Source: an optimization exercise on an open RTL-to-GDS flow (aim: small area, a short achievable clock period and few clock cycles per item). Production flows keep margins and buffers that such runs may drop. The RTL was checked by simulation tests, not by an equivalence proof against the original design. The series may have gaps, and a smaller design here may also do less where the tests do not look. No activity file was given, so power comes from the tool's default toggle rates.

[flow/config.mk]
export PLATFORM = sky130hd
export DESIGN_NAME = accumulator_multiplier
export DESIGN_NICKNAME = accumulator_multiplier
export VERILOG_FILES = /design/flow/design.v
export SDC_FILE = /design/flow/constraint.sdc
export NUM_CORES = 4
export LEC_CHECK = 0
export CAP_MARGIN = 20
export CORE_MARGIN = 2
export CORE_UTILIZATION = 40
export SLEW_MARGIN = 20
[flow/constraint.sdc]
create_clock -name core_clock -period 6.0 [get_ports {clock}]
set_input_delay 1.2000 -clock core_clock [delete_from_list [all_inputs] [get_ports {clock}]]
set_output_delay 1.2000 -clock core_clock [all_outputs]
set_load 0.01 [all_outputs]
[flow/design.v]
module full_adder
(
    input logic a, b, c_in,
    output logic g, p, sum, c_out
);
assign g = a & b;
assign p = a ^ b;
assign sum = p ^ c_in;
assign c_out = g | (p & c_in);
endmodule
module carrysave_adder#(parameter N=8)
(
    input logic[N-1:0] a, b, c,
    output logic[N-1:0] sum, carry
);
generate
    genvar i;
    for(i = 0; i < N; i++) begin: gen_adders
        full_adder full_adder
        (
            .a(a[i]),
            .b(b[i]),
            .c_in(c[i]),
            .sum(sum[i]),
            .c_out(carry[i])
        );
    end: gen_adders
endgenerate
endmodule
module lookaheadcarry_unit#(parameter N=4)
(
    input logic[N-1:0] g, p,
    input c_in,
    output logic[N-1:0] c_out,
    output logic GG, PG
);
logic[N:0] gen;
assign gen = {g, c_in};
assign PG = &p;
logic[N-1:0] prop_gens;
assign prop_gens[0] = g[N-1];
assign GG = |prop_gens;
generate
    genvar i;
    genvar j;
    for(i = 0; i < N; i++) begin: carries
        logic[i+1:0] prop_carry;
        assign prop_carry[0] = gen[i+1];
        for(j = 0; j < i+1; j++) begin: props
            assign prop_carry[j+1] = &p[i:j] & gen[j];
        end: props
        assign c_out[i] = |prop_carry;
    end: carries
    for(i = 0; i < N-1; i++) begin: group_gen
        assign prop_gens[i+1] = &p[N-1:i+1] & g[i];
    end: group_gen
endgenerate
endmodule
module carrylookahead_adder#(parameter N=4, LEVELS=2)
(
    input logic[N**LEVELS-1:0] a, b,
    input logic c_in,
    output logic[N**LEVELS-1:0] sum,
    output logic c_out
);
localparam size = N**LEVELS;
logic[size-1:0] g[LEVELS:0];
logic[size-1:0] p[LEVELS:0];
logic[size:0] carry[LEVELS:0];
assign c_out = carry[LEVELS-1][N];
generate
    genvar i;
    genvar j;
    for(i = 0; i < size; i++) begin: adders
        full_adder fa
        (
            .a(a[i]),
            .b(b[i]),
            .c_in(carry[0][i]),
            .g(g[0][i]),
            .p(p[0][i]),
            .sum(sum[i]),
            .c_out()
        );
    end: adders
    for(i = 0; i < LEVELS+1; i++) begin: carry_in
        assign carry[i][0] = c_in;
    end: carry_in
    for(i = 1; i < LEVELS+1; i++) begin: level
        for(j = 0; j < size / (N**i); j++) begin: lookahead
            lookaheadcarry_unit #(.N(N)) lcu
            (
                .g(g[i-1][j*N+N-1:j*N]),
                .p(p[i-1][j*N+N-1:j*N]),
                .c_in(carry[i][j]),
                .c_out(carry[i-1][j*N+N:j*N+1]),
                .GG(g[i][j]),
                .PG(p[i][j])
            );
        end: lookahead
    end: level
endgenerate
endmodule
module accumulator#(parameter N=16)
(
    input logic clock, reset,
    input logic[N-1:0] in,
    output logic[N-1:0] out
);
logic cla_carry[N:0];
assign cla_carry[0] = 0;
logic[N-1:0] u, v;
logic[N-1:0] u_reg;
logic[N:0] v_reg;
carrysave_adder #(.N(N)) csa
(
    .a(in),
    .b(u_reg),
    .c(v_reg[N-1:0]),
    .sum(u),
    .carry(v)
);
carrylookahead_adder #(.N(4), .LEVELS($clog2(N)/2 + $clog2(N)%2)) cla
(
    .a(u_reg),
    .b(v_reg),
    .c_in(0),
    .sum(out),
    .c_out()
);
always_ff @(posedge clock, posedge reset) begin
    if(reset) begin
        u_reg <= 0;
        v_reg <= 0;
    end
    else begin
        u_reg <= u;
        v_reg <= {v, 1'b0};
    end
end
endmodule
module accumulator_multiplier#(parameter N=32)
(
    input logic clock, reset,
    input logic[N-1:0] multiplicand, multiplier,
    output logic[N*2-1:0] out,
    output logic done
);
logic[$clog2(N+1)-1:0] count;
logic[N*2-1:0] to_add;
assign to_add = (count < N && multiplier[count[$clog2(N)-1:0]])? multiplicand << count : 0;
accumulator #(.N(N*2)) accumulator
(
    .clock(clock),
    .reset(reset),
    .in(to_add),
    .out(out)
);
always_ff @(posedge clock, posedge reset) begin
    if(reset) begin
        count <= 0;
        done <= 0;
    end
    else if(count != N) begin
        count <= count + 1;
        done <= 0;
    end
    else begin
        count <= count;
        done <= 1;
    end
end
endmodule
[flow/run.sh]
#!/bin/bash
# synth_recipe.tcl (not shown) runs the flow's synth.tcl, then flattens the netlist and writes it again
# the make line also repeats each setting of config.mk as NAME=value (left out here)
make -C /OpenROAD-flow-scripts/flow DESIGN_CONFIG=/design/flow/config.mk WORK_HOME=/design/flow/orfs CLKGATE_MAP_FILE= SYNTH_SCRIPT=/design/flow/synth_recipe.tcl finish
Run 1, M2 wires:
The bar under the picture is 50 um long.
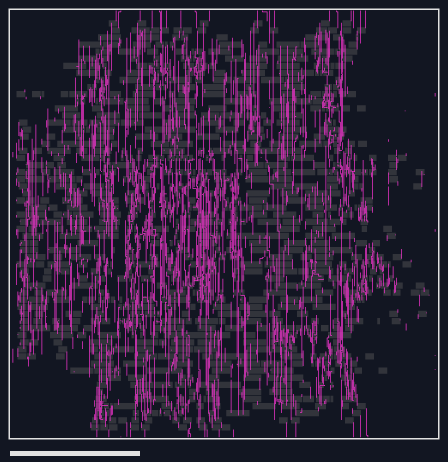
nets with wire on the layer = 1103
main direction = vertical
longest straight run = 49.6 um
wire length on this layer = 10400 um
Vias: 7321
met2 usage: 27.3%
Routed WL: 22.8 mm

Run 1, gate families picked out:
The bar under the picture is 50 um long.
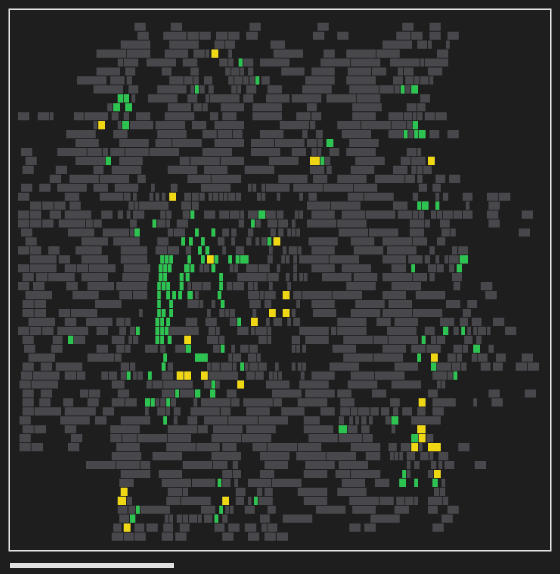
yellow -> AND and OR gates  # cells 27, most used and2_1
green -> NAND gates  # cells 121, most used nand2_1
fraction of area in multi-input gates: 51.3%
Final Non-Filler Cells: 1391
most common cell after layout, fill and taps aside: dfrtp_1

==> metrics.md, run 1 <==
| Metric | Value |
|---|---|
| H-tree depth | `4` |
| PostCTS Resize Cnt | `0` |
| Wire length of the first global-routing pass | `37.7 mm` |
| Total clock buffers created by CTS | `17` |
| Period utilization | `83.2%` |
| Asr flop ratio synth | `100%` |
| Crit Path Class | `flop to output pin` |
| Slew @ Worst Pin | `803 ps` |
| Synthesis Warnings | `10` |
| CP arrival | `3790 ps` |
| Placed Cells | `1360` |
| # fillers | `2328` |
| Final RePlAce weighted congestion | `0.837` |
| Top-area cell type share of the netlist area | `32.7%` |
| Hold Path Depth | `1` |
| GRT overflow | `0` |
| Worst-path cell chain | `ha_1 > a21o_1 > o21bai_1 > o32ai_1 > a21oi_2 > a21oi_2 > o21a_2 > o211ai_1 > a2111oi_0 > nor3b_1 > clkdlybuf4s50_1` |
| Die W | `164 um` |
| Vias/cell | `5.26` |
| Setup_tns | `0 ps` |
| Pwr dens | `311 nW/um^2` |
| Most frequent cell after synthesis | `dfrtp_1` |
| Final worst path period need | `4990 ps` |
| Max-Cap Viols | `0` |
| Layout cells sized above 1 | `8.77%` |
| Slew Limit Fails | `0` |
| Syn nets | `1189` |
| Area growth syn-to-layout | `16.6%` |
| Mapped Cells | `991` |
| Depth of the worst register-to-register path | `9` |
| Top cells by area, synth | `dfrtp_1 (33%), fa_1 (13%), ha_1 (7.9%)` |
| Normalized max-slew margin | `46.5%` |
| Peak VDD IR | `188 uV` |
| Worst hold path startpoint | `accumulator.u_reg[0]$_DFF_PP0_` |
| Worst hold path class | `flop to flop` |
| Synth unique cells | `59` |
| Worst Path Max Fanout | `6` |
| Die area | `27000 sq um` |
| Number of enable flip-flop cells after synthesis | `0` |
| Worst slack, placed | `1430 ps` |
| Critical R2R Launch | `count[1]$_DFFE_PP0N_` |
| Initial antenna violation count | `0` |
| P_leak | `5.23 nW` |
| Clock sink count | `134` |
| Die Ht | `164 um` |
| Drt drc | `0` |
| RSZ-0062 raised after global routing | `no` |
| Pre-antenna DRT Iters | `5` |
| Yosys top cell by area | `dfrtp_1` |
| Setup crit start kind | `flop` |
| Most instantiated cells after synthesis | `dfrtp_1 (134), nor2_1 (101), nand2_1 (88)` |
| Main synth FF type | `dfrtp_1` |
| Max reg flops | `64` |
| Post-DP HPWL | `18.4 mm` |
| Remaining antenna violation count | `0` |
| Syn Std Cell Area | `10300 sq um` |
| CTS Root Cell | `clkbuf_16` |
| Setup slack after layout | `1010 ps` |
| Largest net degree at the start of global routing | `74` |
| Critical path's slowest cell | `clkdlybuf4s50_1` |
| Clk buf depth | `2` |
| GRT Overall Usage | `18.0%` |
| Final net count | `1247` |
| Most frequent CP cell | `a21oi_2` |
| Status | `no timing/DRC/antenna violations` |
| Drt wl/cell | `16.4 um` |
| # setup viols final | `0` |
| Flops & latches, synth | `134` |
| Io pins | `131` |
| Worst-path clk slew | `60 ps` |
| Initial detailed-routing violation count | `404` |
| Fmax | `200 MHz` |
| Cell Rows | `58` |
| Avg Inst Size Synth | `10.4 sq um` |
| Final Hold Vio Count | `0` |
| Antenna diode count | `0` |
| Crit. End Element | `output pin` |
| CTS tree | `yes` |
| Vias in the first global route | `7390` |
| Post-CTS Repair Setup Buffers | `0` |
| Setup slack, reg-to-reg | `2590 ps` |
| Number of port buffers | `130` |
Testbench counts for the RTL of run 1, summed over its fixed seeds: cycles 84,000, items 2,400.
Run 1, cell density map:
The bar under the picture is 50 um long. The die is cut into 16 by 16 equal tiles; black is low, pale yellow is high, 0 to 100% covered.
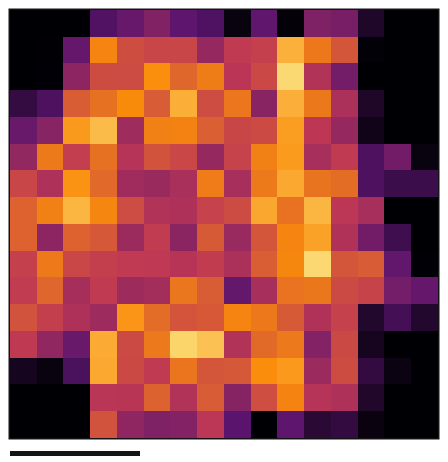
fullest tile = 92%
mean over tiles = 43%
tiles over 75% full = 9.0%
nearly empty tiles = 15%
Core Util, Final: 47.5%
Initial Util: 40.8%
total core area: 25200 sq um

Run 1, clock network drawn from the DEF:
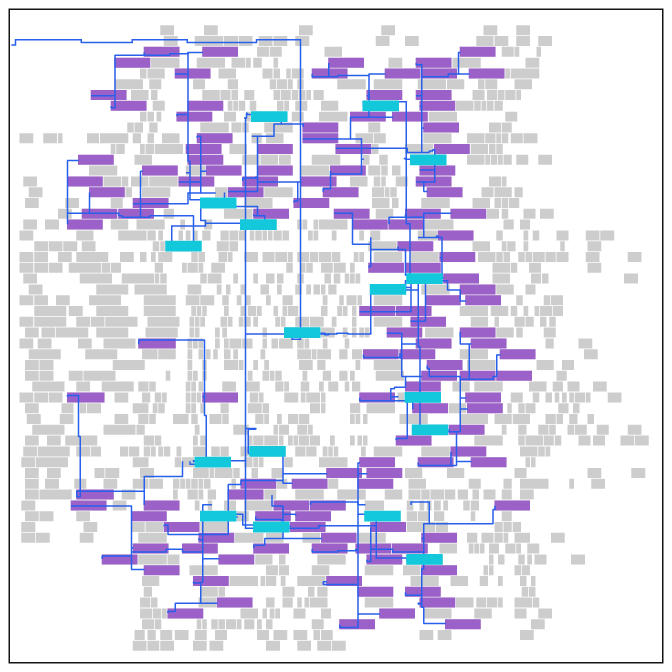
purple -> flip-flops  # count 134
blue -> clock wires  # length 1910 um
cyan -> cells driving clock nets  # count 17
routed clock nets = 18
Clk. pwr: 0.961 mW
later-pin clock latency in the skew report: 430 ps
clock share of power: 25.8%
Layout Skew: 13.0 ps

-- run 1: metrics by stage --
| step | util [%] | hold WS [ps] | power [mW] | cell area (sq um) |
|---|---|---|---|---|
| 2_1_floorplan | - | 467 | 2.38 | 10300 |
| 4_1_cts | 47.5 | 513 | 3.78 | 12000 |
| 3_5_place_dp | 45.4 | 495 | 2.80 | 11400 |
| 6_report | 47.5 | 501 | 3.73 | 12000 |
| 5_1_grt | 47.5 | 531 | 4.00 | 12000 |
| 3_3_place_gp | 45.4 | 499 | 2.77 | 11400 |
-- run 1: routing by layer --
metal	track usage, %	part of all wire (%)
met1	26.2	47
met2	27.3	45
met3	3.74	6.4
met4	5.18	1.2
met5	0	0
-- run 1: worst max-delay path by stage --
stage | start | end | slack, ps
6_report | accumulator.v_reg[15]$_DFF_PP0_ | out[63] | 1010
5_1_grt | accumulator.v_reg[23]$_DFF_PP0_ | out[63] | 660
4_1_cts | accumulator.v_reg[15]$_DFF_PP0_ | out[63] | 920
3_5_place_dp | accumulator.v_reg[15]$_DFF_PP0_ | out[63] | 1430
3_3_place_gp | accumulator.v_reg[15]$_DFF_PP0_ | out[63] | 1450
2_1_floorplan | reset | accumulator.u_reg[0]$_DFF_PP0_ | 1220
-- run 1: kinds of logic (layout without fill, tap and decap cells) --
logic type      Yosys count  after routing  synth area share [%]
simple gates            278            278                  12.3
compound gates          194            194                  12.0
buf+inv                 135            205                  7.48
flops                   134            134                  32.7
fa+ha+maj               132            132                  21.0
mux                      63             63                  9.87
xor+xnor                 55             55                  4.69
-- run 1: power by group --
group,leakage [nW],switching [mW],internal (mW)
registers,1.71,0.171,1.11
logic,3.25,0.701,0.778
clock network,0.262,0.402,0.560
total,5.23,1.27,2.45
-- run 1: cells in the final DEF (no fill, tap or decap), types with 22 or more instances in the layout --
cell             synthesis  final
mux2i_1                 27     27
o21ai_0                 30     30
xor2_1                  22     22
inv_1                   33     32
nand2_1                 88     88
xnor2_1                 33     33
mux4_2                  30     30
fa_1                    67     67
clkdlybuf4s50_1          0    130
ha_1                    65     65
dfrtp_1                134    131
nor2_1                 101    101
a21oi_1                 59     59
-- run 1: cell type report --
| cell class | count | area (sq um) | share of cell area (%) |
|---|---|---|---|
| clock inverter | 10 | 72.6 | 0.606 |
| sequential | 134 | 3360 | 28.0 |
| multi-input combinational | 722 | 6150 | 51.3 |
| inverter | 36 | 138 | 1.15 |
| clock buffer | 21 | 470 | 3.93 |
| timing repair buffer | 138 | 1370 | 11.5 |
| tap | 330 | 413 | 3.45 |
-- run 1: worst max-delay path: cells and delay by family (launching register included) --
kind | cells | cell delay (ps)
AND/OR/NAND/NOR | 1 | 90
adder cells (fa/ha/maj) | 1 | 360
AO/OA/AOI/OAI | 8 | 2030
flip-flops | 1 | 400
buffers and inverters | 1 | 480
## Run 2: large edit since run 1, in outline
flow/design.v: 173 -> 1946 lines; modules unchanged: 0
  accumulator_multiplier: edited, 32 -> 1946 lines
  removed: full_adder, carrysave_adder, lookaheadcarry_unit, carrylookahead_adder, accumulator
--- a/flow/config.mk
+++ b/flow/config.mk
@@ -6,4 +6,5 @@
 export NUM_CORES = 4
 export LEC_CHECK = 0
+export ABC_AREA = 1
 export CAP_MARGIN = 20
 export CORE_MARGIN = 2
Run 2, M2 wires:
The bar under the picture is 100 um long.
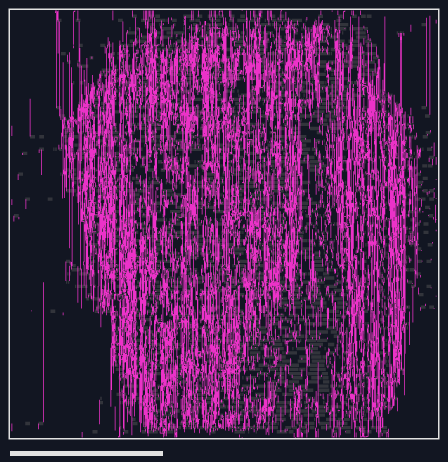
met2 usage: 43.6%
Vias: 27.0k

Run 2, cell density map:
The bar under the picture is 100 um long. The die is cut into 28 by 28 equal tiles; black is low, pale yellow is high, 0 to 100% covered.
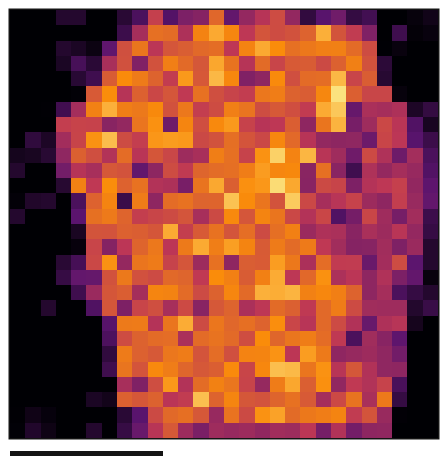
emptiest ninth of the die = bottom left
fullest tile = 94%
tiles over 75% full = 7.1%
nearly empty tiles = 19%
mean over tiles = 42%
Core Util, Final: 45.3%
total core area: 75700 sq um

==> run 2 against run 1 <==
Highest routed layer is now met5. Maximum frequency down 14%. Non-clock buffer count up 200. Setup slack lost 800 ps. Sequential cell count decreased by 7. Sequential share of layout area down 21 points. Synthesized cell count grew to 4.0 times the previous value. Final area rose to 2.9 times the previous value. Die area increased to 2.9 times the previous value. Via count increased to 3.7 times the previous value.
==> metrics.md, run 2 <==
| Metric | Value |
|---|---|
| Normalized max-slew margin | `52.8%` |
| Clock share of power | `4.8%` |
| Asr flop ratio synth | `0%` |
| Top cells by area, synth | `fa_1 (30%), xor2_1 (16%), inv_1 (11%)` |
| Slew @ Worst Pin | `707 ps` |
| Initial detailed-routing violation count | `3095` |
| Area growth syn-to-layout | `12.3%` |
| Most instantiated cells after synthesis | `inv_1 (865), nand2_1 (717), xor2_1 (542)` |
| Final Cell Area | `34300 sq um` |
| GRT Overall Usage | `28.1%` |
| PostCTS Resize Cnt | `0` |
| NetSw | `12.1 mW` |
| Yosys top cell by area | `fa_1` |
| Final worst path period need | `5790 ps` |
| CTS tree | `yes` |
| Synthesis Warnings | `1` |
| Hold endpoint | `r_s1051$_DFF_P_` |
| GR Layer Usage met3 | `5.25%` |
| Reg area | `2540 sq um` |
| Drt wl/cell | `21.8 um` |
| Placed instance area | `33700 sq um` |
| RSZ-0062 raised after global routing | `no` |
| Vias/cell | `5.32` |
| Crit. End Element | `flop` |
| Status | `no timing/DRC/antenna violations` |
| Peak VDD IR | `486 uV` |
| Top-area cell type share of the netlist area | `29.8%` |
| Total clock buffers created by CTS | `17` |
| Syn Std Cell Area | `30500 sq um` |
| Worst hold path startpoint | `multiplier[31]` |
| Setup crit start kind | `input port` |
| Flops & latches, synth | `127` |
| Wire length of the first global-routing pass | `167 mm` |
| GRT overflow | `0` |
| Power Internal | `9.66 mW` |
| Io pins | `131` |
| Global route hottest layer | `met2` |
| Number of port buffers | `130` |
| Slew Limit Fails | `0` |
| # hold bufs at CTS | `0` |
| Mapped Cells | `3985` |
| Pre-antenna DRT Iters | `6` |
| Setup_tns | `0 ps` |
| Avg Inst Size Synth | `7.66 sq um` |
| Die W | `280 um` |
| CTS Root Cell | `clkbuf_16` |
| H-tree depth | `4` |
| Final Hold Vio Count | `0` |
| Syn nets | `4625` |
| Logic pwr share | `87.0%` |
| P_leak | `17.6 nW` |
| Worst hold slack | `1340 ps` |
| Main synth FF type | `dfxtp_1` |
| Max-Cap Viols | `0` |
| # setup viols final | `0` |
| Initial Util | `40.3%` |
| Final RePlAce weighted congestion | `0.944` |
| Synth unique cells | `38` |
| Total power | `21.7 mW` |
| Worst Path Max Fanout | `6` |
| Routed WL | `111 mm` |
| Largest net degree at the start of global routing | `45` |
| Post-DP HPWL | `91.0 mm` |
| Worst-path clk slew | `70 ps` |
| Number of enable flip-flop cells after synthesis | `0` |
| Clock sink count | `127` |
| Cell Rows | `101` |
| Required @ worst endpoint | `6290 ps` |
| Placed Cells | `5043` |
| Die Ht | `280 um` |
| Pwr dens | `634 nW/um^2` |
| Remaining antenna violation count | `0` |
| CP arrival | `6090 ps` |
| Commonest cells after routing, fill and taps aside | `inv_1 (865), nand2_1 (716), xor2_1 (542), fa_1 (454), o22ai_1 (448)` |
| Post-CTS Repair Setup Buffers | `0` |
| Layout cells sized above 1 | `8.79%` |
| Period utilization | `96.6%` |
| Antenna diode count | `0` |
| Worst hold path class | `input port to flop` |
| Clk buf depth | `2` |
| Initial antenna violation count | `1` |
| # fillers | `7509` |
| Met1 GRT Util | `40.0%` |
| Most frequent cell after synthesis | `inv_1` |
| Final net count | `4724` |
| Sequential share of the synthesized area | `8.33%` |
| Multi-input gate area | `23400 sq um` |
| Hold Path Depth | `4` |
| Vias in the first global route | `26.3k` |
| Sequential Power Share | `8.2%` |
| Fmax | `173 MHz` |
| Crit Path Class | `input port to flop` |
| Die area | `78500 sq um` |
| Sw Ratio | `55.5%` |
| Drt drc | `0` |
Testbench counts for the RTL of run 2, summed over its fixed seeds: cycles 4,800, items 2,400.
Run 2, gate families picked out:
The bar under the picture is 100 um long.
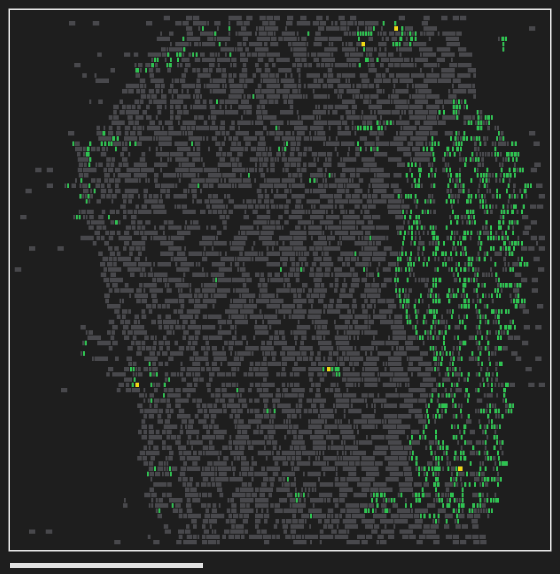
most common cell after layout, fill and taps aside: inv_1
fraction of area in multi-input gates: 68.3%
Final Non-Filler Cells: 5075

==> run 2: cell count changes after synthesis, sizes merged, moves of 46 or more <==
cell	before	now
buf	79	192
clkbuf	20	66
dfrtp	134	0
dfxtp	0	127
fa	67	454
ha	65	120
inv	35	875
nand2	88	731
nand3	17	73
nor2	101	176
o22ai	3	497
xor2	22	542
==> run 2: per-layer routing <==
layer / wire length [um] / part of all wire [%]
met1: 48000 / 43
met4: 3120 / 2.8
met5: 16 / 0.014
met3: 11000 / 9.9
met2: 48600 / 44
==> run 2: cell type report <==
type	instances	share of cell area, %
clock buffers	18	1.28
clock inverters	14	0.423
inverters	882	9.66
multi-input cells	2718	68.3
flip-flops and latches	127	7.42
well taps	978	3.57
repair buffers	338	9.35
==> run 2: how the worst max path moves through the flow <==
stage          depth (start not counted)  slack (ps)      startpoint              end
4_1_cts                               17         260   multiplier[7]  r_s1001$_DFF_P_
6_report                              17         210   multiplier[7]  r_s1001$_DFF_P_
3_5_place_dp                          17        -190   multiplier[7]  r_s1001$_DFF_P_
3_3_place_gp                          17        -180   multiplier[7]  r_s1001$_DFF_P_
5_1_grt                               17         110   multiplier[7]  r_s1001$_DFF_P_
2_1_floorplan                         16         650  multiplier[15]   r_s987$_DFF_P_
==> run 2: logic make-up (layout without fill, tap and decap cells) <==
logic type | count (synthesis) | in the layout | share of synthesized area, %
buffers and inverters | 1140 | 1252 | 15.0
flip-flops | 127 | 127 | 8.33
AND/OR/NAND/NOR | 1018 | 1018 | 13.5
AO/OA/AOI/OAI | 580 | 580 | 12.7
XOR/XNOR | 545 | 545 | 15.6
adder cells (fa/ha/maj) | 574 | 574 | 34.7
multiplexers | 1 | 1 | 0.0328
==> run 2: per-stage QoR <==
step | setup slack (ps) | utilization, %
after floorplan | 653 | -
after global placement | -180 | 44.5
after detailed placement | -186 | 44.5
after CTS | 261 | 45.3
after global routing | 108 | 45.3
final | 207 | 45.3
==> run 2: worst max-delay path, cell delays in order <==
cell and delay, ps:
clkdlybuf4s50_1 570, or2_1 330, nor2_1 120, nor2_2 80
buf_4 170, o22ai_1 320, xor2_1 150, fa_1 560
inv_1 80, fa_1 500, inv_1 50, fa_1 480
inv_1 50, fa_1 410, fa_1 510, inv_1 50
fa_1 450
==> run 2: power by group through the flow <==
stage | logic, mW | clock network [mW] | registers, mW
after floorplan | 11.5 | 0 | 1.70
after global placement | 18.4 | 0 | 1.79
after detailed placement | 18.7 | 0 | 1.80
after CTS | 18.8 | 1.05 | 1.79
after global routing | 21.2 | 1.08 | 1.81
final | 18.9 | 1.04 | 1.79
## Run 3: what changed since run 2
==> flow/flow/run.sh (new file) <==
#!/bin/bash
# Own layout flow: the standard flow, except that Yosys's generic "abc -fast"
# pre-mapping inside synth is skipped (synth -noabc). That pre-mapping scrambles
# the full-adder structure of the multiplier tree, so extract_fa then maps the
# adders with an inverter on nearly every pin. The final ABC mapping, the
# register set and every later step are the standard flow's own (standard.sh).
set -euo pipefail
cd "$(dirname "$0")/.."
sed '1s/-noshare/-noshare -noabc/' synth_recipe.tcl > flow_synth.tcl
sed 's#/synth_recipe\.tcl#/flow_synth.tcl#g' standard.sh > flow_standard.sh
grep -q flow_synth.tcl flow_standard.sh
bash flow_standard.sh synth > flow_synth.log 2>&1
bash flow_standard.sh > flow_layout.log 2>&1
test -s out/final.def
==> flow/standard.sh (new file) <==
#!/bin/bash
# synth_recipe.tcl (not shown) runs the flow's synth.tcl, then flattens the netlist and writes it again
# the make line also repeats each setting of config.mk as NAME=value (left out here)
make -C /OpenROAD-flow-scripts/flow DESIGN_CONFIG=/design/flow/config.mk WORK_HOME=/design/flow/orfs CLKGATE_MAP_FILE= SYNTH_SCRIPT=/design/flow/synth_recipe.tcl "${@:-finish}"
removed: flow/run.sh
Run 3, clock network drawn from the DEF:
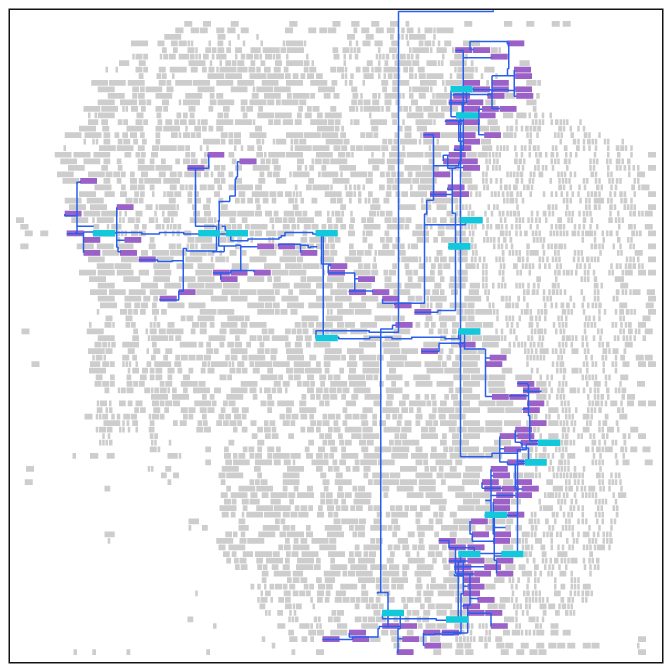
purple -> flip-flops  # count 127
cyan -> cells driving clock nets  # count 17
blue -> clock wires  # length 2340 um
routed clock nets = 18
clock share of power: 5.1%
Clk. pwr: 1.07 mW

Run 3, clock routing:
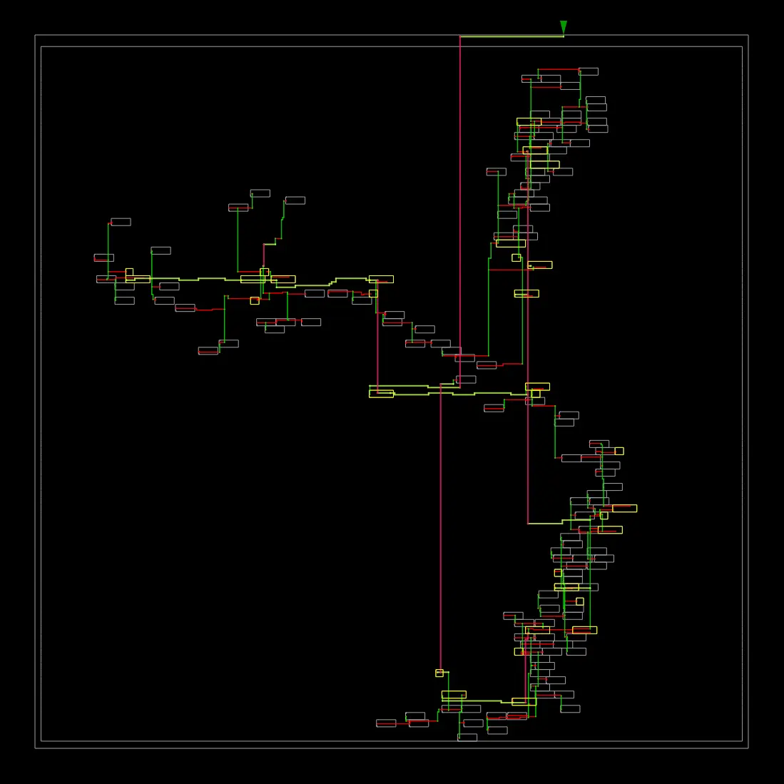
CLK BUF: 17
total clock buffers created by CTS: 17
clock sink count: 127
Seq cells: 127

==> run 3 against run 2 <==
Setup slack better by 430 ps. Clock power about the same. Wire length is 6.2% lower. Still clean. Critical endpoint is now r_s995$_DFF_P_. Worst hold slack got worse by 240 ps. Sequential share of layout area rose by 0.60 points. Global-route usage increased by 0.32 points. Largest cell class unchanged. First-iteration DRC count shrank 21%.
==> metrics.md, run 3 <==
| Metric | Value |
|---|---|
| Total power | `21.0 mW` |
| # setup viols final | `0` |
| Syn nets | `4181` |
| Initial antenna violation count | `0` |
| Hold Path Depth | `2` |
| Synthesis Warnings | `1` |
| Synth unique cells | `29` |
| Max-Cap Viols | `0` |
| Largest net degree at the start of global routing | `36` |
| Final net count | `4221` |
| CP arrival | `5700 ps` |
| Syn Std Cell Area | `28500 sq um` |
| Remaining antenna violation count | `0` |
| Avg Inst Size Synth | `8.09 sq um` |
| Vias | `25.1k` |
| Main synth FF type | `dfxtp_1` |
| Peak VDD IR | `606 uV` |
| Vias in the first global route | `25.3k` |
| Drt wl/cell | `23.0 um` |
| Max incr delay on CP | `700 ps` |
| Period utilization | `89.4%` |
| H-tree depth | `4` |
| RSZ-0062 raised after global routing | `no` |
| Post-DP HPWL | `82.2 mm` |
| Number of port buffers | `130` |
| Die Ht | `271 um` |
| Area growth syn-to-layout | `11.3%` |
| CTS tree | `yes` |
| Mapped Cells | `3522` |
| Most frequent CP cell | `fa_1` |
| # fillers | `6979` |
| Die W | `271 um` |
| Setup_tns | `0 ps` |
| Hold endpoint | `r_neg_1$_DFF_P_` |
| Most frequent cell after synthesis | `nand2_1` |
| Status | `no timing/DRC/antenna violations` |
| Post-CTS Repair Setup Buffers | `0` |
| Sequential share of the synthesized area | `8.92%` |
| Final RePlAce weighted congestion | `0.984` |
| Worst hold path startpoint | `multiplier[3]` |
| Vias/cell | `5.57` |
| GRT Overall Usage | `28.4%` |
| Required @ worst endpoint | `6330 ps` |
| Io pins | `131` |
| Sw Ratio | `52.9%` |
| Most common cell after layout, fill and taps aside | `nand2_1` |
| Crit Path Class | `input port to flop` |
| Top-area cell type share of the netlist area | `32.7%` |
| Worst-path cell chain | `clkdlybuf4s50_1 > inv_1 > o21ai_0 > fa_1 > fa_1 > fa_1 > fa_1 > fa_1 > fa_1` |
| Logic pwr share | `85.8%` |
| # hold bufs at CTS | `0` |
| Final Hold Vio Count | `0` |
| Most instantiated cells after synthesis | `nand2_1 (668), xor2_1 (544), o22ai_1 (496)` |
| Normalized max-slew margin | `41.3%` |
| Final worst path period need | `5360 ps` |
| Placed Cells | `4483` |
| Commonest cells after routing, fill and taps aside | `nand2_1 (668), xor2_1 (544), o22ai_1 (496), inv_1 (489), fa_1 (465)` |
| Fmax | `186 MHz` |
| Crit. End Element | `flop` |
| Critical path's slowest cell | `fa_1` |
| Setup crit start | `multiplicand[31]` |
| Power Internal | `9.87 mW` |
| Worst hold path class | `input port to flop` |
| Buf/Inv on CP | `2` |
| Routed WL | `104 mm` |
| Worst hold slack | `1100 ps` |
| Sequential Power Share | `9.1%` |
| Pre-antenna DRT Iters | `5` |
| Asr flop ratio synth | `0%` |
| Drt drc | `0` |
Run 3, cell density map:
The bar under the picture is 100 um long. The die is cut into 27 by 27 equal tiles; black is low, pale yellow is high, 0 to 100% covered.
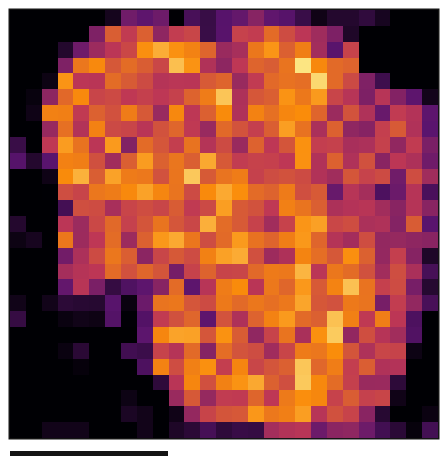
Core Util, Final: 45.1%
total core area: 70300 sq um
Initial Util: 40.6%

-- run 3: worst max-delay path by stage --
stage / end / cells past startpoint
floorplan: r_s989$_DFF_P_ / 13
CTS: r_s987$_DFF_P_ / 11
global placement: r_s983$_DFF_P_ / 11
global route: r_s985$_DFF_P_ / 11
detailed placement: r_s987$_DFF_P_ / 11
finish: r_s995$_DFF_P_ / 9
-- run 3: cells by family (layout without fill, tap and decap cells) --
logic type | after synthesis | after routing | synth area share [%]
AND/OR/NAND/NOR | 925 | 925 | 13.2
buffers and inverters | 755 | 807 | 10.5
adder cells (fa/ha/maj) | 593 | 593 | 38.3
AO/OA/AOI/OAI | 578 | 578 | 12.4
XOR/XNOR | 544 | 544 | 16.7
flip-flops | 127 | 127 | 8.92
other | 0 | 1 | 0
-- run 3: power groups by stage --
stage	registers [mW]	clock network, mW	logic, mW
2_1_floorplan	1.72	0	11.3
3_3_place_gp	1.90	0	17.5
3_5_place_dp	1.90	0	17.8
4_1_cts	1.88	1.09	17.9
5_1_grt	1.94	1.12	20.3
6_report	1.91	1.07	18.0
-- run 3: layout make-up --
class / count / area [sq um] / area share (%)
multi-input cells: 2640 / 23000 / 72.6
flip-flops and latches: 127 / 2540 / 8.01
repair buffers: 281 / 2530 / 7.98
inverters: 495 / 1860 / 5.86
well taps: 940 / 1180 / 3.71
clock buffers: 17 / 425 / 1.34
clock inverters: 14 / 159 / 0.501
diodes: 1 / 2.50 / 0.00789
-- run 3: per-layer routing --
layer	wire (um)	GRT usage, %
met5	166	0.329
met3	10900	7.06
met1	41600	37.2
met4	4570	12.0
met2	46600	44.5
-- run 3: stage by stage --
step	area (sq um)	setup slack [ps]
global placement	31100	260
floorplan	28500	910
CTS	31700	716
finish	31700	635
detailed placement	31100	228
global route	31700	530
--- run 4: outline of the changes from run 3 ---
flow/design.v: 1946 -> 2378 lines; modules unchanged: 0
  accumulator_multiplier: edited, 1946 -> 2378 lines
==> flow/flow/run.sh (replaced) <==
#!/bin/bash
# Own layout flow: the standard flow (standard.sh) with two changes.
# 1. Yosys's generic "abc -fast" pre-mapping inside synth is skipped (synth -noabc).
#    It scrambles the full-adder structure of the multiplier tree, so extract_fa then
#    maps the adders with an inverter on nearly every pin. The final ABC mapping and
#    the register set are the standard synthesis's.
# 2. The port buffers are buf_2 cells instead of the slow clkdlybuf4s50_1 that
#    buffer_ports picks by default; every port still gets its buffer.
set -euo pipefail
cd "$(dirname "$0")/.."
sed '1s/-noshare/-noshare -noabc/' synth_recipe.tcl > flow_synth.tcl
sed 's#/synth_recipe\.tcl#/flow_synth.tcl#g' standard.sh > flow_standard.sh
grep -q flow_synth.tcl flow_standard.sh
EXTRA=(BUFFER_PORTS_ARGS="-buffer_cell sky130_fd_sc_hd__buf_2")
bash flow_standard.sh "${EXTRA[@]}" synth > flow_synth.log 2>&1
bash flow_standard.sh "${EXTRA[@]}" finish > flow_layout.log 2>&1
test -s out/final.def
--- a/flow/config.mk
+++ b/flow/config.mk
@@ -10,3 +10,4 @@
 export CORE_MARGIN = 2
 export CORE_UTILIZATION = 40
+export SETUP_SLACK_MARGIN = 2.0
 export SLEW_MARGIN = 20
Run 4, clock routing:
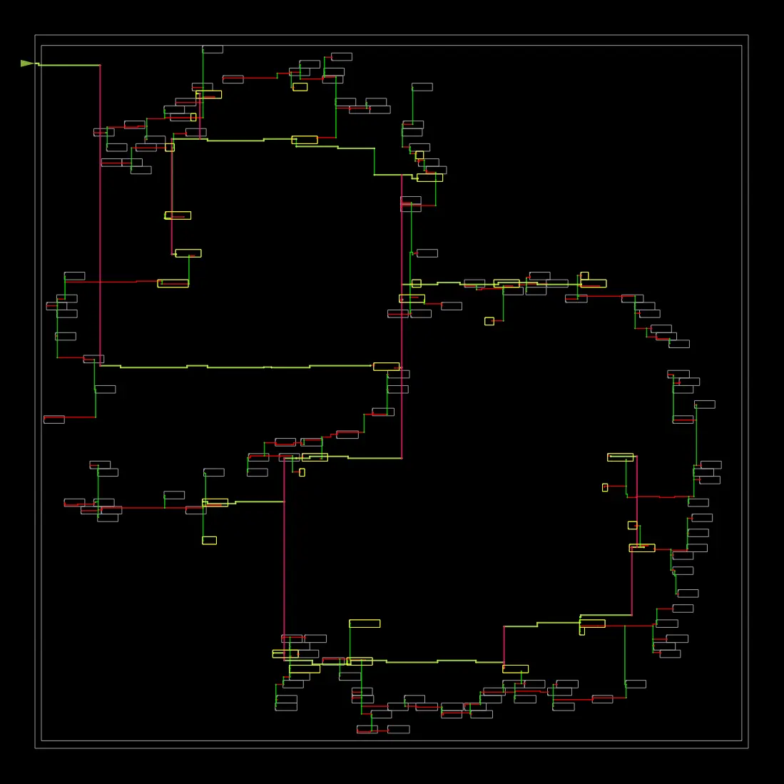
CLK BUF: 19
Clk. pwr: 1.13 mW

Run 4, M2 wires:
The bar under the picture is 100 um long.
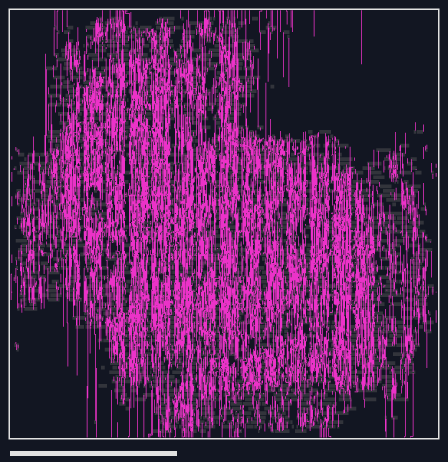
Routed WL: 94.7 mm
met2 usage: 46.2%

==> run 4 against run 3 <==
Still clean. Global-route usage up 0.34 points. Sequential power is 5% higher. Maximum frequency increased by 15%. Setup slack gained 690 ps. Utilization up 8.1 points. Final cell count is 20% lower. Combinational power fell by about 10%. Via count down 14%. Worst hold slack got worse by 230 ps. Sequential cell count stayed put. Synthesized cell count decreased by 26%. Die area decreased by 10%. Critical path type unchanged. Largest power group unchanged. Highest routed layer unchanged.
==> metrics.md, run 4 <==
| Metric | Value |
|---|---|
| H-tree depth | `4` |
| Slew @ Worst Pin | `796 ps` |
| Top cells by area, synth | `fa_1 (39%), xor2_1 (19%), o22ai_1 (12%)` |
| Core Util, Final | `53.3%` |
| Final Non-Filler Cells | `3601` |
| Peak VDD IR | `583 uV` |
| Area growth syn-to-layout | `31.5%` |
| Required @ worst endpoint | `6370 ps` |
| Layout cells sized above 1 | `41.5%` |
| Final net count | `3421` |
| Number of port buffers | `130` |
| Number of enable flip-flop cells after synthesis | `0` |
| Flops & latches, synth | `127` |
| Yosys top cell by area | `fa_1` |
| Syn nets | `3270` |
| Worst Path Max Fanout | `6` |
| Top-area cell type share of the netlist area | `39.1%` |
| Remaining antenna violation count | `0` |
| Status | `no timing/DRC/antenna violations` |
| Total core area | `63100 sq um` |
| Worst hold path startpoint | `multiplier[1]` |
| Setup_tns | `0 ps` |
| Clock sink count | `127` |
| Sequential share of the synthesized area | `9.95%` |
| Post-DP HPWL | `65.4 mm` |
| NetSw | `9.04 mW` |
| Total clock buffers created by CTS | `17` |
| Final Hold Vio Count | `0` |
| CP arrival | `5050 ps` |
| Avg Inst Size Synth | `9.86 sq um` |
| Most instantiated cells after synthesis | `xor2_1 (548), fa_1 (499), o22ai_1 (496)` |
| Sequential Power Share | `10.4%` |
| Sw Ratio | `46.9%` |
| Final worst path period need | `4680 ps` |
| RSZ-0062 raised after global routing | `yes` |
| Slew Limit Fails | `0` |
| Synth unique cells | `37` |
| GRT overflow | `0` |
| Worst-path clk slew | `70 ps` |
| Crit Path Class | `input port to flop` |
| Vias | `21.6k` |
| P_leak | `13.7 nW` |
| Period utilization | `77.9%` |
| Most common cell after layout, fill and taps aside | `xor2_1` |
| Initial detailed-routing violation count | `2169` |
| Main synth FF type | `dfxtp_1` |
| Cell Rows | `92` |
| Final RePlAce weighted congestion | `0.948` |
| Normalized max-slew margin | `46.7%` |
| Power Internal | `10.2 mW` |
| Commonest cells after routing, fill and taps aside | `xor2_1 (490), o22ai_1 (373), fa_1 (291), fa_2 (208), buf_4 (189)` |
| Syn Std Cell Area | `25500 sq um` |
| Die area | `65900 sq um` |
| Pre-antenna DRT Iters | `5` |
| Placed Cells | `3372` |
| GRT Overall Usage | `28.8%` |
| Max-Cap Viols | `0` |
| End of the critical path | `r_s997$_DFF_P_` |
| Fmax | `214 MHz` |
| Asr flop ratio synth | `0%` |
| CTS Root Cell | `clkbuf_16` |
| Synthesis Warnings | `1` |
| Crit. End Element | `flop` |
| Clk buf depth | `2` |
| Mapped Cells | `2590` |
| Setup crit start kind | `input port` |
| Die W | `257 um` |
| Pwr dens | `574 nW/um^2` |
| Wire length of the first global-routing pass | `144 mm` |
| Die Ht | `257 um` |
| Vias/cell | `6.00` |
| CTS tree | `yes` |
| Worst hold path class | `input port to flop` |
| Largest net degree at the start of global routing | `37` |
| Io pins | `131` |
| Drt drc | `0` |
| Setup crit start | `multiplier[3]` |
| Initial Util | `40.5%` |
| # setup viols final | `0` |
| Most frequent cell after synthesis | `xor2_1` |
| Vias in the first global route | `23.4k` |
| Initial antenna violation count | `1` |
| Drt wl/cell | `26.3 um` |
| Logic pwr share | `83.8%` |
Testbench counts for the RTL of run 4, summed over its fixed seeds: cycles 4,800, items 2,400.
Run 4, clock network drawn from the DEF:
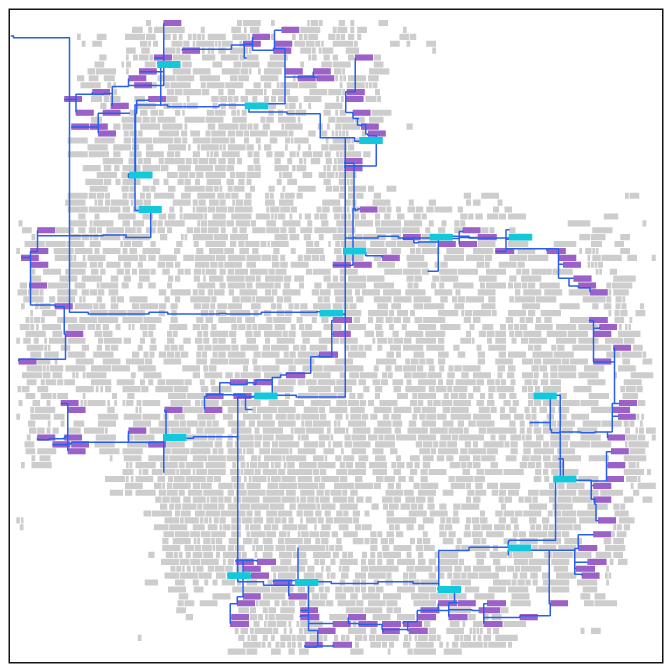
cyan -> cells driving clock nets  # count 17
blue -> clock wires  # length 2410 um
purple -> flip-flops  # count 127
flops lie = spread over the die
routed clock nets = 18
clock share of power: 5.8%

==> run 4: changes by cell type in the layout (fill, tap and decap cells not counted), moves of 54 or more <==
cell / before / now
nand2_1: 668 / 91
inv_1: 489 / 106
fa_2: 0 / 208
fa_1: 465 / 291
o22ai_1: 496 / 373
buf_6: 0 / 114
clkdlybuf4s50_1: 114 / 0
nor2_1: 120 / 20
o22ai_2: 0 / 80
buf_2: 16 / 81
nand3_1: 63 / 8
xor2_2: 0 / 55
xor2_1: 544 / 490
==> run 4: worst max-delay path, stage by stage <==
cell,delay (ps)
buf_12,110
nand2_4,70
inv_2,40
nor2_4,200
inv_4,110
o22ai_4,180
xor2_2,110
fa_1,520
inv_1,70
fa_2,590
fa_2,460
fa_2,380
fa_2,560
fa_2,450
==> run 4: logic make-up (layout without fill, tap and decap cells) <==
group	after synthesis	in the layout	share of synthesized area [%]
AO/OA/AOI/OAI	574	575	14.0
XOR/XNOR	550	550	18.9
adder cells (fa/ha/maj)	614	614	44.7
buffers and inverters	493	655	8.34
flip-flops	127	127	9.95
other	0	1	0
AND/OR/NAND/NOR	232	233	4.10
==> run 4: metal layers <==
| layer | GRT usage, % | up-vias | part of all wire [%] |
|---|---|---|---|
| li1 | - | 8864 | - |
| met1 | 36.0 | 11100 | 37 |
| met2 | 46.2 | 1345 | 48 |
| met3 | 7.10 | 326 | 9.6 |
| met4 | 14.6 | 2 | 5.3 |
| met5 | 0 | - | 0.012 |
==> run 4: power groups by stage <==
stage	sequential [mW]	combinational [mW]	clock, mW
6_report	2.00	16.2	1.13
5_1_grt	2.04	18.1	1.18
4_1_cts	1.97	15.6	1.15
3_5_place_dp	1.90	13.6	0
3_3_place_gp	1.90	13.2	0
2_1_floorplan	1.81	10.5	0
==> run 4: worst min-delay path by stage <==
stage,endpoint,slack [ps],depth (start not counted)
after floorplan,r_neg_0$_DFF_P_,1230,0
after global routing,r_neg_0$_DFF_P_,860,1
final,r_neg_0$_DFF_P_,870,1
after global placement,r_neg_0$_DFF_P_,1440,1
after detailed placement,r_neg_0$_DFF_P_,1450,1
after CTS,r_neg_0$_DFF_P_,840,1
==> run 4: metrics by stage <==
| stage | worst slack, ps | instance area, sq um | power (mW) | hold WS [ps] |
|---|---|---|---|---|
| after global placement | 406 | 27700 | 15.1 | 1440 |
| after detailed placement | 384 | 27700 | 15.5 | 1450 |
| after floorplan | 1040 | 27200 | 12.3 | 1230 |
| after global routing | 1250 | 33600 | 21.3 | 859 |
| after CTS | 1380 | 32300 | 18.7 | 844 |
| final | 1320 | 33600 | 19.3 | 874 |
==> run 4: area by class of cell <==
type                            instances  area (sq um)
Timing Repair inverter                  7          66.3
Antenna cell                            1          2.50
Clock inverter                         13           160
Timing Repair Buffer                  447          4330
Inverter                              169           803
Multi-Input combinational cell       1972         24100
Clock buffer                           19           453
Sequential cell                       127          2580
Tap cell                              846          1060
Fill cell                            5418         29500
==> run 4: timing repair <==
action / 4_1_cts / 5_1_grt
gates cloned: 14 / 1
pin swaps: 202 / 103
resized for setup: 561 / 201
setup buffers: 151 / 30
setup endpoints to repair: 130 / 131
endpoints found under the hold margin: 0 / 0
hold buffers: 0 / 0
## Run 5: what changed since run 4
--- a/flow/config.mk
+++ b/flow/config.mk
@@ -10,4 +10,4 @@
 export CORE_MARGIN = 2
 export CORE_UTILIZATION = 40
-export SETUP_SLACK_MARGIN = 2.0
-export SLEW_MARGIN = 20
+export SETUP_SLACK_MARGIN = 1.0
+export SLEW_MARGIN = 70
Run 5, gate families picked out:
The bar under the picture is 100 um long.
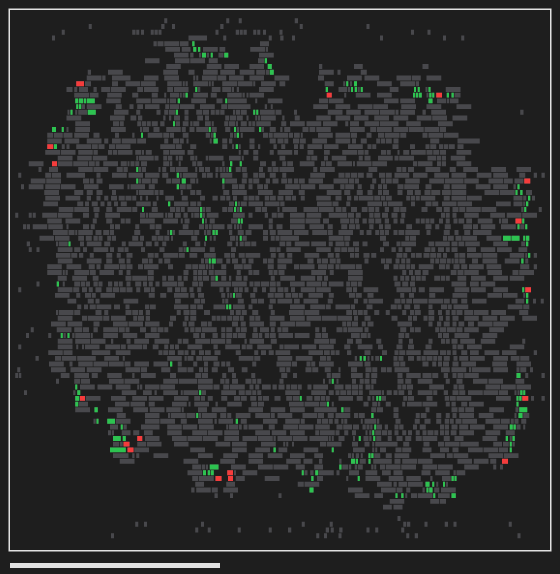
green -> NAND gates  # cells 178, most used nand2_1, where spread over the die
red -> AND-OR and OR-AND gates  # cells 17, most used a31o_2, where spread over the die
Final Non-Filler Cells: 3434
fraction of area in multi-input gates: 75.7%
most common cell after layout, fill and taps aside: xor2_1

Run 5, clock network drawn from the DEF:
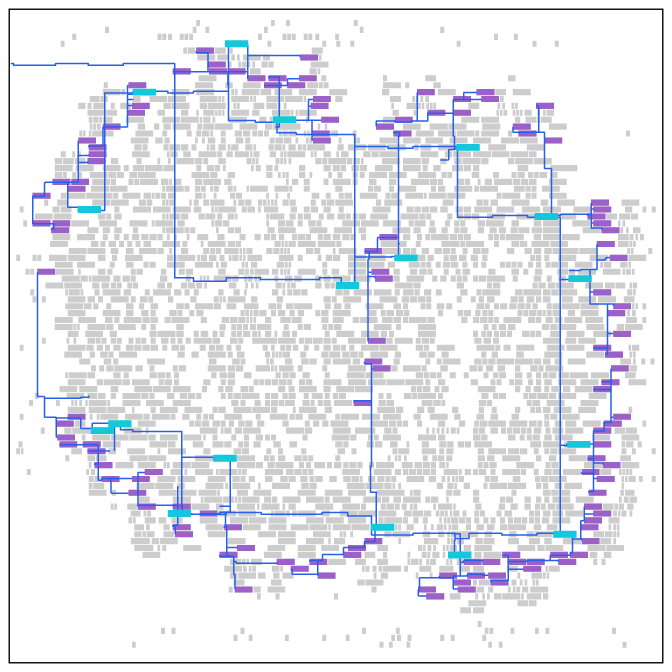
purple -> flip-flops  # count 127
blue -> clock wires  # length 2460 um
cyan -> cells driving clock nets  # count 17
flops lie = spread over the die
Clk. pwr: 1.16 mW
clock share of power: 7.3%

==> run 5 against run 4 <==
Critical path type unchanged. Largest cell class unchanged. Still clean. Sequential cell count is the same. Sequential power is 7% lower. Maximum frequency down 4.8%. Non-clock buffer count fell by 160.
==> metrics.md, run 5 <==
| Metric | Value |
|---|---|
| Synth unique cells | `37` |
| Sequential share of the synthesized area | `9.95%` |
| Sw Ratio | `49.2%` |
| Number of port buffers | `130` |
| Die W | `257 um` |
| Period utilization | `81.9%` |
| Most frequent cell after synthesis | `xor2_1` |
| Wire length of the first global-routing pass | `131 mm` |
| Total core area | `63100 sq um` |
| P_leak | `12.1 nW` |
| Worst slack, placed | `448 ps` |
| Final worst path period need | `4910 ps` |
| # hold bufs at CTS | `0` |
| CTS Root Cell | `clkbuf_16` |
| Final Hold Vio Count | `0` |
| GRT overflow | `0` |
| Routed WL | `84.4 mm` |
| Drt wl/cell | `24.6 um` |
| GRT Overall Usage | `26.2%` |
| Fmax | `203 MHz` |
| Power Internal | `8.00 mW` |
| Max incr delay on CP | `570 ps` |
| Status | `no timing/DRC/antenna violations` |
| Slew Limit Fails | `0` |
| Placed instance area | `27200 sq um` |
| Worst Path Max Fanout | `15` |
| Die Ht | `257 um` |
| Total clock buffers created by CTS | `17` |
| Worst-path cell chain | `buf_2 > nor2_1 > nor2_1 > inv_2 > o22ai_1 > xor2_1 > fa_1 > fa_1 > fa_1 > fa_1 > fa_1 > fa_1` |
| Max-Cap Viols | `0` |
| Initial Util | `40.5%` |
| CTS tree | `yes` |
| Area growth syn-to-layout | `9.28%` |
| Most instantiated cells after synthesis | `xor2_1 (548), fa_1 (499), o22ai_1 (496)` |
| Io pins | `131` |
| Sequential Power Share | `11.9%` |
| RSZ-0062 raised after global routing | `no` |
| Crit. End Element | `flop` |
| Flops & latches, synth | `127` |
| Cell Rows | `92` |
| Initial detailed-routing violation count | `2289` |
| Layout cells sized above 1 | `16.6%` |
| Clock sink count | `127` |
| Logic pwr share | `80.8%` |
| Synthesis Warnings | `1` |
| Vias in the first global route | `21.7k` |
| Mapped Cells | `2590` |
| Clk buf depth | `2` |
| Setup slack after layout | `1090 ps` |
| Normalized max-slew margin | `68.7%` |
| Main synth FF type | `dfxtp_1` |
| CP arrival | `5280 ps` |
| Syn Std Cell Area | `25500 sq um` |
| Die area | `65900 sq um` |
| Worst hold path class | `input port to flop` |
| Largest net degree at the start of global routing | `34` |
| Post-DP HPWL | `65.9 mm` |
| Asr flop ratio synth | `0%` |
| Crit Path Class | `input port to flop` |
| Critical path's slowest cell | `fa_1` |
| Number of enable flip-flop cells after synthesis | `0` |
| Buf/Inv on CP | `2` |
| Top-area cell type share of the netlist area | `39.1%` |
| Setup_tns | `0 ps` |
| # setup viols final | `0` |
| Peak VDD IR | `320 uV` |
| Most frequent CP cell | `fa_1` |
| Placed Cells | `3394` |
| Vias | `20.4k` |
| Commonest cells after routing, fill and taps aside | `xor2_1 (543), fa_1 (498), o22ai_1 (493), buf_4 (150), nand2_1 (137)` |
| Yosys top cell by area | `fa_1` |
| H-tree depth | `4` |
| Vias/cell | `5.94` |
| Final Cell Area | `27900 sq um` |
| Drt drc | `0` |
| Required @ worst endpoint | `6370 ps` |
| Final RePlAce weighted congestion | `0.989` |
| Setup crit start kind | `input port` |
| Slew @ Worst Pin | `468 ps` |
| Top cells by area, synth | `fa_1 (39%), xor2_1 (19%), o22ai_1 (12%)` |
| Avg Inst Size Synth | `9.86 sq um` |
| Syn nets | `3270` |
| NetSw | `7.75 mW` |
| Remaining antenna violation count | `0` |
| Pre-antenna DRT Iters | `8` |
| Initial antenna violation count | `6` |
| Pwr dens | `564 nW/um^2` |
| Delay-heaviest family, CP | `adder cells` |
| Worst-path clk slew | `60 ps` |
| Final net count | `3252` |
Run 5, clock routing:
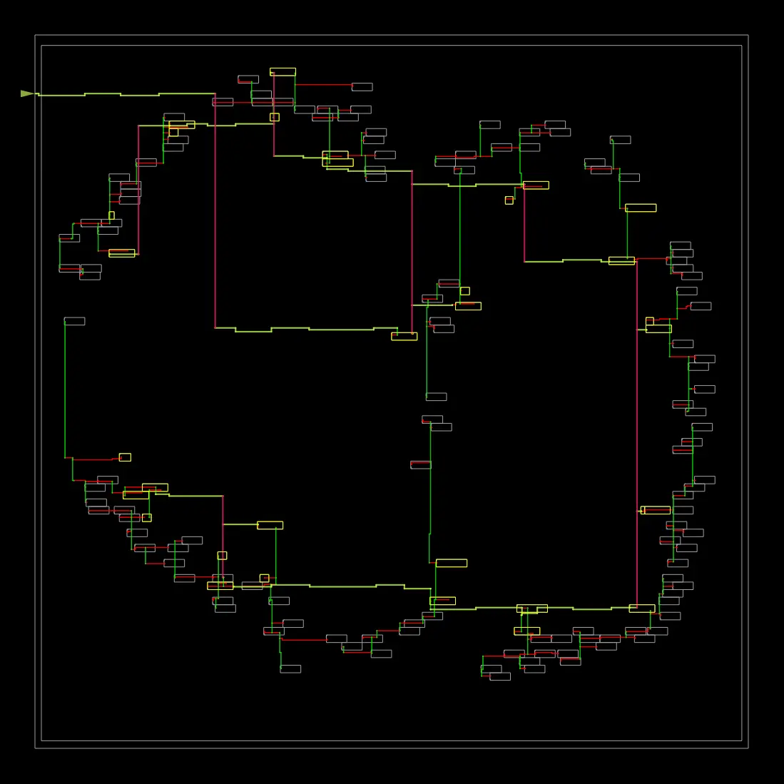
CLK BUF: 18

-- run 5: cell counts after synthesis --
Identical to the previous run, type by type.
-- run 5: path summary, 6_finish.rpt --
check | from | endpoint | slack (ps) | cells after the start
worst min-delay path | multiplier[1] | r_neg_0$_DFF_P_ | 900 | 1
worst max-delay path | multiplier[1] | r_s983$_DFF_P_ | 1090 | 12
-- run 5: metal layers --
metal | GRT usage, % | wire, um | vias to the layer above
li1 | - | - | 8551
met1 | 32.2 | 30900 | 10300
met2 | 42.8 | 40600 | 1288
met3 | 6.94 | 8750 | 251
met4 | 12.6 | 4150 | 2
met5 | 0 | 8 | -
-- run 5: repair_timing --
item	4_1_cts	5_1_grt
pin swaps	0	2
resized for setup	1	12
buffers inserted	0	3
endpoints found under the setup margin	1	24
-- run 5: cells by family (layout without fill, tap and decap cells) --
logic type	Yosys count	count (layout)	synth area share, %
compound gates	574	574	14.0
xor+xnor	550	550	18.9
fa+ha+maj	614	614	44.7
buf+inv	493	488	8.34
flops	127	127	9.95
other cells	0	3	0
simple gates	232	232	4.10
-- run 5: power groups by stage --
stage | clock network [mW] | registers (mW) | logic [mW]
2_1_floorplan | 0 | 1.81 | 10.0
3_3_place_gp | 0 | 1.88 | 12.7
3_5_place_dp | 0 | 1.89 | 13.0
4_1_cts | 1.20 | 1.88 | 13.1
5_1_grt | 1.23 | 1.92 | 14.7
6_report | 1.16 | 1.87 | 12.7
-- run 5: final cells by class --
class,count,area (sq um)
tap,846,1060
timing repair buffer,287,1900
sequential,127,2540
multi-input combinational,1970,21100
fill,6106,35200
clock buffer,18,429
inverter,169,647
clock inverter,14,204
antenna,3,7.51
-- run 5: through the flow --
| step | utilization, % | hold slack (ps) | power [mW] |
|---|---|---|---|
| after floorplan | - | 1230 | 11.8 |
| after global placement | 42.8 | 1380 | 14.6 |
| after detailed placement | 43.1 | 1390 | 14.9 |
| after CTS | 44.1 | 853 | 16.2 |
| after global routing | 44.3 | 883 | 17.9 |
| final | 44.3 | 897 | 15.8 |
## Run 6: what changed since run 5
--- a/flow/config.mk
+++ b/flow/config.mk
@@ -11,3 +11,3 @@
 export CORE_UTILIZATION = 40
 export SETUP_SLACK_MARGIN = 1.0
-export SLEW_MARGIN = 70
+export SLEW_MARGIN = 50
Run 6, clock routing:
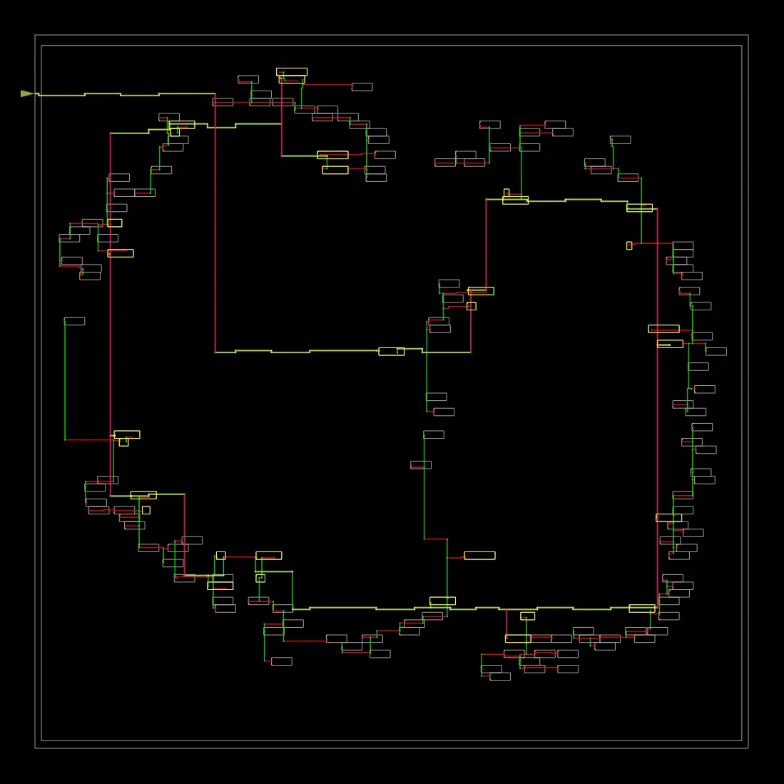
Clk. pwr: 1.15 mW
CLK BUF: 19

Run 6, clock network drawn from the DEF:
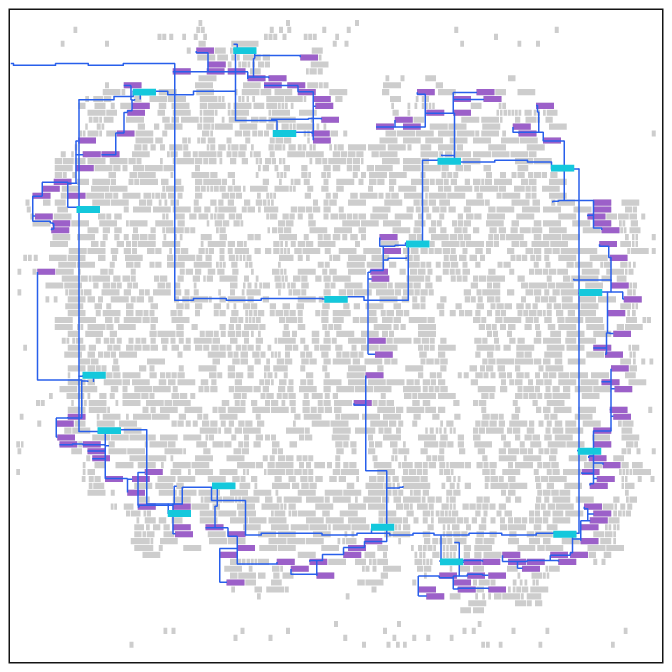
blue -> clock wires  # length 2410 um
purple -> flip-flops  # count 127
cyan -> cells driving clock nets  # count 17
routed clock nets = 18
flops lie = spread over the die

==> run 6 against run 5 <==
Still clean on timing, DRC and antenna. Setup slack lost 35 ps. Clock power is essentially flat. Non-clock buffer count grew 7. First-iteration DRC count shrank 1.5%. Sequential cell count is the same. Synthesized area is the same. Wire length grew 0.14%. Total power is essentially flat. Final area shrank 0.15%. Global-route usage shrank 0.072 points. Maximum frequency shrank 0.70%. Final cell count grew 0.17%. Critical path type unchanged. Largest power group unchanged.
==> metrics.md, run 6 <==
| Metric | Value |
|---|---|
| Wire length of the first global-routing pass | `130 mm` |
| Crit Path Class | `input port to flop` |
| Hold Path Depth | `1` |
| Total core area | `63100 sq um` |
| Normalized max-slew margin | `48.0%` |
| Cell Rows | `92` |
| Sw Ratio | `49.0%` |
| Clock sink count | `127` |
| Logic pwr share | `80.8%` |
| Worst-path cell chain | `buf_2 > inv_1 > o21ai_2 > o22ai_1 > xor2_1 > fa_1 > fa_1 > fa_1 > fa_1 > fa_1 > fa_1` |
| Worst hold path startpoint | `multiplier[1]` |
| Reg area | `2540 sq um` |
| Main synth FF type | `dfxtp_1` |
| Peak VDD IR | `351 uV` |
| Total power | `15.7 mW` |
| CTS tree | `yes` |
| Area growth syn-to-layout | `9.12%` |
| NetSw | `7.72 mW` |
| Final net count | `3259` |
| Period utilization | `82.5%` |
| Mapped Cells | `2590` |
| Delay-heaviest family, CP | `adder cells` |
| CP arrival | `5310 ps` |
| Worst slack, placed | `431 ps` |
| Clock share of power | `7.3%` |
| Syn nets | `3270` |
| Hold endpoint | `r_neg_0$_DFF_P_` |
| Die W | `257 um` |
| Power Internal | `8.02 mW` |
| Top cells by area, synth | `fa_1 (39%), xor2_1 (19%), o22ai_1 (12%)` |
| Flops & latches, synth | `127` |
| Vias/cell | `5.95` |
| Worst hold path class | `input port to flop` |
| Placed Cells | `3392` |
| Status | `no timing/DRC/antenna violations` |
| Pre-antenna DRT Iters | `6` |
| Yosys top cell by area | `fa_1` |
| Initial antenna violation count | `5` |
| Worst hold slack | `878 ps` |
| Final Hold Vio Count | `0` |
| Pwr dens | `565 nW/um^2` |
| Max-Cap Viols | `0` |
| Drt wl/cell | `24.6 um` |
| Avg Inst Size Synth | `9.86 sq um` |
| Synth unique cells | `37` |
| Vias in the first global route | `21.7k` |
| Setup slack after layout | `1050 ps` |
| Number of enable flip-flop cells after synthesis | `0` |
| Commonest cells after routing, fill and taps aside | `xor2_1 (548), fa_1 (498), o22ai_1 (493), buf_4 (159), inv_1 (148)` |
| Layout cells sized above 1 | `15.9%` |
| Sequential Power Share | `11.9%` |
| Initial detailed-routing violation count | `2255` |
| Syn Std Cell Area | `25500 sq um` |
| Asr flop ratio synth | `0%` |
| Die area | `65900 sq um` |
| # setup viols final | `0` |
| Total clock buffers created by CTS | `17` |
| Most frequent CP cell | `fa_1` |
| # fillers | `6099` |
| Initial Util | `40.5%` |
| P_leak | `12.1 nW` |
| Drt drc | `0` |
| Most common cell after layout, fill and taps aside | `xor2_1` |
| Post-DP HPWL | `65.7 mm` |
| Slew @ Worst Pin | `779 ps` |
| Die Ht | `257 um` |
| Required @ worst endpoint | `6360 ps` |
| Io pins | `131` |
| Core Util, Final | `44.2%` |
| WP depth | `11` |
| Most instantiated cells after synthesis | `xor2_1 (548), fa_1 (499), o22ai_1 (496)` |
| Most frequent cell after synthesis | `xor2_1` |
| Final RePlAce weighted congestion | `0.989` |
| Slew Limit Fails | `0` |
| Buf/Inv on CP | `2` |
| Multi-input gate area | `21000 sq um` |
| Crit. End Element | `flop` |
| CTS Root Cell | `clkbuf_16` |
| Top-area cell type share of the netlist area | `39.1%` |
| RSZ-0062 raised after global routing | `yes` |
| Setup_tns | `0 ps` |
| Final worst path period need | `4950 ps` |
| # hold bufs at CTS | `0` |
| Remaining antenna violation count | `0` |
| Critical path's slowest cell | `fa_1` |
| Final Non-Filler Cells | `3440` |
| Number of port buffers | `130` |
| GRT overflow | `0` |
| Clk buf depth | `2` |
| H-tree depth | `4` |
| Worst-path clk slew | `60 ps` |
| Largest net degree at the start of global routing | `34` |
| Sequential share of the synthesized area | `9.95%` |
| Worst Path Max Fanout | `10` |
| Final Cell Area | `27900 sq um` |
| Max incr delay on CP | `560 ps` |
| Fmax | `202 MHz` |
| Setup crit start kind | `input port` |
| GRT Overall Usage | `26.1%` |
| Synthesis Warnings | `1` |
| Placed instance area | `27000 sq um` |
Run 6, M2 wires:
The bar under the picture is 100 um long.
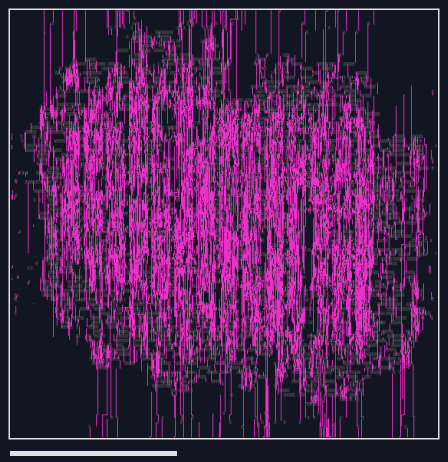
main direction = vertical
nets with wire on the layer = 2848
longest straight run = 114 um
share of all routed wire = 48%
Routed WL: 84.6 mm
met2 usage: 42.3%
Vias: 20.5k

## run 6: cell counts after synthesis
No cell type changed its count.
## run 6: layout make-up
cell class	instances	share of cell area, %
repair buffers	294	6.94
diodes	3	0.0269
inverters	169	2.34
multi-input cells	1970	75.5
well taps	846	3.80
clock inverters	12	0.651
flip-flops and latches	127	9.12
clock buffers	19	1.62
## run 6: metal layers
metal	global-route usage (%)	vias up	part of all wire, %
li1	-	8568	-
met1	32.0	10300	37
met2	42.3	1311	48
met3	7.06	286	10
met4	13.3	0	5.0
met5	0	-	0
## run 6: power by group through the flow
| stage | clock (mW) | combinational, mW | sequential, mW |
|---|---|---|---|
| floorplan | 0 | 10.0 | 1.81 |
| global placement | 0 | 12.7 | 1.88 |
| detailed placement | 0 | 13.0 | 1.89 |
| CTS | 1.20 | 13.1 | 1.88 |
| global route | 1.22 | 14.7 | 1.92 |
| finish | 1.15 | 12.7 | 1.87 |
## run 6: cells by family after synthesis
logic type                 count (synthesis)  share of synthesized area, %
adders and majority gates                614                          44.7
AOI/OAI and AO/OA                        574                          14.0
xor gates and xnor gates                 550                          18.9
buffers and inverters                    493                          8.34
and+or+nand+nor                          232                          4.10
DFF                                      127                          9.95
## run 6: what timing repair did
item                                    4_1_cts  5_1_grt
setup buffers                                 3       11
pin swaps                                     0        2
endpoints found under the setup margin        2       34
gates resized for setup                       3       23
## run 6: worst max path at each step
| stage | end | from |
|---|---|---|
| final | r_s983$_DFF_P_ | multiplier[3] |
| after global routing | r_s989$_DFF_P_ | multiplier[9] |
| after CTS | r_s983$_DFF_P_ | multiplier[1] |
| after detailed placement | r_s993$_DFF_P_ | multiplier[15] |
| after global placement | r_s993$_DFF_P_ | multiplier[15] |
| after floorplan | r_s995$_DFF_P_ | multiplier[3] |
## Run 7: what changed since run 6
--- a/flow/config.mk
+++ b/flow/config.mk
@@ -9,5 +9,5 @@
 export CAP_MARGIN = 20
 export CORE_MARGIN = 2
-export CORE_UTILIZATION = 40
+export CORE_UTILIZATION = 65
 export SETUP_SLACK_MARGIN = 1.0
-export SLEW_MARGIN = 50
+export SLEW_MARGIN = 20
Run 7, gate families picked out:
The bar under the picture is 50 um long.
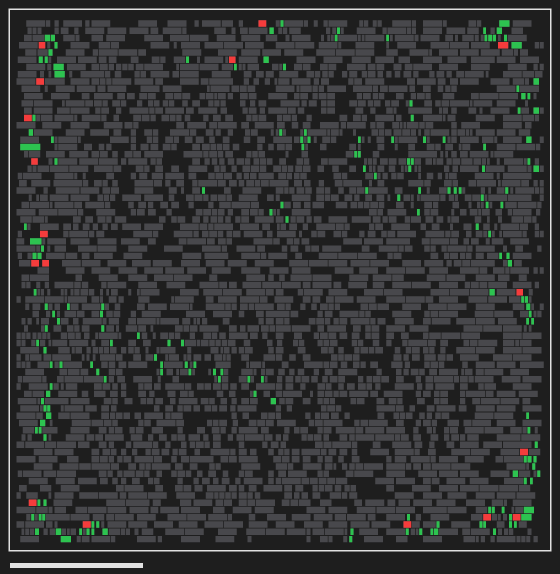
red -> AND-OR and OR-AND gates  # cells 17, most used a31o_2, where spread over the die
green -> NAND gates  # cells 178, most used nand2_1, where spread over the die
fraction of area in multi-input gates: 76.9%
Final Non-Filler Cells: 3095

Run 7, M2 wires:
The bar under the picture is 50 um long.
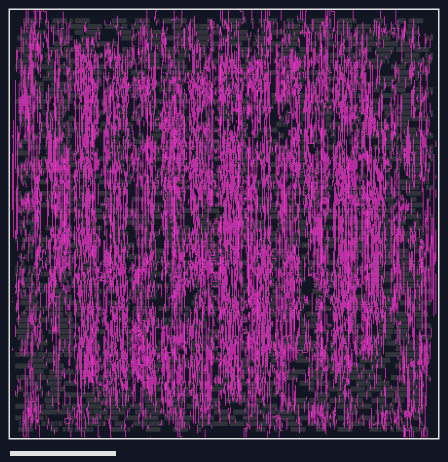
wire length on this layer = 35.1 mm
nets with wire on the layer = 2802
Vias: 20.6k
met2 usage: 60.1%
Routed WL: 82.3 mm

==> run 7 against run 6 <==
Clock-buffer cell count is 2 higher. Final cell count decreased by 10%. Critical path type unchanged. Synthesized cell count unchanged. Setup slack worse by 33 ps. Combinational power grew 4%. Utilization rose by 26 points. Sequential cell count unchanged.
==> metrics.md, run 7 <==
| Metric | Value |
|---|---|
| Drt wl/cell | `26.6 um` |
| Synthesis Warnings | `1` |
| Top-area cell type share of the netlist area | `39.1%` |
| Status | `no timing/DRC/antenna violations` |
| Initial antenna violation count | `2` |
| Worst hold path startpoint | `multiplier[1]` |
| H-tree depth | `4` |
| Crit Path Class | `input port to flop` |
| Avg Inst Size Synth | `9.86 sq um` |
| Area growth syn-to-layout | `7.02%` |
| Initial Util | `66.0%` |
| Yosys top cell by area | `fa_1` |
| Initial detailed-routing violation count | `2660` |
| RSZ-0062 raised after global routing | `yes` |
| Main synth FF type | `dfxtp_1` |
| Number of enable flip-flop cells after synthesis | `0` |
| Worst Path Max Fanout | `9` |
| Most frequent CP cell | `fa_1` |
| CTS tree | `yes` |
| Vias/cell | `6.66` |
| Largest net degree at the start of global routing | `63` |
| Worst-path cell chain | `buf_2 > nor2_1 > nor2_1 > clkinvlp_4 > buf_4 > o22ai_1 > xor2_1 > ha_1 > fa_1 > fa_1 > fa_1 > fa_1 > fa_1` |
| Final Cell Area | `27300 sq um` |
| Worst-path clk slew | `70 ps` |
| Placed Cells | `3048` |
| Syn Std Cell Area | `25500 sq um` |
| CP arrival | `5360 ps` |
| Placed instance area | `26500 sq um` |
| Most frequent cell after synthesis | `xor2_1` |
| Total core area | `38700 sq um` |
| Max-Cap Viols | `0` |
| CTS Root Cell | `clkbuf_16` |
| Die Ht | `202 um` |
| Worst hold path class | `input port to flop` |
| Final worst path period need | `4980 ps` |
| Final RePlAce weighted congestion | `0.967` |
| Synth unique cells | `37` |
| Max incr delay on CP | `570 ps` |
| Syn nets | `3270` |
| GRT overflow | `0` |
| Multi-input gate area | `21000 sq um` |
| Final net count | `3243` |
| Peak VDD IR | `670 uV` |
| Slew Limit Fails | `0` |
| Required @ worst endpoint | `6380 ps` |
| Hold Path Depth | `1` |
| Cell Rows | `72` |
| Mapped Cells | `2590` |
| Commonest cells after routing, fill and taps aside | `xor2_1 (547), fa_1 (498), o22ai_1 (493), inv_1 (156), buf_4 (141)` |
| Setup_tns | `0 ps` |
| Clock sink count | `127` |
| Critical path's slowest cell | `fa_1` |
| Die area | `40900 sq um` |
| Final Hold Vio Count | `0` |
| P_leak | `12.1 nW` |
| Wire length of the first global-routing pass | `127 mm` |
| Asr flop ratio synth | `0%` |
| Setup crit start kind | `input port` |
| Fmax | `201 MHz` |
| Vias in the first global route | `21.3k` |
| Crit. End Element | `flop` |
| Sequential share of the synthesized area | `9.95%` |
| GRT Overall Usage | `41.7%` |
| Remaining antenna violation count | `0` |
| Post-DP HPWL | `62.5 mm` |
| Top cells by area, synth | `fa_1 (39%), xor2_1 (19%), o22ai_1 (12%)` |
| Number of port buffers | `130` |
| Drt drc | `0` |
| Most common cell after layout, fill and taps aside | `xor2_1` |
| Pwr dens | `594 nW/um^2` |
| Layout cells sized above 1 | `15.0%` |
| # setup viols final | `0` |
| Normalized max-slew margin | `22.1%` |
| Most instantiated cells after synthesis | `xor2_1 (548), fa_1 (499), o22ai_1 (496)` |
| Flops & latches, synth | `127` |
| Pre-antenna DRT Iters | `6` |
| Worst hold slack | `901 ps` |
| # hold bufs at CTS | `0` |
| # fillers | `3003` |
| Period utilization | `83.0%` |
| Slew @ Worst Pin | `1170 ps` |
| Die W | `202 um` |
| Io pins | `131` |
| Reg area | `2540 sq um` |
| Clk buf depth | `2` |
| Hold endpoint | `r_neg_0$_DFF_P_` |
| Total clock buffers created by CTS | `17` |
Run 7, clock network drawn from the DEF:
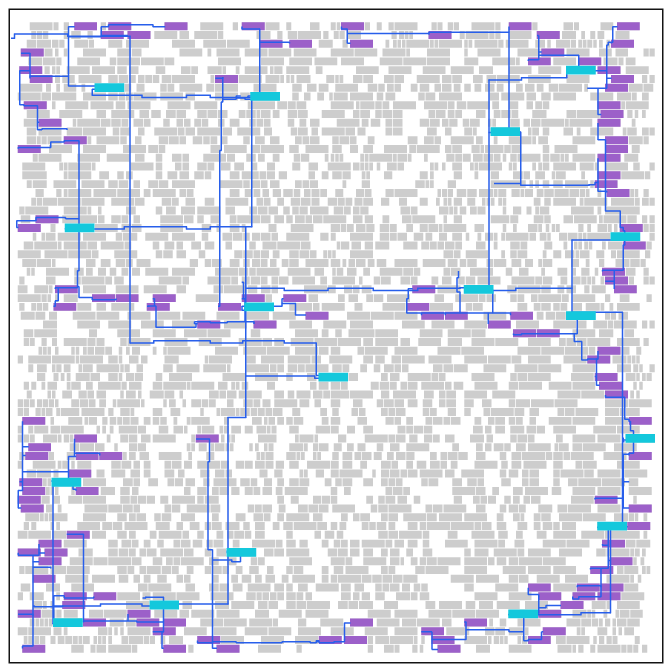
blue -> clock wires  # length 2530 um
cyan -> cells driving clock nets  # count 17
purple -> flip-flops  # count 127
flops lie = spread over the die
routed clock nets = 18
clock share of power: 7.4%
Clk. pwr: 1.20 mW

==> run 7: what timing repair did <==
item                                    in CTS  in global routing
endpoints found under the setup margin       4                 31
resized for setup                            2                 22
pin swaps                                    0                  1
buffers inserted                             6                  8
gates cloned                                 0                  0
==> run 7: metal layers <==
layer / up-vias / global-route usage [%] / wire length, um
li1: 8534 / - / -
met1: 10200 / 60.0 / 32700
met2: 1583 / 60.1 / 35100
met3: 271 / 9.84 / 10400
met4: 0 / 19.3 / 4030
met5: - / 0 / 0
==> run 7: report_power, final <==
group          leakage, nW  internal (mW)  switching [mW]
sequential            1.07           1.59           0.305
combinational         10.7           5.86            7.29
clock                0.310          0.730           0.466
total                 12.1           8.18            8.06
==> run 7: logic make-up (layout without fill, tap and decap cells) <==
kind of cell | after synthesis | count (layout) | synth area share, %
simple gates | 232 | 232 | 4.10
fa+ha+maj | 614 | 614 | 44.7
flops | 127 | 127 | 9.95
compound gates | 574 | 574 | 14.0
other cells | 0 | 1 | 0
xor+xnor | 550 | 550 | 18.9
buf+inv | 493 | 479 | 8.34
==> run 7: final cells by class <==
type / count / share of cell area [%]
multi-input combinational: 1970 / 76.9
sequential: 127 / 9.30
timing repair buffer: 278 / 6.67
inverter: 169 / 2.40
tap: 518 / 2.37
clock buffer: 21 / 1.72
clock inverter: 11 / 0.654
antenna: 1 / 0.00915
==> run 7: how the worst max path moves through the flow <==
stage | startpoint | end | depth (start not counted)
2_1_floorplan | multiplier[3] | r_s995$_DFF_P_ | 14
3_3_place_gp | multiplier[7] | r_s987$_DFF_P_ | 13
3_5_place_dp | multiplier[11] | r_s1009$_DFF_P_ | 13
4_1_cts | multiplier[15] | r_s989$_DFF_P_ | 13
5_1_grt | multiplier[7] | r_s989$_DFF_P_ | 14
6_report | multiplier[15] | r_s1005$_DFF_P_ | 13
==> run 7: worst max-delay path: cells and delay by family <==
family                     cells  cell delay [ps]
buffers and inverters          3              520
xor gates and xnor gates       1              340
and+or+nand+nor                2              390
adders and majority gates      6             2700
AOI/OAI and AO/OA              1              210
==> run 7: through the flow <==
step                      power (mW)  util (%)  setup slack (ps)
after floorplan                 11.8         -               995
after global placement          14.2      68.4               553
after detailed placement        14.8      68.4               445
after CTS                       16.3      70.2              1010
after global routing            18.0      70.6               968
final                           16.2      70.6              1020
## Run 8: what changed since run 7
--- a/flow/config.mk
+++ b/flow/config.mk
@@ -10,4 +10,4 @@
 export CORE_MARGIN = 2
 export CORE_UTILIZATION = 65
-export SETUP_SLACK_MARGIN = 1.0
+export SETUP_SLACK_MARGIN = 1.3
 export SLEW_MARGIN = 20
Run 8, clock routing:
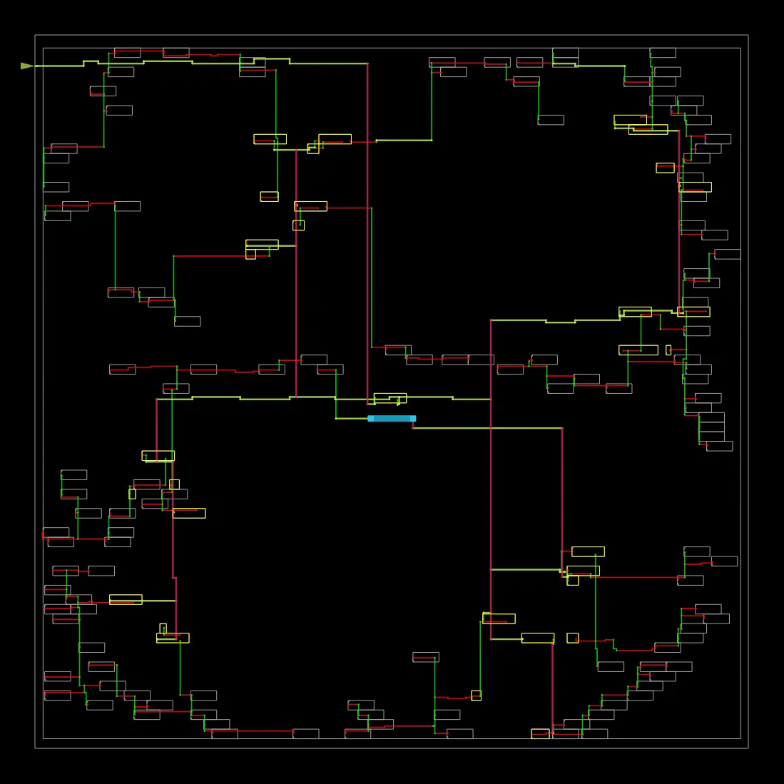
CLK BUF: 21
Clk. pwr: 1.12 mW

Run 8, clock network drawn from the DEF:
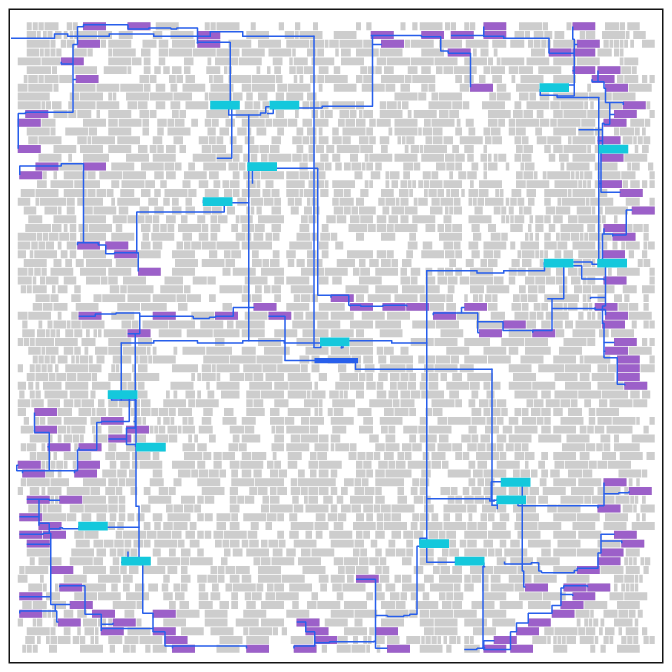
blue -> clock wires  # length 2540 um
cyan -> cells driving clock nets  # count 17
purple -> flip-flops  # count 127
flops lie = spread over the die
routed clock nets = 18
clock share of power: 6.7%

==> run 8 against run 7 <==
Still clean on timing, DRC and antenna. Total power rose by 2.4%. Global-route usage up 1.1 points. First-iteration DRC count down 3.0%. Final area grew 5.4%. Clock power shrank 7%. Via count grew 3.2%. Sequential cell count is the same. Maximum frequency increased by 5.7%. Highest routed layer is now met5.
==> metrics.md, run 8 <==
| Metric | Value |
|---|---|
| Final worst path period need | `4710 ps` |
| Yosys top cell by area | `fa_1` |
| Largest net degree at the start of global routing | `40` |
| Setup slack after layout | `1290 ps` |
| Die Ht | `202 um` |
| Pwr dens | `577 nW/um^2` |
| Flops & latches, synth | `127` |
| P_leak | `12.5 nW` |
| Final Hold Vio Count | `0` |
| Most frequent CP cell | `fa_1` |
| Setup crit start kind | `input port` |
| Top-area cell type share of the netlist area | `39.1%` |
| Mapped Cells | `2590` |
| Worst slack, placed | `335 ps` |
| Period utilization | `78.5%` |
| Total power | `16.6 mW` |
| Setup_tns | `0 ps` |
| Max-Cap Viols | `0` |
| Required @ worst endpoint | `6340 ps` |
| Sequential share of the synthesized area | `9.95%` |
| Slew @ Worst Pin | `956 ps` |
| Die area | `40900 sq um` |
| Vias in the first global route | `21.8k` |
| GRT Overall Usage | `42.8%` |
| Clock sink count | `127` |
| Max incr delay on CP | `580 ps` |
| Syn nets | `3270` |
| Most instantiated cells after synthesis | `xor2_1 (548), fa_1 (499), o22ai_1 (496)` |
| Peak VDD IR | `553 uV` |
| Mux cell area share after synthesis | `0%` |
| CTS Root Cell | `clkbuf_16` |
| Most frequent cell after synthesis | `xor2_1` |
| Vias/cell | `6.79` |
| Number of enable flip-flop cells after synthesis | `0` |
| Largest family of logic cells by synthesized area | `adder cells` |
| Drt wl/cell | `28.1 um` |
| Io pins | `131` |
| Top cells by area, synth | `fa_1 (39%), xor2_1 (19%), o22ai_1 (12%)` |
| Simple-gate share of the synthesized area | `4.10%` |
| Syn Std Cell Area | `25500 sq um` |
| # setup viols final | `0` |
| GRT overflow | `0` |
| Hold endpoint | `r_pp_1_0$_DFF_P_` |
| Clk buf depth | `2` |
| Status | `no timing/DRC/antenna violations` |
| Initial detailed-routing violation count | `2581` |
| Hold Path Depth | `3` |
| Worst hold path class | `input port to flop` |
| Number of port buffers | `130` |
| Synth unique cells | `37` |
| Initial Util | `66.0%` |
| Total core area | `38700 sq um` |
| Final net count | `3280` |
| H-tree depth | `4` |
| Worst-path clk slew | `70 ps` |
| Synth Area in XOR/XNOR | `18.9%` |
| Worst Path Max Fanout | `7` |
| RSZ-0062 raised after global routing | `yes` |
| CTS tree | `yes` |
| Remaining antenna violation count | `0` |
| Slew Limit Fails | `0` |
| Wire length of the first global-routing pass | `131 mm` |
| CP arrival | `5050 ps` |
| Fmax | `212 MHz` |
| Total clock buffers created by CTS | `17` |
| Die W | `202 um` |
| Most common cell after layout, fill and taps aside | `xor2_1` |
| Core Util, Final | `74.4%` |
| Area growth syn-to-layout | `12.8%` |
| Worst-path cell chain | `clkbuf_4 > nor2_4 > o21ai_4 > buf_12 > o22ai_2 > xor2_1 > fa_1 > fa_1 > fa_1 > fa_2 > fa_1 > fa_2` |
| Layout cells sized above 1 | `22.0%` |
| Initial antenna violation count | `5` |
| Synthesis Warnings | `1` |
| Cell Rows | `72` |
| Critical path's slowest cell | `fa_1` |
| Avg Inst Size Synth | `9.86 sq um` |
| Worst hold slack | `1080 ps` |
| Commonest cells after routing, fill and taps aside | `xor2_1 (536), fa_1 (457), o22ai_1 (452), buf_4 (145), inv_1 (131)` |
| Pre-antenna DRT Iters | `6` |
| Main synth FF type | `dfxtp_1` |
| Crit Path Class | `input port to flop` |
| Asr flop ratio synth | `0%` |
| Drt drc | `0` |
| Adder-Cell Fraction of Synth Area | `44.7%` |
| Synth Area in Compound Gates | `14.0%` |
| Normalized max-slew margin | `36.2%` |
| Final RePlAce weighted congestion | `0.984` |
| Worst hold path startpoint | `multiplier[3]` |
| # hold bufs at CTS | `0` |
| Post-DP HPWL | `62.9 mm` |
| Crit. End Element | `flop` |
Run 8, M2 wires:
The bar under the picture is 50 um long.
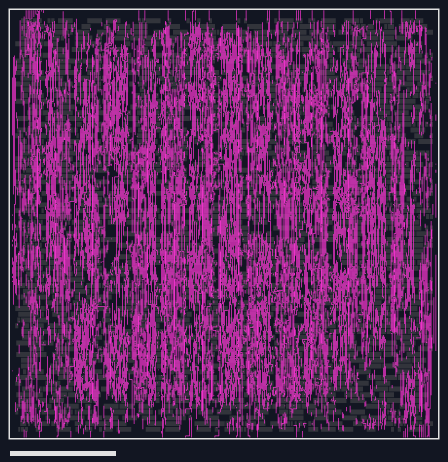
met2 usage: 62.3%
Routed WL: 87.9 mm
Vias: 21.3k

## run 8: cell counts after synthesis
Identical to the previous run, type by type.
## run 8: critical path: cells and delay by family
kind / cells / cell delay, ps
buffers and inverters: 2 / 370
AOI/OAI and AO/OA: 2 / 300
xor gates and xnor gates: 1 / 190
adders and majority gates: 6 / 2910
and+or+nand+nor: 1 / 80
## run 8: cell families after synthesis
logic type,Yosys count
adders and majority gates,614
AOI/OAI and AO/OA,574
xor gates and xnor gates,550
buffers and inverters,493
and+or+nand+nor,232
DFF,127
## run 8: through the flow
step | area, sq um | cells
after floorplan | 26300 | 2590
after global routing | 28800 | 3131
after detailed placement | 26900 | 3046
final | 28800 | 3132
after CTS | 27900 | 3096
after global placement | 26900 | 3046
## run 8: worst max path at each step
| stage | start | to | slack, ps | cells past startpoint |
|---|---|---|---|---|
| global route | multiplier[16] | r_s997$_DFF_P_ | 1240 | 13 |
| floorplan | multiplier[15] | r_s997$_DFF_P_ | 1040 | 14 |
| detailed placement | multiplier[15] | r_s1009$_DFF_P_ | 340 | 12 |
| CTS | multiplicand[28] | r_s991$_DFF_P_ | 1300 | 10 |
| finish | multiplier[1] | r_s987$_DFF_P_ | 1290 | 12 |
| global placement | multiplier[15] | r_s1007$_DFF_P_ | 420 | 12 |
## run 8: timing repair
action / in CTS / in global routing
cloned: 2 / 6
endpoints found under the setup margin: 62 / 43
pin swaps: 8 / 37
buffers inserted: 16 / 29
gates resized for setup: 48 / 131
## run 8: routing by layer
layer,vias up,part of all wire (%),GRT usage [%]
met4,8,5.0,18.7
met2,1759,43,62.3
met5,-,0.12,0
li1,8602,-,-
met1,10500,38,59.5
met3,351,14,12.8
## run 8: layout make-up
cell class                      count  area, sq um
Antenna cell                        1         2.50
Timing Repair inverter              3         23.8
Timing Repair Buffer              312         2490
Tap cell                          518          648
Inverter                          169          732
Clock buffer                       21          470
Clock inverter                     11          128
Sequential cell                   127         2540
Multi-Input combinational cell   1970        21800
Fill cell                        2831         9920
## run 8: where the power goes
group	leakage (nW)	internal [mW]	switching [mW]
clock	0.286	0.647	0.475
sequential	1.07	1.59	0.309
combinational	11.1	6.14	7.47
total	12.5	8.38	8.26
## Run 9: what changed since run 8
--- a/flow/config.mk
+++ b/flow/config.mk
@@ -9,5 +9,5 @@
 export CAP_MARGIN = 20
 export CORE_MARGIN = 2
-export CORE_UTILIZATION = 65
-export SETUP_SLACK_MARGIN = 1.3
+export CORE_UTILIZATION = 40
+export SETUP_SLACK_MARGIN = 1.0
 export SLEW_MARGIN = 20
Run 9, clock network drawn from the DEF:
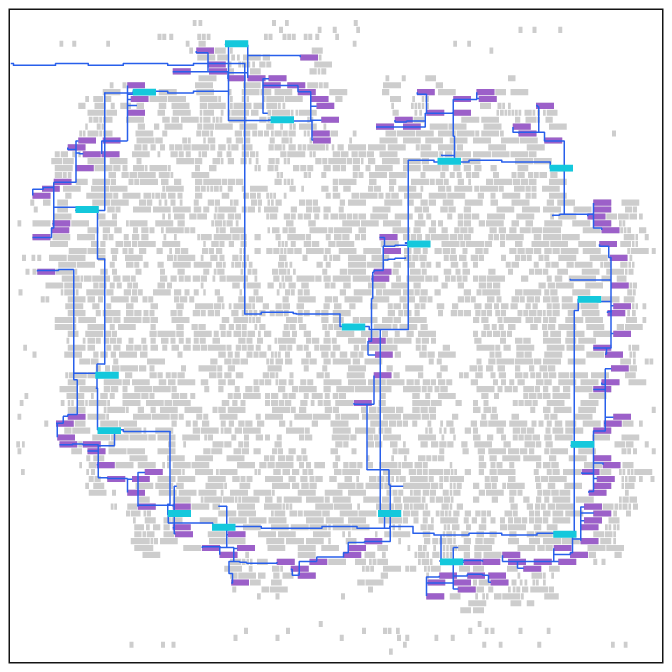
blue -> clock wires  # length 2390 um
purple -> flip-flops  # count 127
cyan -> cells driving clock nets  # count 17
flops lie = spread over the die
routed clock nets = 18
clock share of power: 6.8%
Clk. pwr: 1.07 mW

Run 9, clock routing:
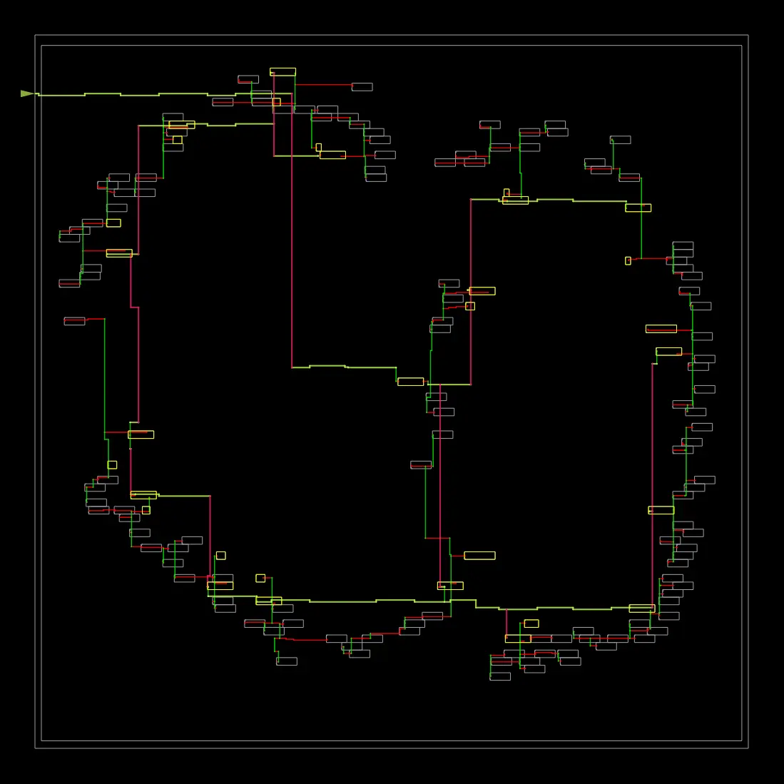
CLK BUF: 19

==> run 9 against run 8 <==
Still clean on timing, DRC and antenna. Total power shrank 6.1%. Final cell count grew 9.8%. First-iteration DRC count shrank 19%. Utilization shrank 30 points. Combinational power shrank 7%. Worst hold slack lost 200 ps. Critical path depth grew 1. Synthesized cell count is the same. Non-clock buffer count shrank 21. Sequential share of layout area grew 0.32 points. Critical endpoint is now r_s983$_DFF_P_.
==> metrics.md, run 9 <==
| Metric | Value |
|---|---|
| Status | `no timing/DRC/antenna violations` |
| Final worst path period need | `4940 ps` |
| P_leak | `12.1 nW` |
| Logic pwr share | `81.2%` |
| GRT Overall Usage | `26.2%` |
| Slew Limit Fails | `0` |
| Required @ worst endpoint | `6370 ps` |
| Wire length of the first global-routing pass | `131 mm` |
| Die area | `65900 sq um` |
| Final RePlAce weighted congestion | `0.989` |
| Initial detailed-routing violation count | `2103` |
| Critical path's slowest cell | `fa_1` |
| H-tree depth | `4` |
| Buf/Inv on CP | `3` |
| Sequential share of the synthesized area | `9.95%` |
| Most frequent cell after synthesis | `xor2_1` |
| Vias | `20.5k` |
| CP arrival | `5310 ps` |
| Final Hold Vio Count | `0` |
| Top cells by area, synth | `fa_1 (39%), xor2_1 (19%), o22ai_1 (12%)` |
| Delay-heaviest family, CP | `adder cells` |
| Layout cells sized above 1 | `15.6%` |
| Area growth syn-to-layout | `8.81%` |
| Worst hold path class | `input port to flop` |
| Top-area cell type share of the netlist area | `39.1%` |
| Vias in the first global route | `21.5k` |
| Vias/cell | `5.95` |
| Fmax | `202 MHz` |
| Setup crit start kind | `input port` |
| Normalized max-slew margin | `30.8%` |
| NetSw | `7.72 mW` |
| Setup_tns | `0 ps` |
| Die W | `257 um` |
| Period utilization | `82.4%` |
| Hold endpoint | `r_neg_0$_DFF_P_` |
| Initial Util | `40.5%` |
| Post-DP HPWL | `65.7 mm` |
| Slew @ Worst Pin | `1040 ps` |
| Crit. End Element | `flop` |
| Core Util, Final | `44.1%` |
| Largest net degree at the start of global routing | `34` |
| Sw Ratio | `49.4%` |
| Most instantiated cells after synthesis | `xor2_1 (548), fa_1 (499), o22ai_1 (496)` |
| Syn nets | `3270` |
| Most common cell after layout, fill and taps aside | `xor2_1` |
| Mapped Cells | `2590` |
| Asr flop ratio synth | `0%` |
| Drt drc | `0` |
| Total core area | `63100 sq um` |
| Clk buf depth | `2` |
| Pwr dens | `562 nW/um^2` |
| Max-Cap Viols | `0` |
| Worst Path Max Fanout | `5` |
| Most frequent CP cell | `fa_1` |
| CTS tree | `yes` |
| Avg Inst Size Synth | `9.86 sq um` |
| Cell Rows | `92` |
| Synthesis Warnings | `1` |
| Io pins | `131` |
| # setup viols final | `0` |
| Yosys top cell by area | `fa_1` |
| Initial antenna violation count | `4` |
| Clock sink count | `127` |
| Power Internal | `7.91 mW` |
| Drt wl/cell | `24.7 um` |
| Sequential Power Share | `12.0%` |
| Crit Path Class | `input port to flop` |
| Die Ht | `257 um` |
| Worst-path clk slew | `60 ps` |
| Commonest cells after routing, fill and taps aside | `xor2_1 (548), fa_1 (498), o22ai_1 (493), inv_1 (156), buf_4 (156)` |
| Peak VDD IR | `333 uV` |
| Routed WL | `84.8 mm` |
| Remaining antenna violation count | `0` |
| Pre-antenna DRT Iters | `9` |
| RSZ-0062 raised after global routing | `no` |
| Hold Path Depth | `1` |
| Flops & latches, synth | `127` |
| Synth unique cells | `37` |
| Worst-path cell chain | `buf_2 > nand2_1 > inv_1 > nor2_4 > clkinvlp_4 > o22ai_1 > xor2_1 > fa_1 > fa_1 > fa_1 > fa_1 > fa_1 > fa_1` |
| Final net count | `3257` |
| # hold bufs at CTS | `0` |
| Number of enable flip-flop cells after synthesis | `0` |
| CTS Root Cell | `clkbuf_16` |
| Main synth FF type | `dfxtp_1` |
| Total clock buffers created by CTS | `17` |
| Number of port buffers | `130` |
| Max incr delay on CP | `570 ps` |
| Worst hold path startpoint | `multiplier[1]` |
| GRT overflow | `0` |
| Syn Std Cell Area | `25500 sq um` |
Run 9, gate families picked out:
The bar under the picture is 100 um long.
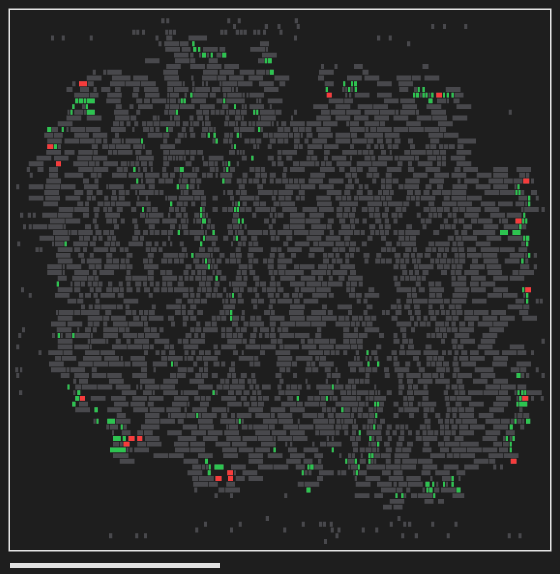
green -> NAND gates  # cells 178, most used nand2_1, where spread over the die
red -> AND-OR and OR-AND gates  # cells 17, most used a31o_2, where spread over the die
fraction of area in multi-input gates: 75.7%
Final Non-Filler Cells: 3438

run 9: cell counts after synthesis:
Identical to the previous run, type by type.
run 9: timing repair:
action | 4_1_cts | 5_1_grt
endpoints found under the setup margin | 9 | 37
setup buffers | 3 | 8
pin swaps | 0 | 2
gates cloned | 0 | 1
gates resized for setup | 3 | 26
run 9: power by group through the flow:
stage               clock network, mW  logic (mW)  registers (mW)
floorplan                           0        10.0            1.81
global placement                    0        12.7            1.88
detailed placement                  0        13.0            1.89
CTS                              1.11        13.1            1.88
global route                     1.13        14.7            1.92
finish                           1.07        12.7            1.87
run 9: kinds of logic after synthesis:
kind of cell | Yosys count | share of synthesized area [%]
adders and majority gates | 614 | 44.7
AOI/OAI and AO/OA | 574 | 14.0
xor gates and xnor gates | 550 | 18.9
buffers and inverters | 493 | 8.34
and+or+nand+nor | 232 | 4.10
DFF | 127 | 9.95
run 9: layout make-up:
class / count / area, sq um
Fill cell: 6143 / 35300
Multi-Input combinational cell: 1970 / 21000
Sequential cell: 127 / 2540
Timing Repair Buffer: 291 / 1910
Tap cell: 846 / 1060
Inverter: 169 / 648
Clock buffer: 19 / 453
Clock inverter: 12 / 134
Timing Repair inverter: 1 / 7.51
Antenna cell: 3 / 7.51
run 9: worst max path at each step:
stage	startpoint	to	slack (ps)	cells after the start
after floorplan	multiplier[3]	r_s995$_DFF_P_	990	14
after global placement	multiplier[15]	r_s993$_DFF_P_	460	12
after detailed placement	multiplier[15]	r_s993$_DFF_P_	410	11
after CTS	multiplier[1]	r_s983$_DFF_P_	1020	12
after global routing	multiplier[5]	r_s985$_DFF_P_	1010	12
final	multiplier[1]	r_s983$_DFF_P_	1060	13
run 9: metrics by stage:
stage | power (mW) | cell area, sq um | instances | hold WS (ps) | setup WS (ps)
CTS | 16.1 | 27600 | 3426 | 844 | 1020
global route | 17.7 | 27800 | 3437 | 870 | 1010
detailed placement | 14.9 | 27000 | 3392 | 1380 | 412
global placement | 14.6 | 27000 | 3392 | 1380 | 458
floorplan | 11.8 | 25600 | 2590 | 1230 | 995
finish | 15.6 | 27800 | 3438 | 879 | 1060
run 9: per-layer routing:
metal  track usage [%]  routed length [um]  vias up
met5                 0                  11        -
met4              13.5                4780        2
met3              6.09                8370      304
met2              42.3               40000     1288
met1              32.7               31700    10300
li1                  -                   -     8566
## Run 10: what changed since run 9
--- a/flow/config.mk
+++ b/flow/config.mk
@@ -10,4 +10,5 @@
 export CORE_MARGIN = 2
 export CORE_UTILIZATION = 40
+export CTS_BUF_LIST = sky130_fd_sc_hd__clkbuf_4 sky130_fd_sc_hd__clkbuf_8
 export SETUP_SLACK_MARGIN = 1.0
 export SLEW_MARGIN = 20
Run 10, clock network drawn from the DEF:
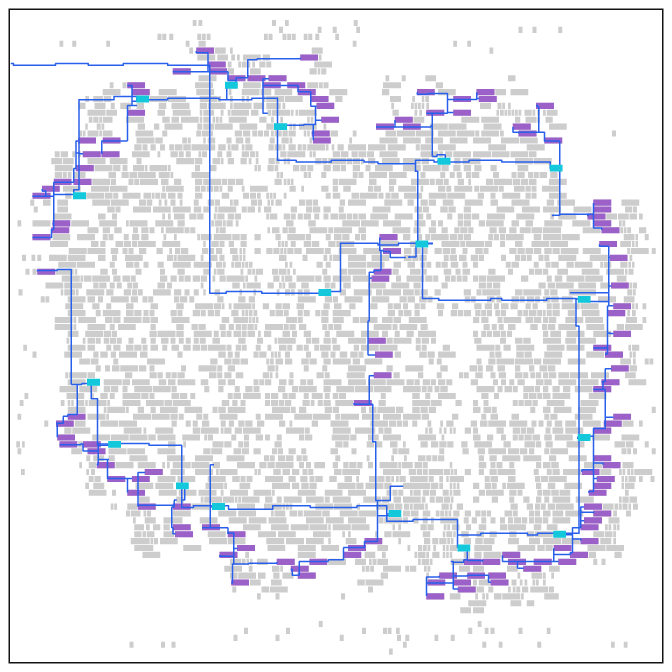
cyan -> cells driving clock nets  # count 17
blue -> clock wires  # length 2380 um
purple -> flip-flops  # count 127
routed clock nets = 18
clock share of power: 5.2%
Clk. pwr: 0.793 mW

Run 10, clock routing:
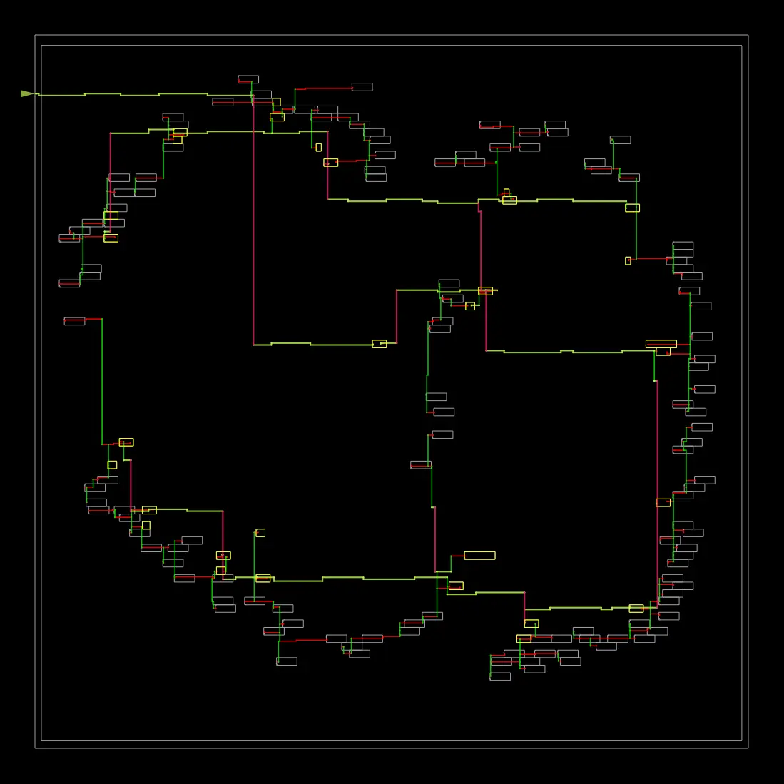

==> run 10 against run 9 <==
Highest routed layer unchanged. Sequential power about the same. Critical path depth unchanged. Critical path type unchanged. Sequential share of layout area increased by 0.097 points. Maximum frequency decreased by 0.54%. Setup slack got worse by 27 ps. Largest power group unchanged. Largest cell class unchanged. Die area unchanged. Wire length decreased by 0.23%.
==> metrics.md, run 10 <==
| Metric | Value |
|---|---|
| Worst-path cell chain | `buf_2 > nand2_1 > inv_1 > nor2_1 > clkinvlp_4 > o22ai_1 > xor2_1 > fa_1 > fa_1 > fa_1 > fa_1 > fa_1 > fa_1` |
| Worst slack, placed | `412 ps` |
| Normalized max-slew margin | `28.4%` |
| Cell Rows | `92` |
| Number of enable flip-flop cells after synthesis | `0` |
| Crit. End Element | `flop` |
| Final RePlAce weighted congestion | `0.989` |
| Vias/cell | `5.97` |
| Max-Cap Viols | `0` |
| Flops & latches, synth | `127` |
| Avg Inst Size Synth | `9.86 sq um` |
| Die W | `257 um` |
| Peak VDD IR | `291 uV` |
| RSZ-0062 raised after global routing | `no` |
| Asr flop ratio synth | `0%` |
| Met1 GRT Util | `32.4%` |
| Global route hottest layer | `met2` |
| Remaining antenna violation count | `0` |
| Main synth FF type | `dfxtp_1` |
| Worst hold path class | `input port to flop` |
| Commonest cells after routing, fill and taps aside | `xor2_1 (548), fa_1 (498), o22ai_1 (493), inv_1 (157), buf_4 (150)` |
| Power Internal | `7.68 mW` |
| Setup_tns | `0 ps` |
| Max incr delay on CP | `570 ps` |
| Final Cell Area | `27500 sq um` |
| Most frequent cell after synthesis | `xor2_1` |
| Number of port buffers | `130` |
| Syn Std Cell Area | `25500 sq um` |
| Pwr dens | `558 nW/um^2` |
| Crit Path Class | `input port to flop` |
| Die Ht | `257 um` |
| Vias in the first global route | `21.5k` |
| Area growth syn-to-layout | `7.67%` |
| P_leak | `12.0 nW` |
| Slew @ Worst Pin | `1070 ps` |
| Most instantiated cells after synthesis | `xor2_1 (548), fa_1 (499), o22ai_1 (496)` |
| Drt drc | `0` |
| Clock sink count | `127` |
| Layout cells sized above 1 | `14.9%` |
| Most frequent CP cell | `fa_1` |
| Final Hold Vio Count | `0` |
| Worst Path Max Fanout | `9` |
| GRT overflow | `0` |
| Wire length of the first global-routing pass | `131 mm` |
| CTS Root Cell | `clkbuf_8` |
| Slew Limit Fails | `0` |
| Sw Ratio | `50.0%` |
| Fmax | `201 MHz` |
| Logic pwr share | `82.7%` |
| Initial antenna violation count | `4` |
| Mapped Cells | `2590` |
| Drt wl/cell | `24.7 um` |
| Top cells by area, synth | `fa_1 (39%), xor2_1 (19%), o22ai_1 (12%)` |
| Setup slack after layout | `1030 ps` |
| CP arrival | `5420 ps` |
| Pre-antenna DRT Iters | `8` |
| Synth unique cells | `37` |
| Io pins | `131` |
| # setup viols final | `0` |
| Routed WL | `84.6 mm` |
| Total clock buffers created by CTS | `17` |
| Period utilization | `82.8%` |
| GR Layer Usage met3 | `6.94%` |
| Met2 usage | `42.5%` |
| Worst-path clk slew | `80 ps` |
| # fillers | `6174` |
| CTS tree | `yes` |
| Core Util, Final | `43.6%` |
| GRT Overall Usage | `26.1%` |
| Total core area | `63100 sq um` |
| Placed instance area | `27000 sq um` |
| Largest net degree at the start of global routing | `34` |
| Sequential share of the synthesized area | `9.95%` |
| Initial Util | `40.5%` |
| Final net count | `3250` |
| Synthesis Warnings | `1` |
| Post-DP HPWL | `65.7 mm` |
| Most common cell after layout, fill and taps aside | `xor2_1` |
| Placed Cells | `3392` |
| Setup crit start kind | `input port` |
| Die area | `65900 sq um` |
| NetSw | `7.68 mW` |
| Syn nets | `3270` |
| Vias | `20.5k` |
| # hold bufs at CTS | `0` |
| Required @ worst endpoint | `6450 ps` |
| Clk buf depth | `2` |
| Initial detailed-routing violation count | `2124` |
| Final worst path period need | `4970 ps` |
| Yosys top cell by area | `fa_1` |
| H-tree depth | `4` |
| Top-area cell type share of the netlist area | `39.1%` |
| Critical path's slowest cell | `fa_1` |
| Status | `no timing/DRC/antenna violations` |
| Sequential Power Share | `12.2%` |
| Hold Path Depth | `1` |
Run 10, gate families picked out:
The bar under the picture is 100 um long.
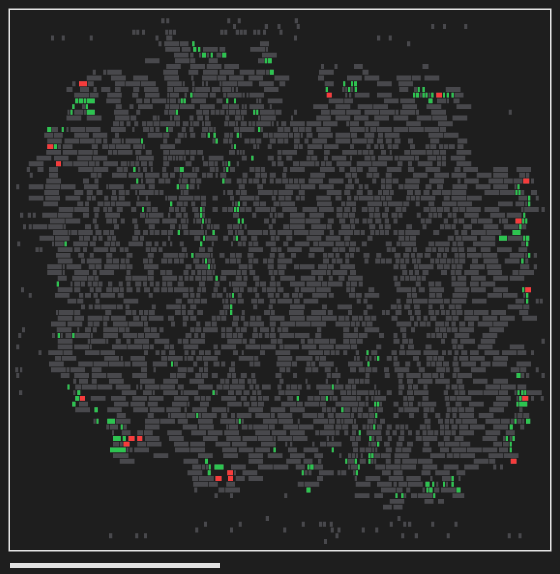
red -> AND-OR and OR-AND gates  # cells 17, most used a31o_2, where spread over the die
green -> NAND gates  # cells 178, most used nand2_1, where spread over the die
Final Non-Filler Cells: 3430
fraction of area in multi-input gates: 76.3%

run 10: layer usage:
metal  wire length (um)  vias to the layer above
li1                   -                     8550
met1              31800                    10400
met2              40100                     1300
met3               8340                      289
met4               4310                        2
met5                 14                        -
run 10: cells by family (layout without fill, tap and decap cells):
kind of cell | Yosys count | in the layout | share of synthesized area [%]
buffers and inverters | 493 | 485 | 8.34
other | 0 | 2 | 0
AO/OA/AOI/OAI | 574 | 574 | 14.0
flip-flops | 127 | 127 | 9.95
adder cells (fa/ha/maj) | 614 | 614 | 44.7
AND/OR/NAND/NOR | 232 | 232 | 4.10
XOR/XNOR | 550 | 550 | 18.9
run 10: final timing paths:
path,startpoint,to
worst min-delay path,multiplier[1],r_neg_0$_DFF_P_
worst max-delay path,multiplier[1],r_s983$_DFF_P_
run 10: critical path: cells and delay by family:
kind            cells  cell delay (ps)
xor+xnor            1              240
buf+inv             3              490
compound gates      1              250
fa+ha+maj           6             2910
simple gates        2              300
run 10: stage by stage:
step,power (mW),hold WS [ps]
3_5_place_dp,14.9,1380
5_1_grt,17.4,774
6_report,15.4,796
2_1_floorplan,11.8,1230
3_3_place_gp,14.6,1380
4_1_cts,15.8,735
run 10: area by class of cell:
type / count / area [sq um] / area share [%]
Antenna cell: 2 / 5.00 / 0.0182
Tap cell: 846 / 1060 / 3.85
Multi-Input combinational cell: 1970 / 21000 / 76.3
Clock inverter: 12 / 134 / 0.487
Sequential cell: 127 / 2540 / 9.24
Inverter: 169 / 646 / 2.35
Clock buffer: 19 / 262 / 0.951
Timing Repair Buffer: 285 / 1880 / 6.82
run 10: power by group through the flow:
stage	sequential, mW	combinational, mW	clock, mW
global placement	1.88	12.7	0
finish	1.87	12.7	0.793
detailed placement	1.89	13.0	0
global route	1.92	14.6	0.859
floorplan	1.81	10.0	0
CTS	1.88	13.1	0.834
run 10: repair_timing:
item / in CTS / in global routing
setup endpoints to repair: 0 / 25
setup buffers: 0 / 5
gates resized for setup: 0 / 12
## Run 11: what changed since run 10
--- a/flow/flow/run.sh
+++ b/flow/flow/run.sh
@@ -5,5 +5,5 @@
 #    maps the adders with an inverter on nearly every pin. The final ABC mapping and
 #    the register set are the standard synthesis's.
-# 2. The port buffers are buf_2 cells instead of the slow clkdlybuf4s50_1 that
+# 2. The port buffers are buf_1 cells instead of the slow clkdlybuf4s50_1 that
 #    buffer_ports picks by default; every port still gets its buffer.
 set -euo pipefail
@@ -12,5 +12,5 @@
 sed 's#/synth_recipe\.tcl#/flow_synth.tcl#g' standard.sh > flow_standard.sh
 grep -q flow_synth.tcl flow_standard.sh
-EXTRA=(BUFFER_PORTS_ARGS="-buffer_cell sky130_fd_sc_hd__buf_2")
+EXTRA=(BUFFER_PORTS_ARGS="-buffer_cell sky130_fd_sc_hd__buf_1")
 bash flow_standard.sh "${EXTRA[@]}" synth > flow_synth.log 2>&1
 bash flow_standard.sh "${EXTRA[@]}" finish > flow_layout.log 2>&1
--- a/flow/config.mk
+++ b/flow/config.mk
@@ -10,5 +10,4 @@
 export CORE_MARGIN = 2
 export CORE_UTILIZATION = 40
-export CTS_BUF_LIST = sky130_fd_sc_hd__clkbuf_4 sky130_fd_sc_hd__clkbuf_8
 export SETUP_SLACK_MARGIN = 1.0
 export SLEW_MARGIN = 20
Run 11, cell density map:
The bar under the picture is 100 um long. The die is cut into 26 by 26 equal tiles; black is low, pale yellow is high, 0 to 100% covered.
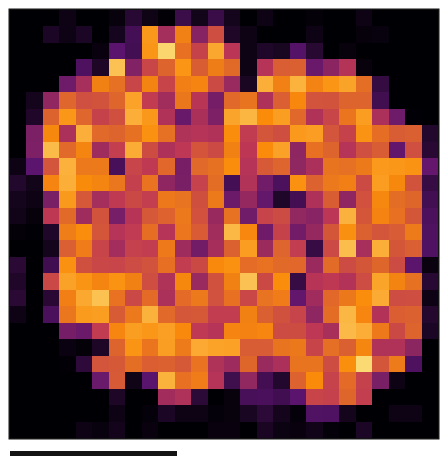
mean over tiles = 40%
fullest tile = 92%
tiles over 75% full = 11%
nearly empty tiles = 20%
emptiest ninth of the die = bottom left
total core area: 63100 sq um
Initial Util: 40.5%
Core Util, Final: 43.7%

Run 11, clock network drawn from the DEF:
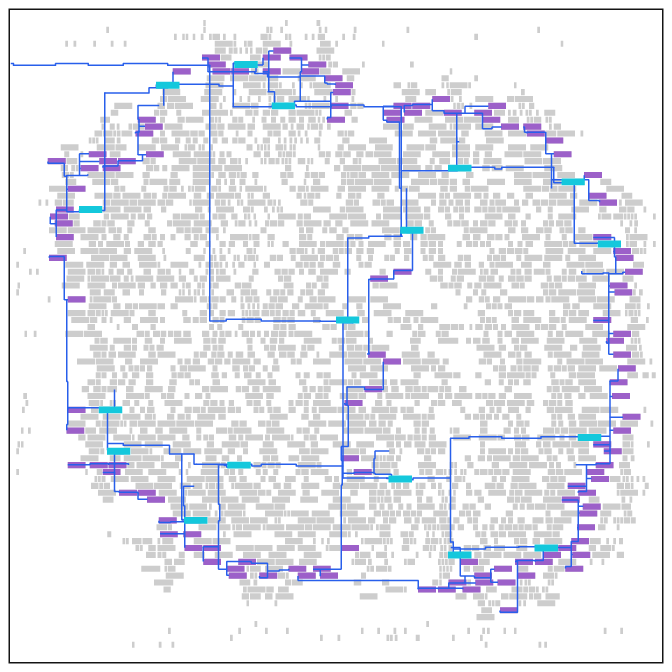
cyan -> cells driving clock nets  # count 17
purple -> flip-flops  # count 127
blue -> clock wires  # length 2560 um
flops lie = spread over the die
routed clock nets = 18
Clk. pwr: 1.05 mW
clock share of power: 6.8%

==> run 11 against run 10 <==
Synthesized area unchanged. Highest routed layer unchanged. Clock-buffer cell count down 1. Global-route usage increased by 0.66 points. Maximum frequency up 0.99%. Sequential cell count unchanged. Final area up 0.10%. Non-clock buffer count decreased by 3. Largest cell class unchanged. Wire length increased by 2.0%. Utilization about the same. Final cell count fell by 0.12%. Sequential share of layout area about the same. Critical path type unchanged. Via count down 0.88%.
==> metrics.md, run 11 <==
| Metric | Value |
|---|---|
| Fmax | `203 MHz` |
| Clk buf depth | `2` |
| Flops & latches, synth | `127` |
| CTS Root Cell | `clkbuf_16` |
| Normalized max-slew margin | `37.2%` |
| Commonest cells after routing, fill and taps aside | `xor2_1 (548), fa_1 (495), o22ai_1 (491), inv_1 (159), buf_4 (143)` |
| Yosys top cell by area | `fa_1` |
| Wire length of the first global-routing pass | `133 mm` |
| Clock sink count | `127` |
| Remaining antenna violation count | `0` |
| Die Ht | `257 um` |
| Placed instance area | `26900 sq um` |
| Worst hold path class | `input port to flop` |
| Max layer used | `met5` |
| Sequential share of the synthesized area | `9.95%` |
| Mapped Cells | `2590` |
| Max incr delay on CP | `540 ps` |
| Syn Std Cell Area | `25500 sq um` |
| Status | `no timing/DRC/antenna violations` |
| P_leak | `11.8 nW` |
| M1 WL | `32.7 mm` |
| GRT Overall Usage | `26.7%` |
| Initial antenna violation count | `3` |
| Max-Cap Viols | `0` |
| Hold Path Depth | `3` |
| Final worst path period need | `4920 ps` |
| Most instantiated cells after synthesis | `xor2_1 (548), fa_1 (499), o22ai_1 (496)` |
| Crit. End Element | `flop` |
| Hold endpoint | `r_pp_0_0$_DFF_P_` |
| Crit Path Class | `input port to flop` |
| Number of enable flip-flop cells after synthesis | `0` |
| Syn nets | `3270` |
| Critical path's slowest cell | `fa_1` |
| Vias in the first global route | `21.8k` |
| Drt drc | `0` |
| Layout cells sized above 1 | `10.7%` |
| Vias/cell | `5.93` |
| Main synth FF type | `dfxtp_1` |
| Total clock buffers created by CTS | `17` |
| Required @ worst endpoint | `6390 ps` |
| Area growth syn-to-layout | `7.79%` |
| # setup viols final | `0` |
| Synth unique cells | `37` |
| Met3 wire length | `7.84 mm` |
| Drt wl/cell | `25.2 um` |
| Final RePlAce weighted congestion | `0.979` |
| Setup crit start kind | `input port` |
| Peak VDD IR | `345 uV` |
| Worst hold path startpoint | `multiplier[0]` |
| Setup_tns | `0 ps` |
| Buf/Inv on CP | `4` |
| Die W | `257 um` |
| RSZ-0062 raised after global routing | `yes` |
| H-tree depth | `4` |
| Final Cell Area | `27500 sq um` |
| # hold bufs at CTS | `0` |
| Die area | `65900 sq um` |
| Worst Path Max Fanout | `21` |
| Worst-path clk slew | `70 ps` |
| Final net count | `3247` |
| Delay-heaviest family, CP | `adder cells` |
| Synthesis Warnings | `1` |
| Slew Limit Fails | `0` |
| CP arrival | `5310 ps` |
| Met2 wire len | `41.0 mm` |
| # fillers | `6158` |
| Most common cell after layout, fill and taps aside | `xor2_1` |
| Pre-antenna DRT Iters | `6` |
| Worst-path cell chain | `buf_2 > nand2_1 > inv_1 > nor2_1 > inv_1 > buf_6 > o22ai_1 > xor2_1 > fa_1 > fa_1 > fa_1 > fa_1 > fa_1 > fa_1` |
| Pwr dens | `561 nW/um^2` |
| Slew @ Worst Pin | `941 ps` |
| Initial detailed-routing violation count | `2020` |
| Asr flop ratio synth | `0%` |
| Cell Rows | `92` |
| Avg Inst Size Synth | `9.86 sq um` |
| Largest net degree at the start of global routing | `40` |
| GRT overflow | `0` |
| Most frequent CP cell | `fa_1` |
| Final Hold Vio Count | `0` |
| Antenna diode count | `0` |
Run 11, M2 wires:
The bar under the picture is 100 um long.
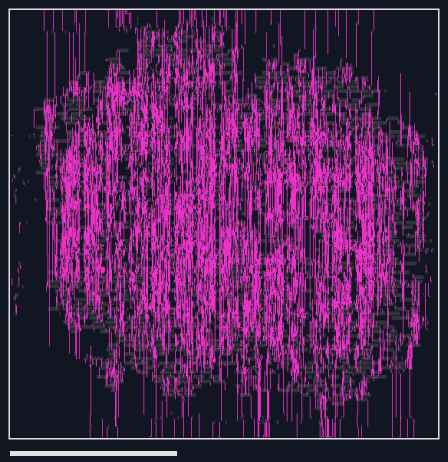
longest straight run = 137 um
main direction = vertical
wire length on this layer = 41.0 mm
share of all routed wire = 48%
Vias: 20.3k
met2 usage: 42.9%
Routed WL: 86.3 mm

run 11: cell counts after synthesis:
No cell type changed its count.
run 11: where the power goes:
group | switching [mW] | internal (mW) | total [mW]
combinational | 7.06 | 5.47 | 12.5
clock | 0.472 | 0.573 | 1.05
sequential | 0.278 | 1.59 | 1.87
total | 7.81 | 7.64 | 15.5
run 11: how the worst max path moves through the flow:
stage,cells past startpoint,to,startpoint,slack (ps)
6_report,14,r_s991$_DFF_P_,multiplier[11],1080
5_1_grt,14,r_s991$_DFF_P_,multiplier[11],990
4_1_cts,12,r_s991$_DFF_P_,multiplier[15],1020
3_5_place_dp,13,r_s983$_DFF_P_,multiplier[9],430
3_3_place_gp,13,r_s983$_DFF_P_,multiplier[9],460
2_1_floorplan,14,r_s995$_DFF_P_,multiplier[3],990
run 11: final cells by class:
cell class	count	area (sq um)	area share (%)
clock inverters	14	138	0.500
multi-input cells	1970	21000	76.3
flip-flops and latches	127	2540	9.23
repair buffers	282	1720	6.25
clock buffers	18	429	1.56
well taps	846	1060	3.84
inverters	169	637	2.31
run 11: logic make-up (layout without fill, tap and decap cells):
| kind of cell | Yosys count | after routing | share of synthesized area (%) |
|---|---|---|---|
| AOI/OAI and AO/OA | 574 | 574 | 14.0 |
| xor gates and xnor gates | 550 | 550 | 18.9 |
| adders and majority gates | 614 | 614 | 44.7 |
| buffers and inverters | 493 | 483 | 8.34 |
| DFF | 127 | 127 | 9.95 |
| and+or+nand+nor | 232 | 232 | 4.10 |
run 11: tightest hold or removal path: cells and delay by family:
kind / cells / cell delay, ps
buf+inv: 1 / 90
xor+xnor: 1 / 60
simple gates: 1 / 70
run 11: timing repair:
| item | CTS | global route |
|---|---|---|
| pin swaps | 0 | 5 |
| gates cloned | 0 | 0 |
| endpoints found under the setup margin | 4 | 31 |
| hold endpoints to repair | 0 | 0 |
| setup buffers | 0 | 2 |
| resized for setup | 4 | 23 |
run 11: layer usage:
| layer | vias up | GRT usage [%] |
|---|---|---|
| li1 | 8534 | - |
| met1 | 10300 | 33.4 |
| met2 | 1206 | 42.9 |
| met3 | 314 | 6.50 |
| met4 | 6 | 13.9 |
| met5 | - | 0 |
run 11: through the flow:
stage | setup WS (ps) | hold WS [ps] | instances | utilization (%) | total power [mW]
finish | 1080 | 957 | 3426 | 43.7 | 15.5
floorplan | 995 | 1230 | 2590 | - | 11.8
global placement | 455 | 1470 | 3392 | 42.6 | 14.4
CTS | 1020 | 938 | 3424 | 43.5 | 15.8
detailed placement | 427 | 1490 | 3392 | 42.6 | 14.7
global route | 990 | 961 | 3426 | 43.7 | 17.5
## Run 12: large edit since run 11, in outline
flow/design.v: 2378 -> 2354 lines; modules unchanged: 0
  accumulator_multiplier: edited, 2378 -> 2354 lines
--- a/flow/config.mk
+++ b/flow/config.mk
@@ -10,4 +10,4 @@
 export CORE_MARGIN = 2
 export CORE_UTILIZATION = 40
-export SETUP_SLACK_MARGIN = 1.0
+export SETUP_SLACK_MARGIN = 0.8
 export SLEW_MARGIN = 20
Run 12, clock routing:
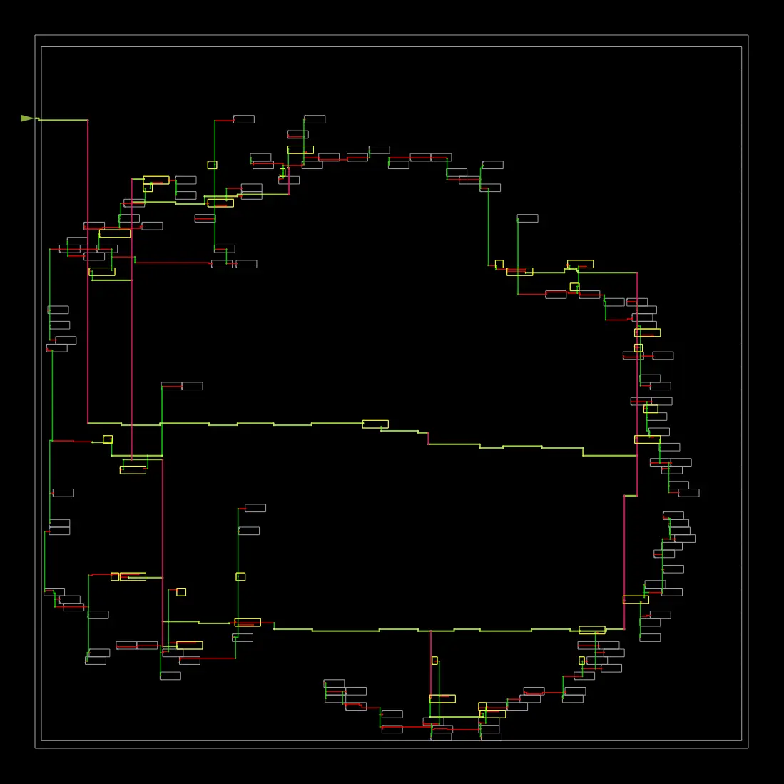
Clk. pwr: 1.02 mW
Seq cells: 115

Run 12, cell density map:
The bar under the picture is 100 um long. The die is cut into 25 by 25 equal tiles; black is low, pale yellow is high, 0 to 100% covered.
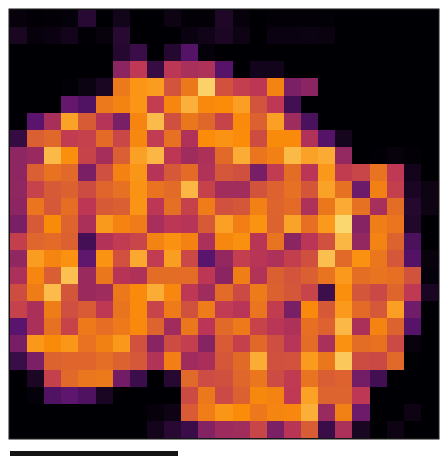
tiles over 75% full = 9.9%
emptiest ninth of the die = top right
mean over tiles = 40%
fullest tile = 91%
nearly empty tiles = 25%
Core Util, Final: 43.8%
Initial Util: 40.6%
total core area: 61800 sq um

==> run 12 against run 11 <==
Still clean on timing, DRC and antenna. Non-clock buffer count fell by 19. Combinational power rose by 7%. Synthesized area fell by 1.8%. Sequential share of layout area fell by 0.73 points. Sequential cell count fell by 12. Die area fell by 1.8%. Worst hold slack improved by 120 ps. Utilization rose by 0.15 points. Critical path depth fell by 2. Synthesized cell count fell by 0.97%. Largest cell class unchanged. Highest routed layer is now met4.
==> metrics.md, run 12 <==
| Metric | Value |
|---|---|
| Status | `no timing/DRC/antenna violations` |
| Largest net degree at the start of global routing | `65` |
| Placed Cells | `3340` |
| Most instantiated cells after synthesis | `xor2_1 (546), fa_1 (497), o22ai_1 (496)` |
| Number of port buffers | `130` |
| Cell Rows | `91` |
| Syn nets | `3240` |
| Max incr delay on CP | `580 ps` |
| Synth Area in Compound Gates | `13.9%` |
| Layout cells sized above 1 | `8.95%` |
| Mux cell area share after synthesis | `0%` |
| Placed instance area | `26400 sq um` |
| Synth Area in XOR/XNOR | `19.2%` |
| Clock sink count | `115` |
| Final net count | `3198` |
| Synth unique cells | `32` |
| Io pins | `131` |
| Normalized max-slew margin | `43.1%` |
| Syn Std Cell Area | `25100 sq um` |
| Main synth FF type | `dfxtp_1` |
| Crit. End Element | `flop` |
| Vias | `20.3k` |
| H-tree depth | `4` |
| Yosys top cell by area | `fa_1` |
| Setup crit start kind | `input port` |
| P_leak | `11.5 nW` |
| Avg Inst Size Synth | `9.78 sq um` |
| Slew @ Worst Pin | `852 ps` |
| Commonest cells after routing, fill and taps aside | `xor2_1 (541), o22ai_1 (496), fa_1 (496), inv_1 (168), nand2_1 (150)` |
| Total clock buffers created by CTS | `17` |
| RSZ-0062 raised after global routing | `yes` |
| Flops & latches, synth | `115` |
| Most common cell after layout, fill and taps aside | `xor2_1` |
| Number of enable flip-flop cells after synthesis | `0` |
| Pwr dens | `600 nW/um^2` |
| Largest family of logic cells by synthesized area | `adder cells` |
| Crit Path Class | `input port to flop` |
| GRT Overall Usage | `27.5%` |
| Drt drc | `0` |
| Drt wl/cell | `25.6 um` |
| Worst hold slack | `1070 ps` |
| Worst slack, placed | `142 ps` |
| Mapped Cells | `2565` |
| Die area | `64700 sq um` |
| Fmax | `194 MHz` |
| Die W | `254 um` |
| Vias/cell | `6.02` |
| Clk buf depth | `2` |
| Simple-gate share of the synthesized area | `3.90%` |
| Total power | `16.3 mW` |
| Worst hold path class | `input port to flop` |
| Initial detailed-routing violation count | `2602` |
| Initial antenna violation count | `0` |
| Wire length of the first global-routing pass | `132 mm` |
| Required @ worst endpoint | `6370 ps` |
| Area growth syn-to-layout | `7.95%` |
| Antenna diode count | `0` |
| Final worst path period need | `5170 ps` |
| CTS Root Cell | `clkbuf_16` |
| CP arrival | `5540 ps` |
| Worst Path Max Fanout | `12` |
| Final Hold Vio Count | `0` |
| Remaining antenna violation count | `0` |
| Pre-antenna DRT Iters | `8` |
| Peak VDD IR | `406 uV` |
| CTS tree | `yes` |
| Critical path's slowest cell | `fa_1` |
| Synthesis Warnings | `1` |
| Adder-Cell Fraction of Synth Area | `45.2%` |
| Die Ht | `254 um` |
| Period utilization | `86.1%` |
| Worst-path cell chain | `clkbuf_2 > inv_1 > o21ai_2 > buf_12 > o22ai_1 > xor2_1 > fa_1 > fa_1 > fa_1 > fa_1 > fa_1 > fa_1` |
| # hold bufs at CTS | `0` |
| Final Cell Area | `27100 sq um` |
| GRT overflow | `0` |
| Max-Cap Viols | `0` |
| Setup slack after layout | `833 ps` |
| Slew Limit Fails | `0` |
| # setup viols final | `0` |
| Vias in the first global route | `21.8k` |
| Most frequent cell after synthesis | `xor2_1` |
| Sequential share of the synthesized area | `9.18%` |
| Post-DP HPWL | `62.6 mm` |
| Most frequent CP cell | `fa_1` |
| Top-area cell type share of the netlist area | `39.7%` |
| Setup_tns | `0 ps` |
| Top cells by area, synth | `fa_1 (40%), xor2_1 (19%), o22ai_1 (12%)` |
| Final Non-Filler Cells | `3373` |
| Worst-path clk slew | `60 ps` |
| Final RePlAce weighted congestion | `0.959` |
| Asr flop ratio synth | `0%` |
Testbench counts for the RTL of run 12, summed over its fixed seeds: cycles 4,800, items 2,400.
Run 12, M2 wires:
The bar under the picture is 100 um long.
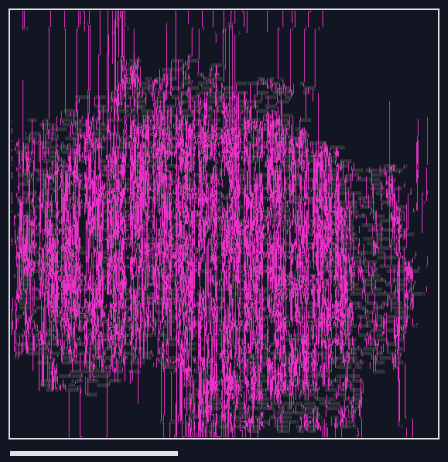
Routed WL: 86.5 mm
met2 usage: 42.6%

run 12: cell types whose count changed after synthesis, sizes merged, moves of 2 or more:
cell    previous run  this run
a21oi             39        30
buf              118       131
clkbuf           206       193
dfxtp            127       115
fa               499       497
ha               115       112
nand2            157       160
nand4              6         4
nor3               0         3
o21ai             18        16
xor2             548       546
run 12: final timing paths:
path                        from                to  slack, ps  cells past startpoint
setup / recovery  multiplier[11]   r_s1007$_DFF_P_        830                     12
hold / removal     multiplier[0]  r_pp_0_0$_DFF_P_       1070                      3
run 12: cell families (layout without fill, tap and decap cells):
group	after synthesis	after routing
and+or+nand+nor	236	236
buffers and inverters	494	465
xor gates and xnor gates	549	549
adders and majority gates	609	609
DFF	115	115
AOI/OAI and AO/OA	562	562
run 12: metal layers:
layer  wire length, um  vias up  track usage, %
met5                 0        -               0
met4              5770        0            16.6
met3              9610      336            8.13
met2             39300     1416            42.6
met1             31800    10200            33.8
li1                  -     8393               -
run 12: power by group:
part	internal [mW]	total (mW)	switching, mW
sequential	1.55	1.81	0.259
combinational	5.87	13.4	7.56
clock	0.579	1.02	0.439
total	8.00	16.3	8.26
run 12: area by class of cell:
type                    instances  area [sq um]
repair buffers                263          1720
clock inverters                14           128
multi-input cells            1956         20800
flip-flops and latches        115          2300
well taps                     837          1050
fillers                      5847         34700
inverters                     170           642
clock buffers                  18           439
run 12: critical path: cells and delay by family:
family                     cells  cell delay, ps
AOI/OAI and AO/OA              2             640
xor gates and xnor gates       1             420
adders and majority gates      6            2790
buffers and inverters          3             470
run 12: what timing repair did:
item                                    4_1_cts  5_1_grt
buffers inserted                              0        1
gates resized for setup                       1       21
endpoints found under the setup margin       16       34
pin swaps                                     0        1

==> separate check: timing with driven ports <==
In the flow no input, the clock included, has a driving cell. The finished layouts below were timed again as built, in two steps.
Step 1 (the two cells are an assumption about what drives the block):
set clk [get_ports {clock}]
set_driving_cell -lib_cell sky130_fd_sc_hd__clkbuf_16 $clk
set_driving_cell -lib_cell sky130_fd_sc_hd__buf_2 [delete_from_list [all_inputs] $clk]
Step 2 adds t to the input delays and takes it off the output delays; t is the mean of the earliest and latest rising clock arrival at the registers after step 1. Input paths then give back, and output paths get back, about the clock's delay inside the block.
Three values: no drivers, after step 1, after step 2; two values: the first two.
| run | shift t [ns] | setup WS [ns] | hold WS [ns] | slew at the worst register clock pin (ns) |
|---|---|---|---|---|
| run 1 | 0.472 | 1.009 / 0.961 / 1.432 | 0.501 / 0.501 / 0.501 | 0.06 / 0.06 |
| run 2 | 0.478 | 0.207 / 0.238 / -0.240 | 1.344 / 1.310 / 1.788 | 0.07 / 0.07 |
| run 3 | 0.522 | 0.635 / 0.674 / 0.153 | 1.102 / 1.061 / 1.583 | 0.08 / 0.08 |
| run 4 | 0.554 | 1.324 / 1.327 / 0.772 | 0.874 / 0.854 / 1.408 | 0.07 / 0.07 |
| run 5 | 0.551 | 1.086 / 1.009 / 0.458 | 0.897 / 0.860 / 1.411 | 0.07 / 0.07 |
| run 6 | 0.551 | 1.051 / 0.960 / 0.409 | 0.878 / 0.843 / 1.394 | 0.07 / 0.07 |
| run 7 | 0.567 | 1.019 / 1.018 / 0.452 | 0.901 / 0.860 / 1.426 | 0.07 / 0.07 |
| run 8 | 0.531 | 1.288 / 1.302 / 0.771 | 1.081 / 1.060 / 1.591 | 0.08 / 0.08 |
| run 9 | 0.558 | 1.058 / 0.999 / 0.441 | 0.879 / 0.840 / 1.398 | 0.07 / 0.07 |
| run 10 | 0.633 | 1.031 / 0.956 / 0.323 | 0.796 / 0.764 / 1.396 | 0.10 / 0.10 |
| run 11 | 0.562 | 1.080 / 0.951 / 0.389 | 0.957 / 0.929 / 1.491 | 0.07 / 0.07 |
| run 12 | 0.562 | 0.833 / 0.840 / 0.278 | 1.073 / 1.035 / 1.597 | 0.07 / 0.07 |
Met with ideal ports but missed after step 2: setup timing in run 2. For run 10, which loses most, drivers alone change the setup slack by -0.075 ns; drivers and shift together by -0.708 ns.
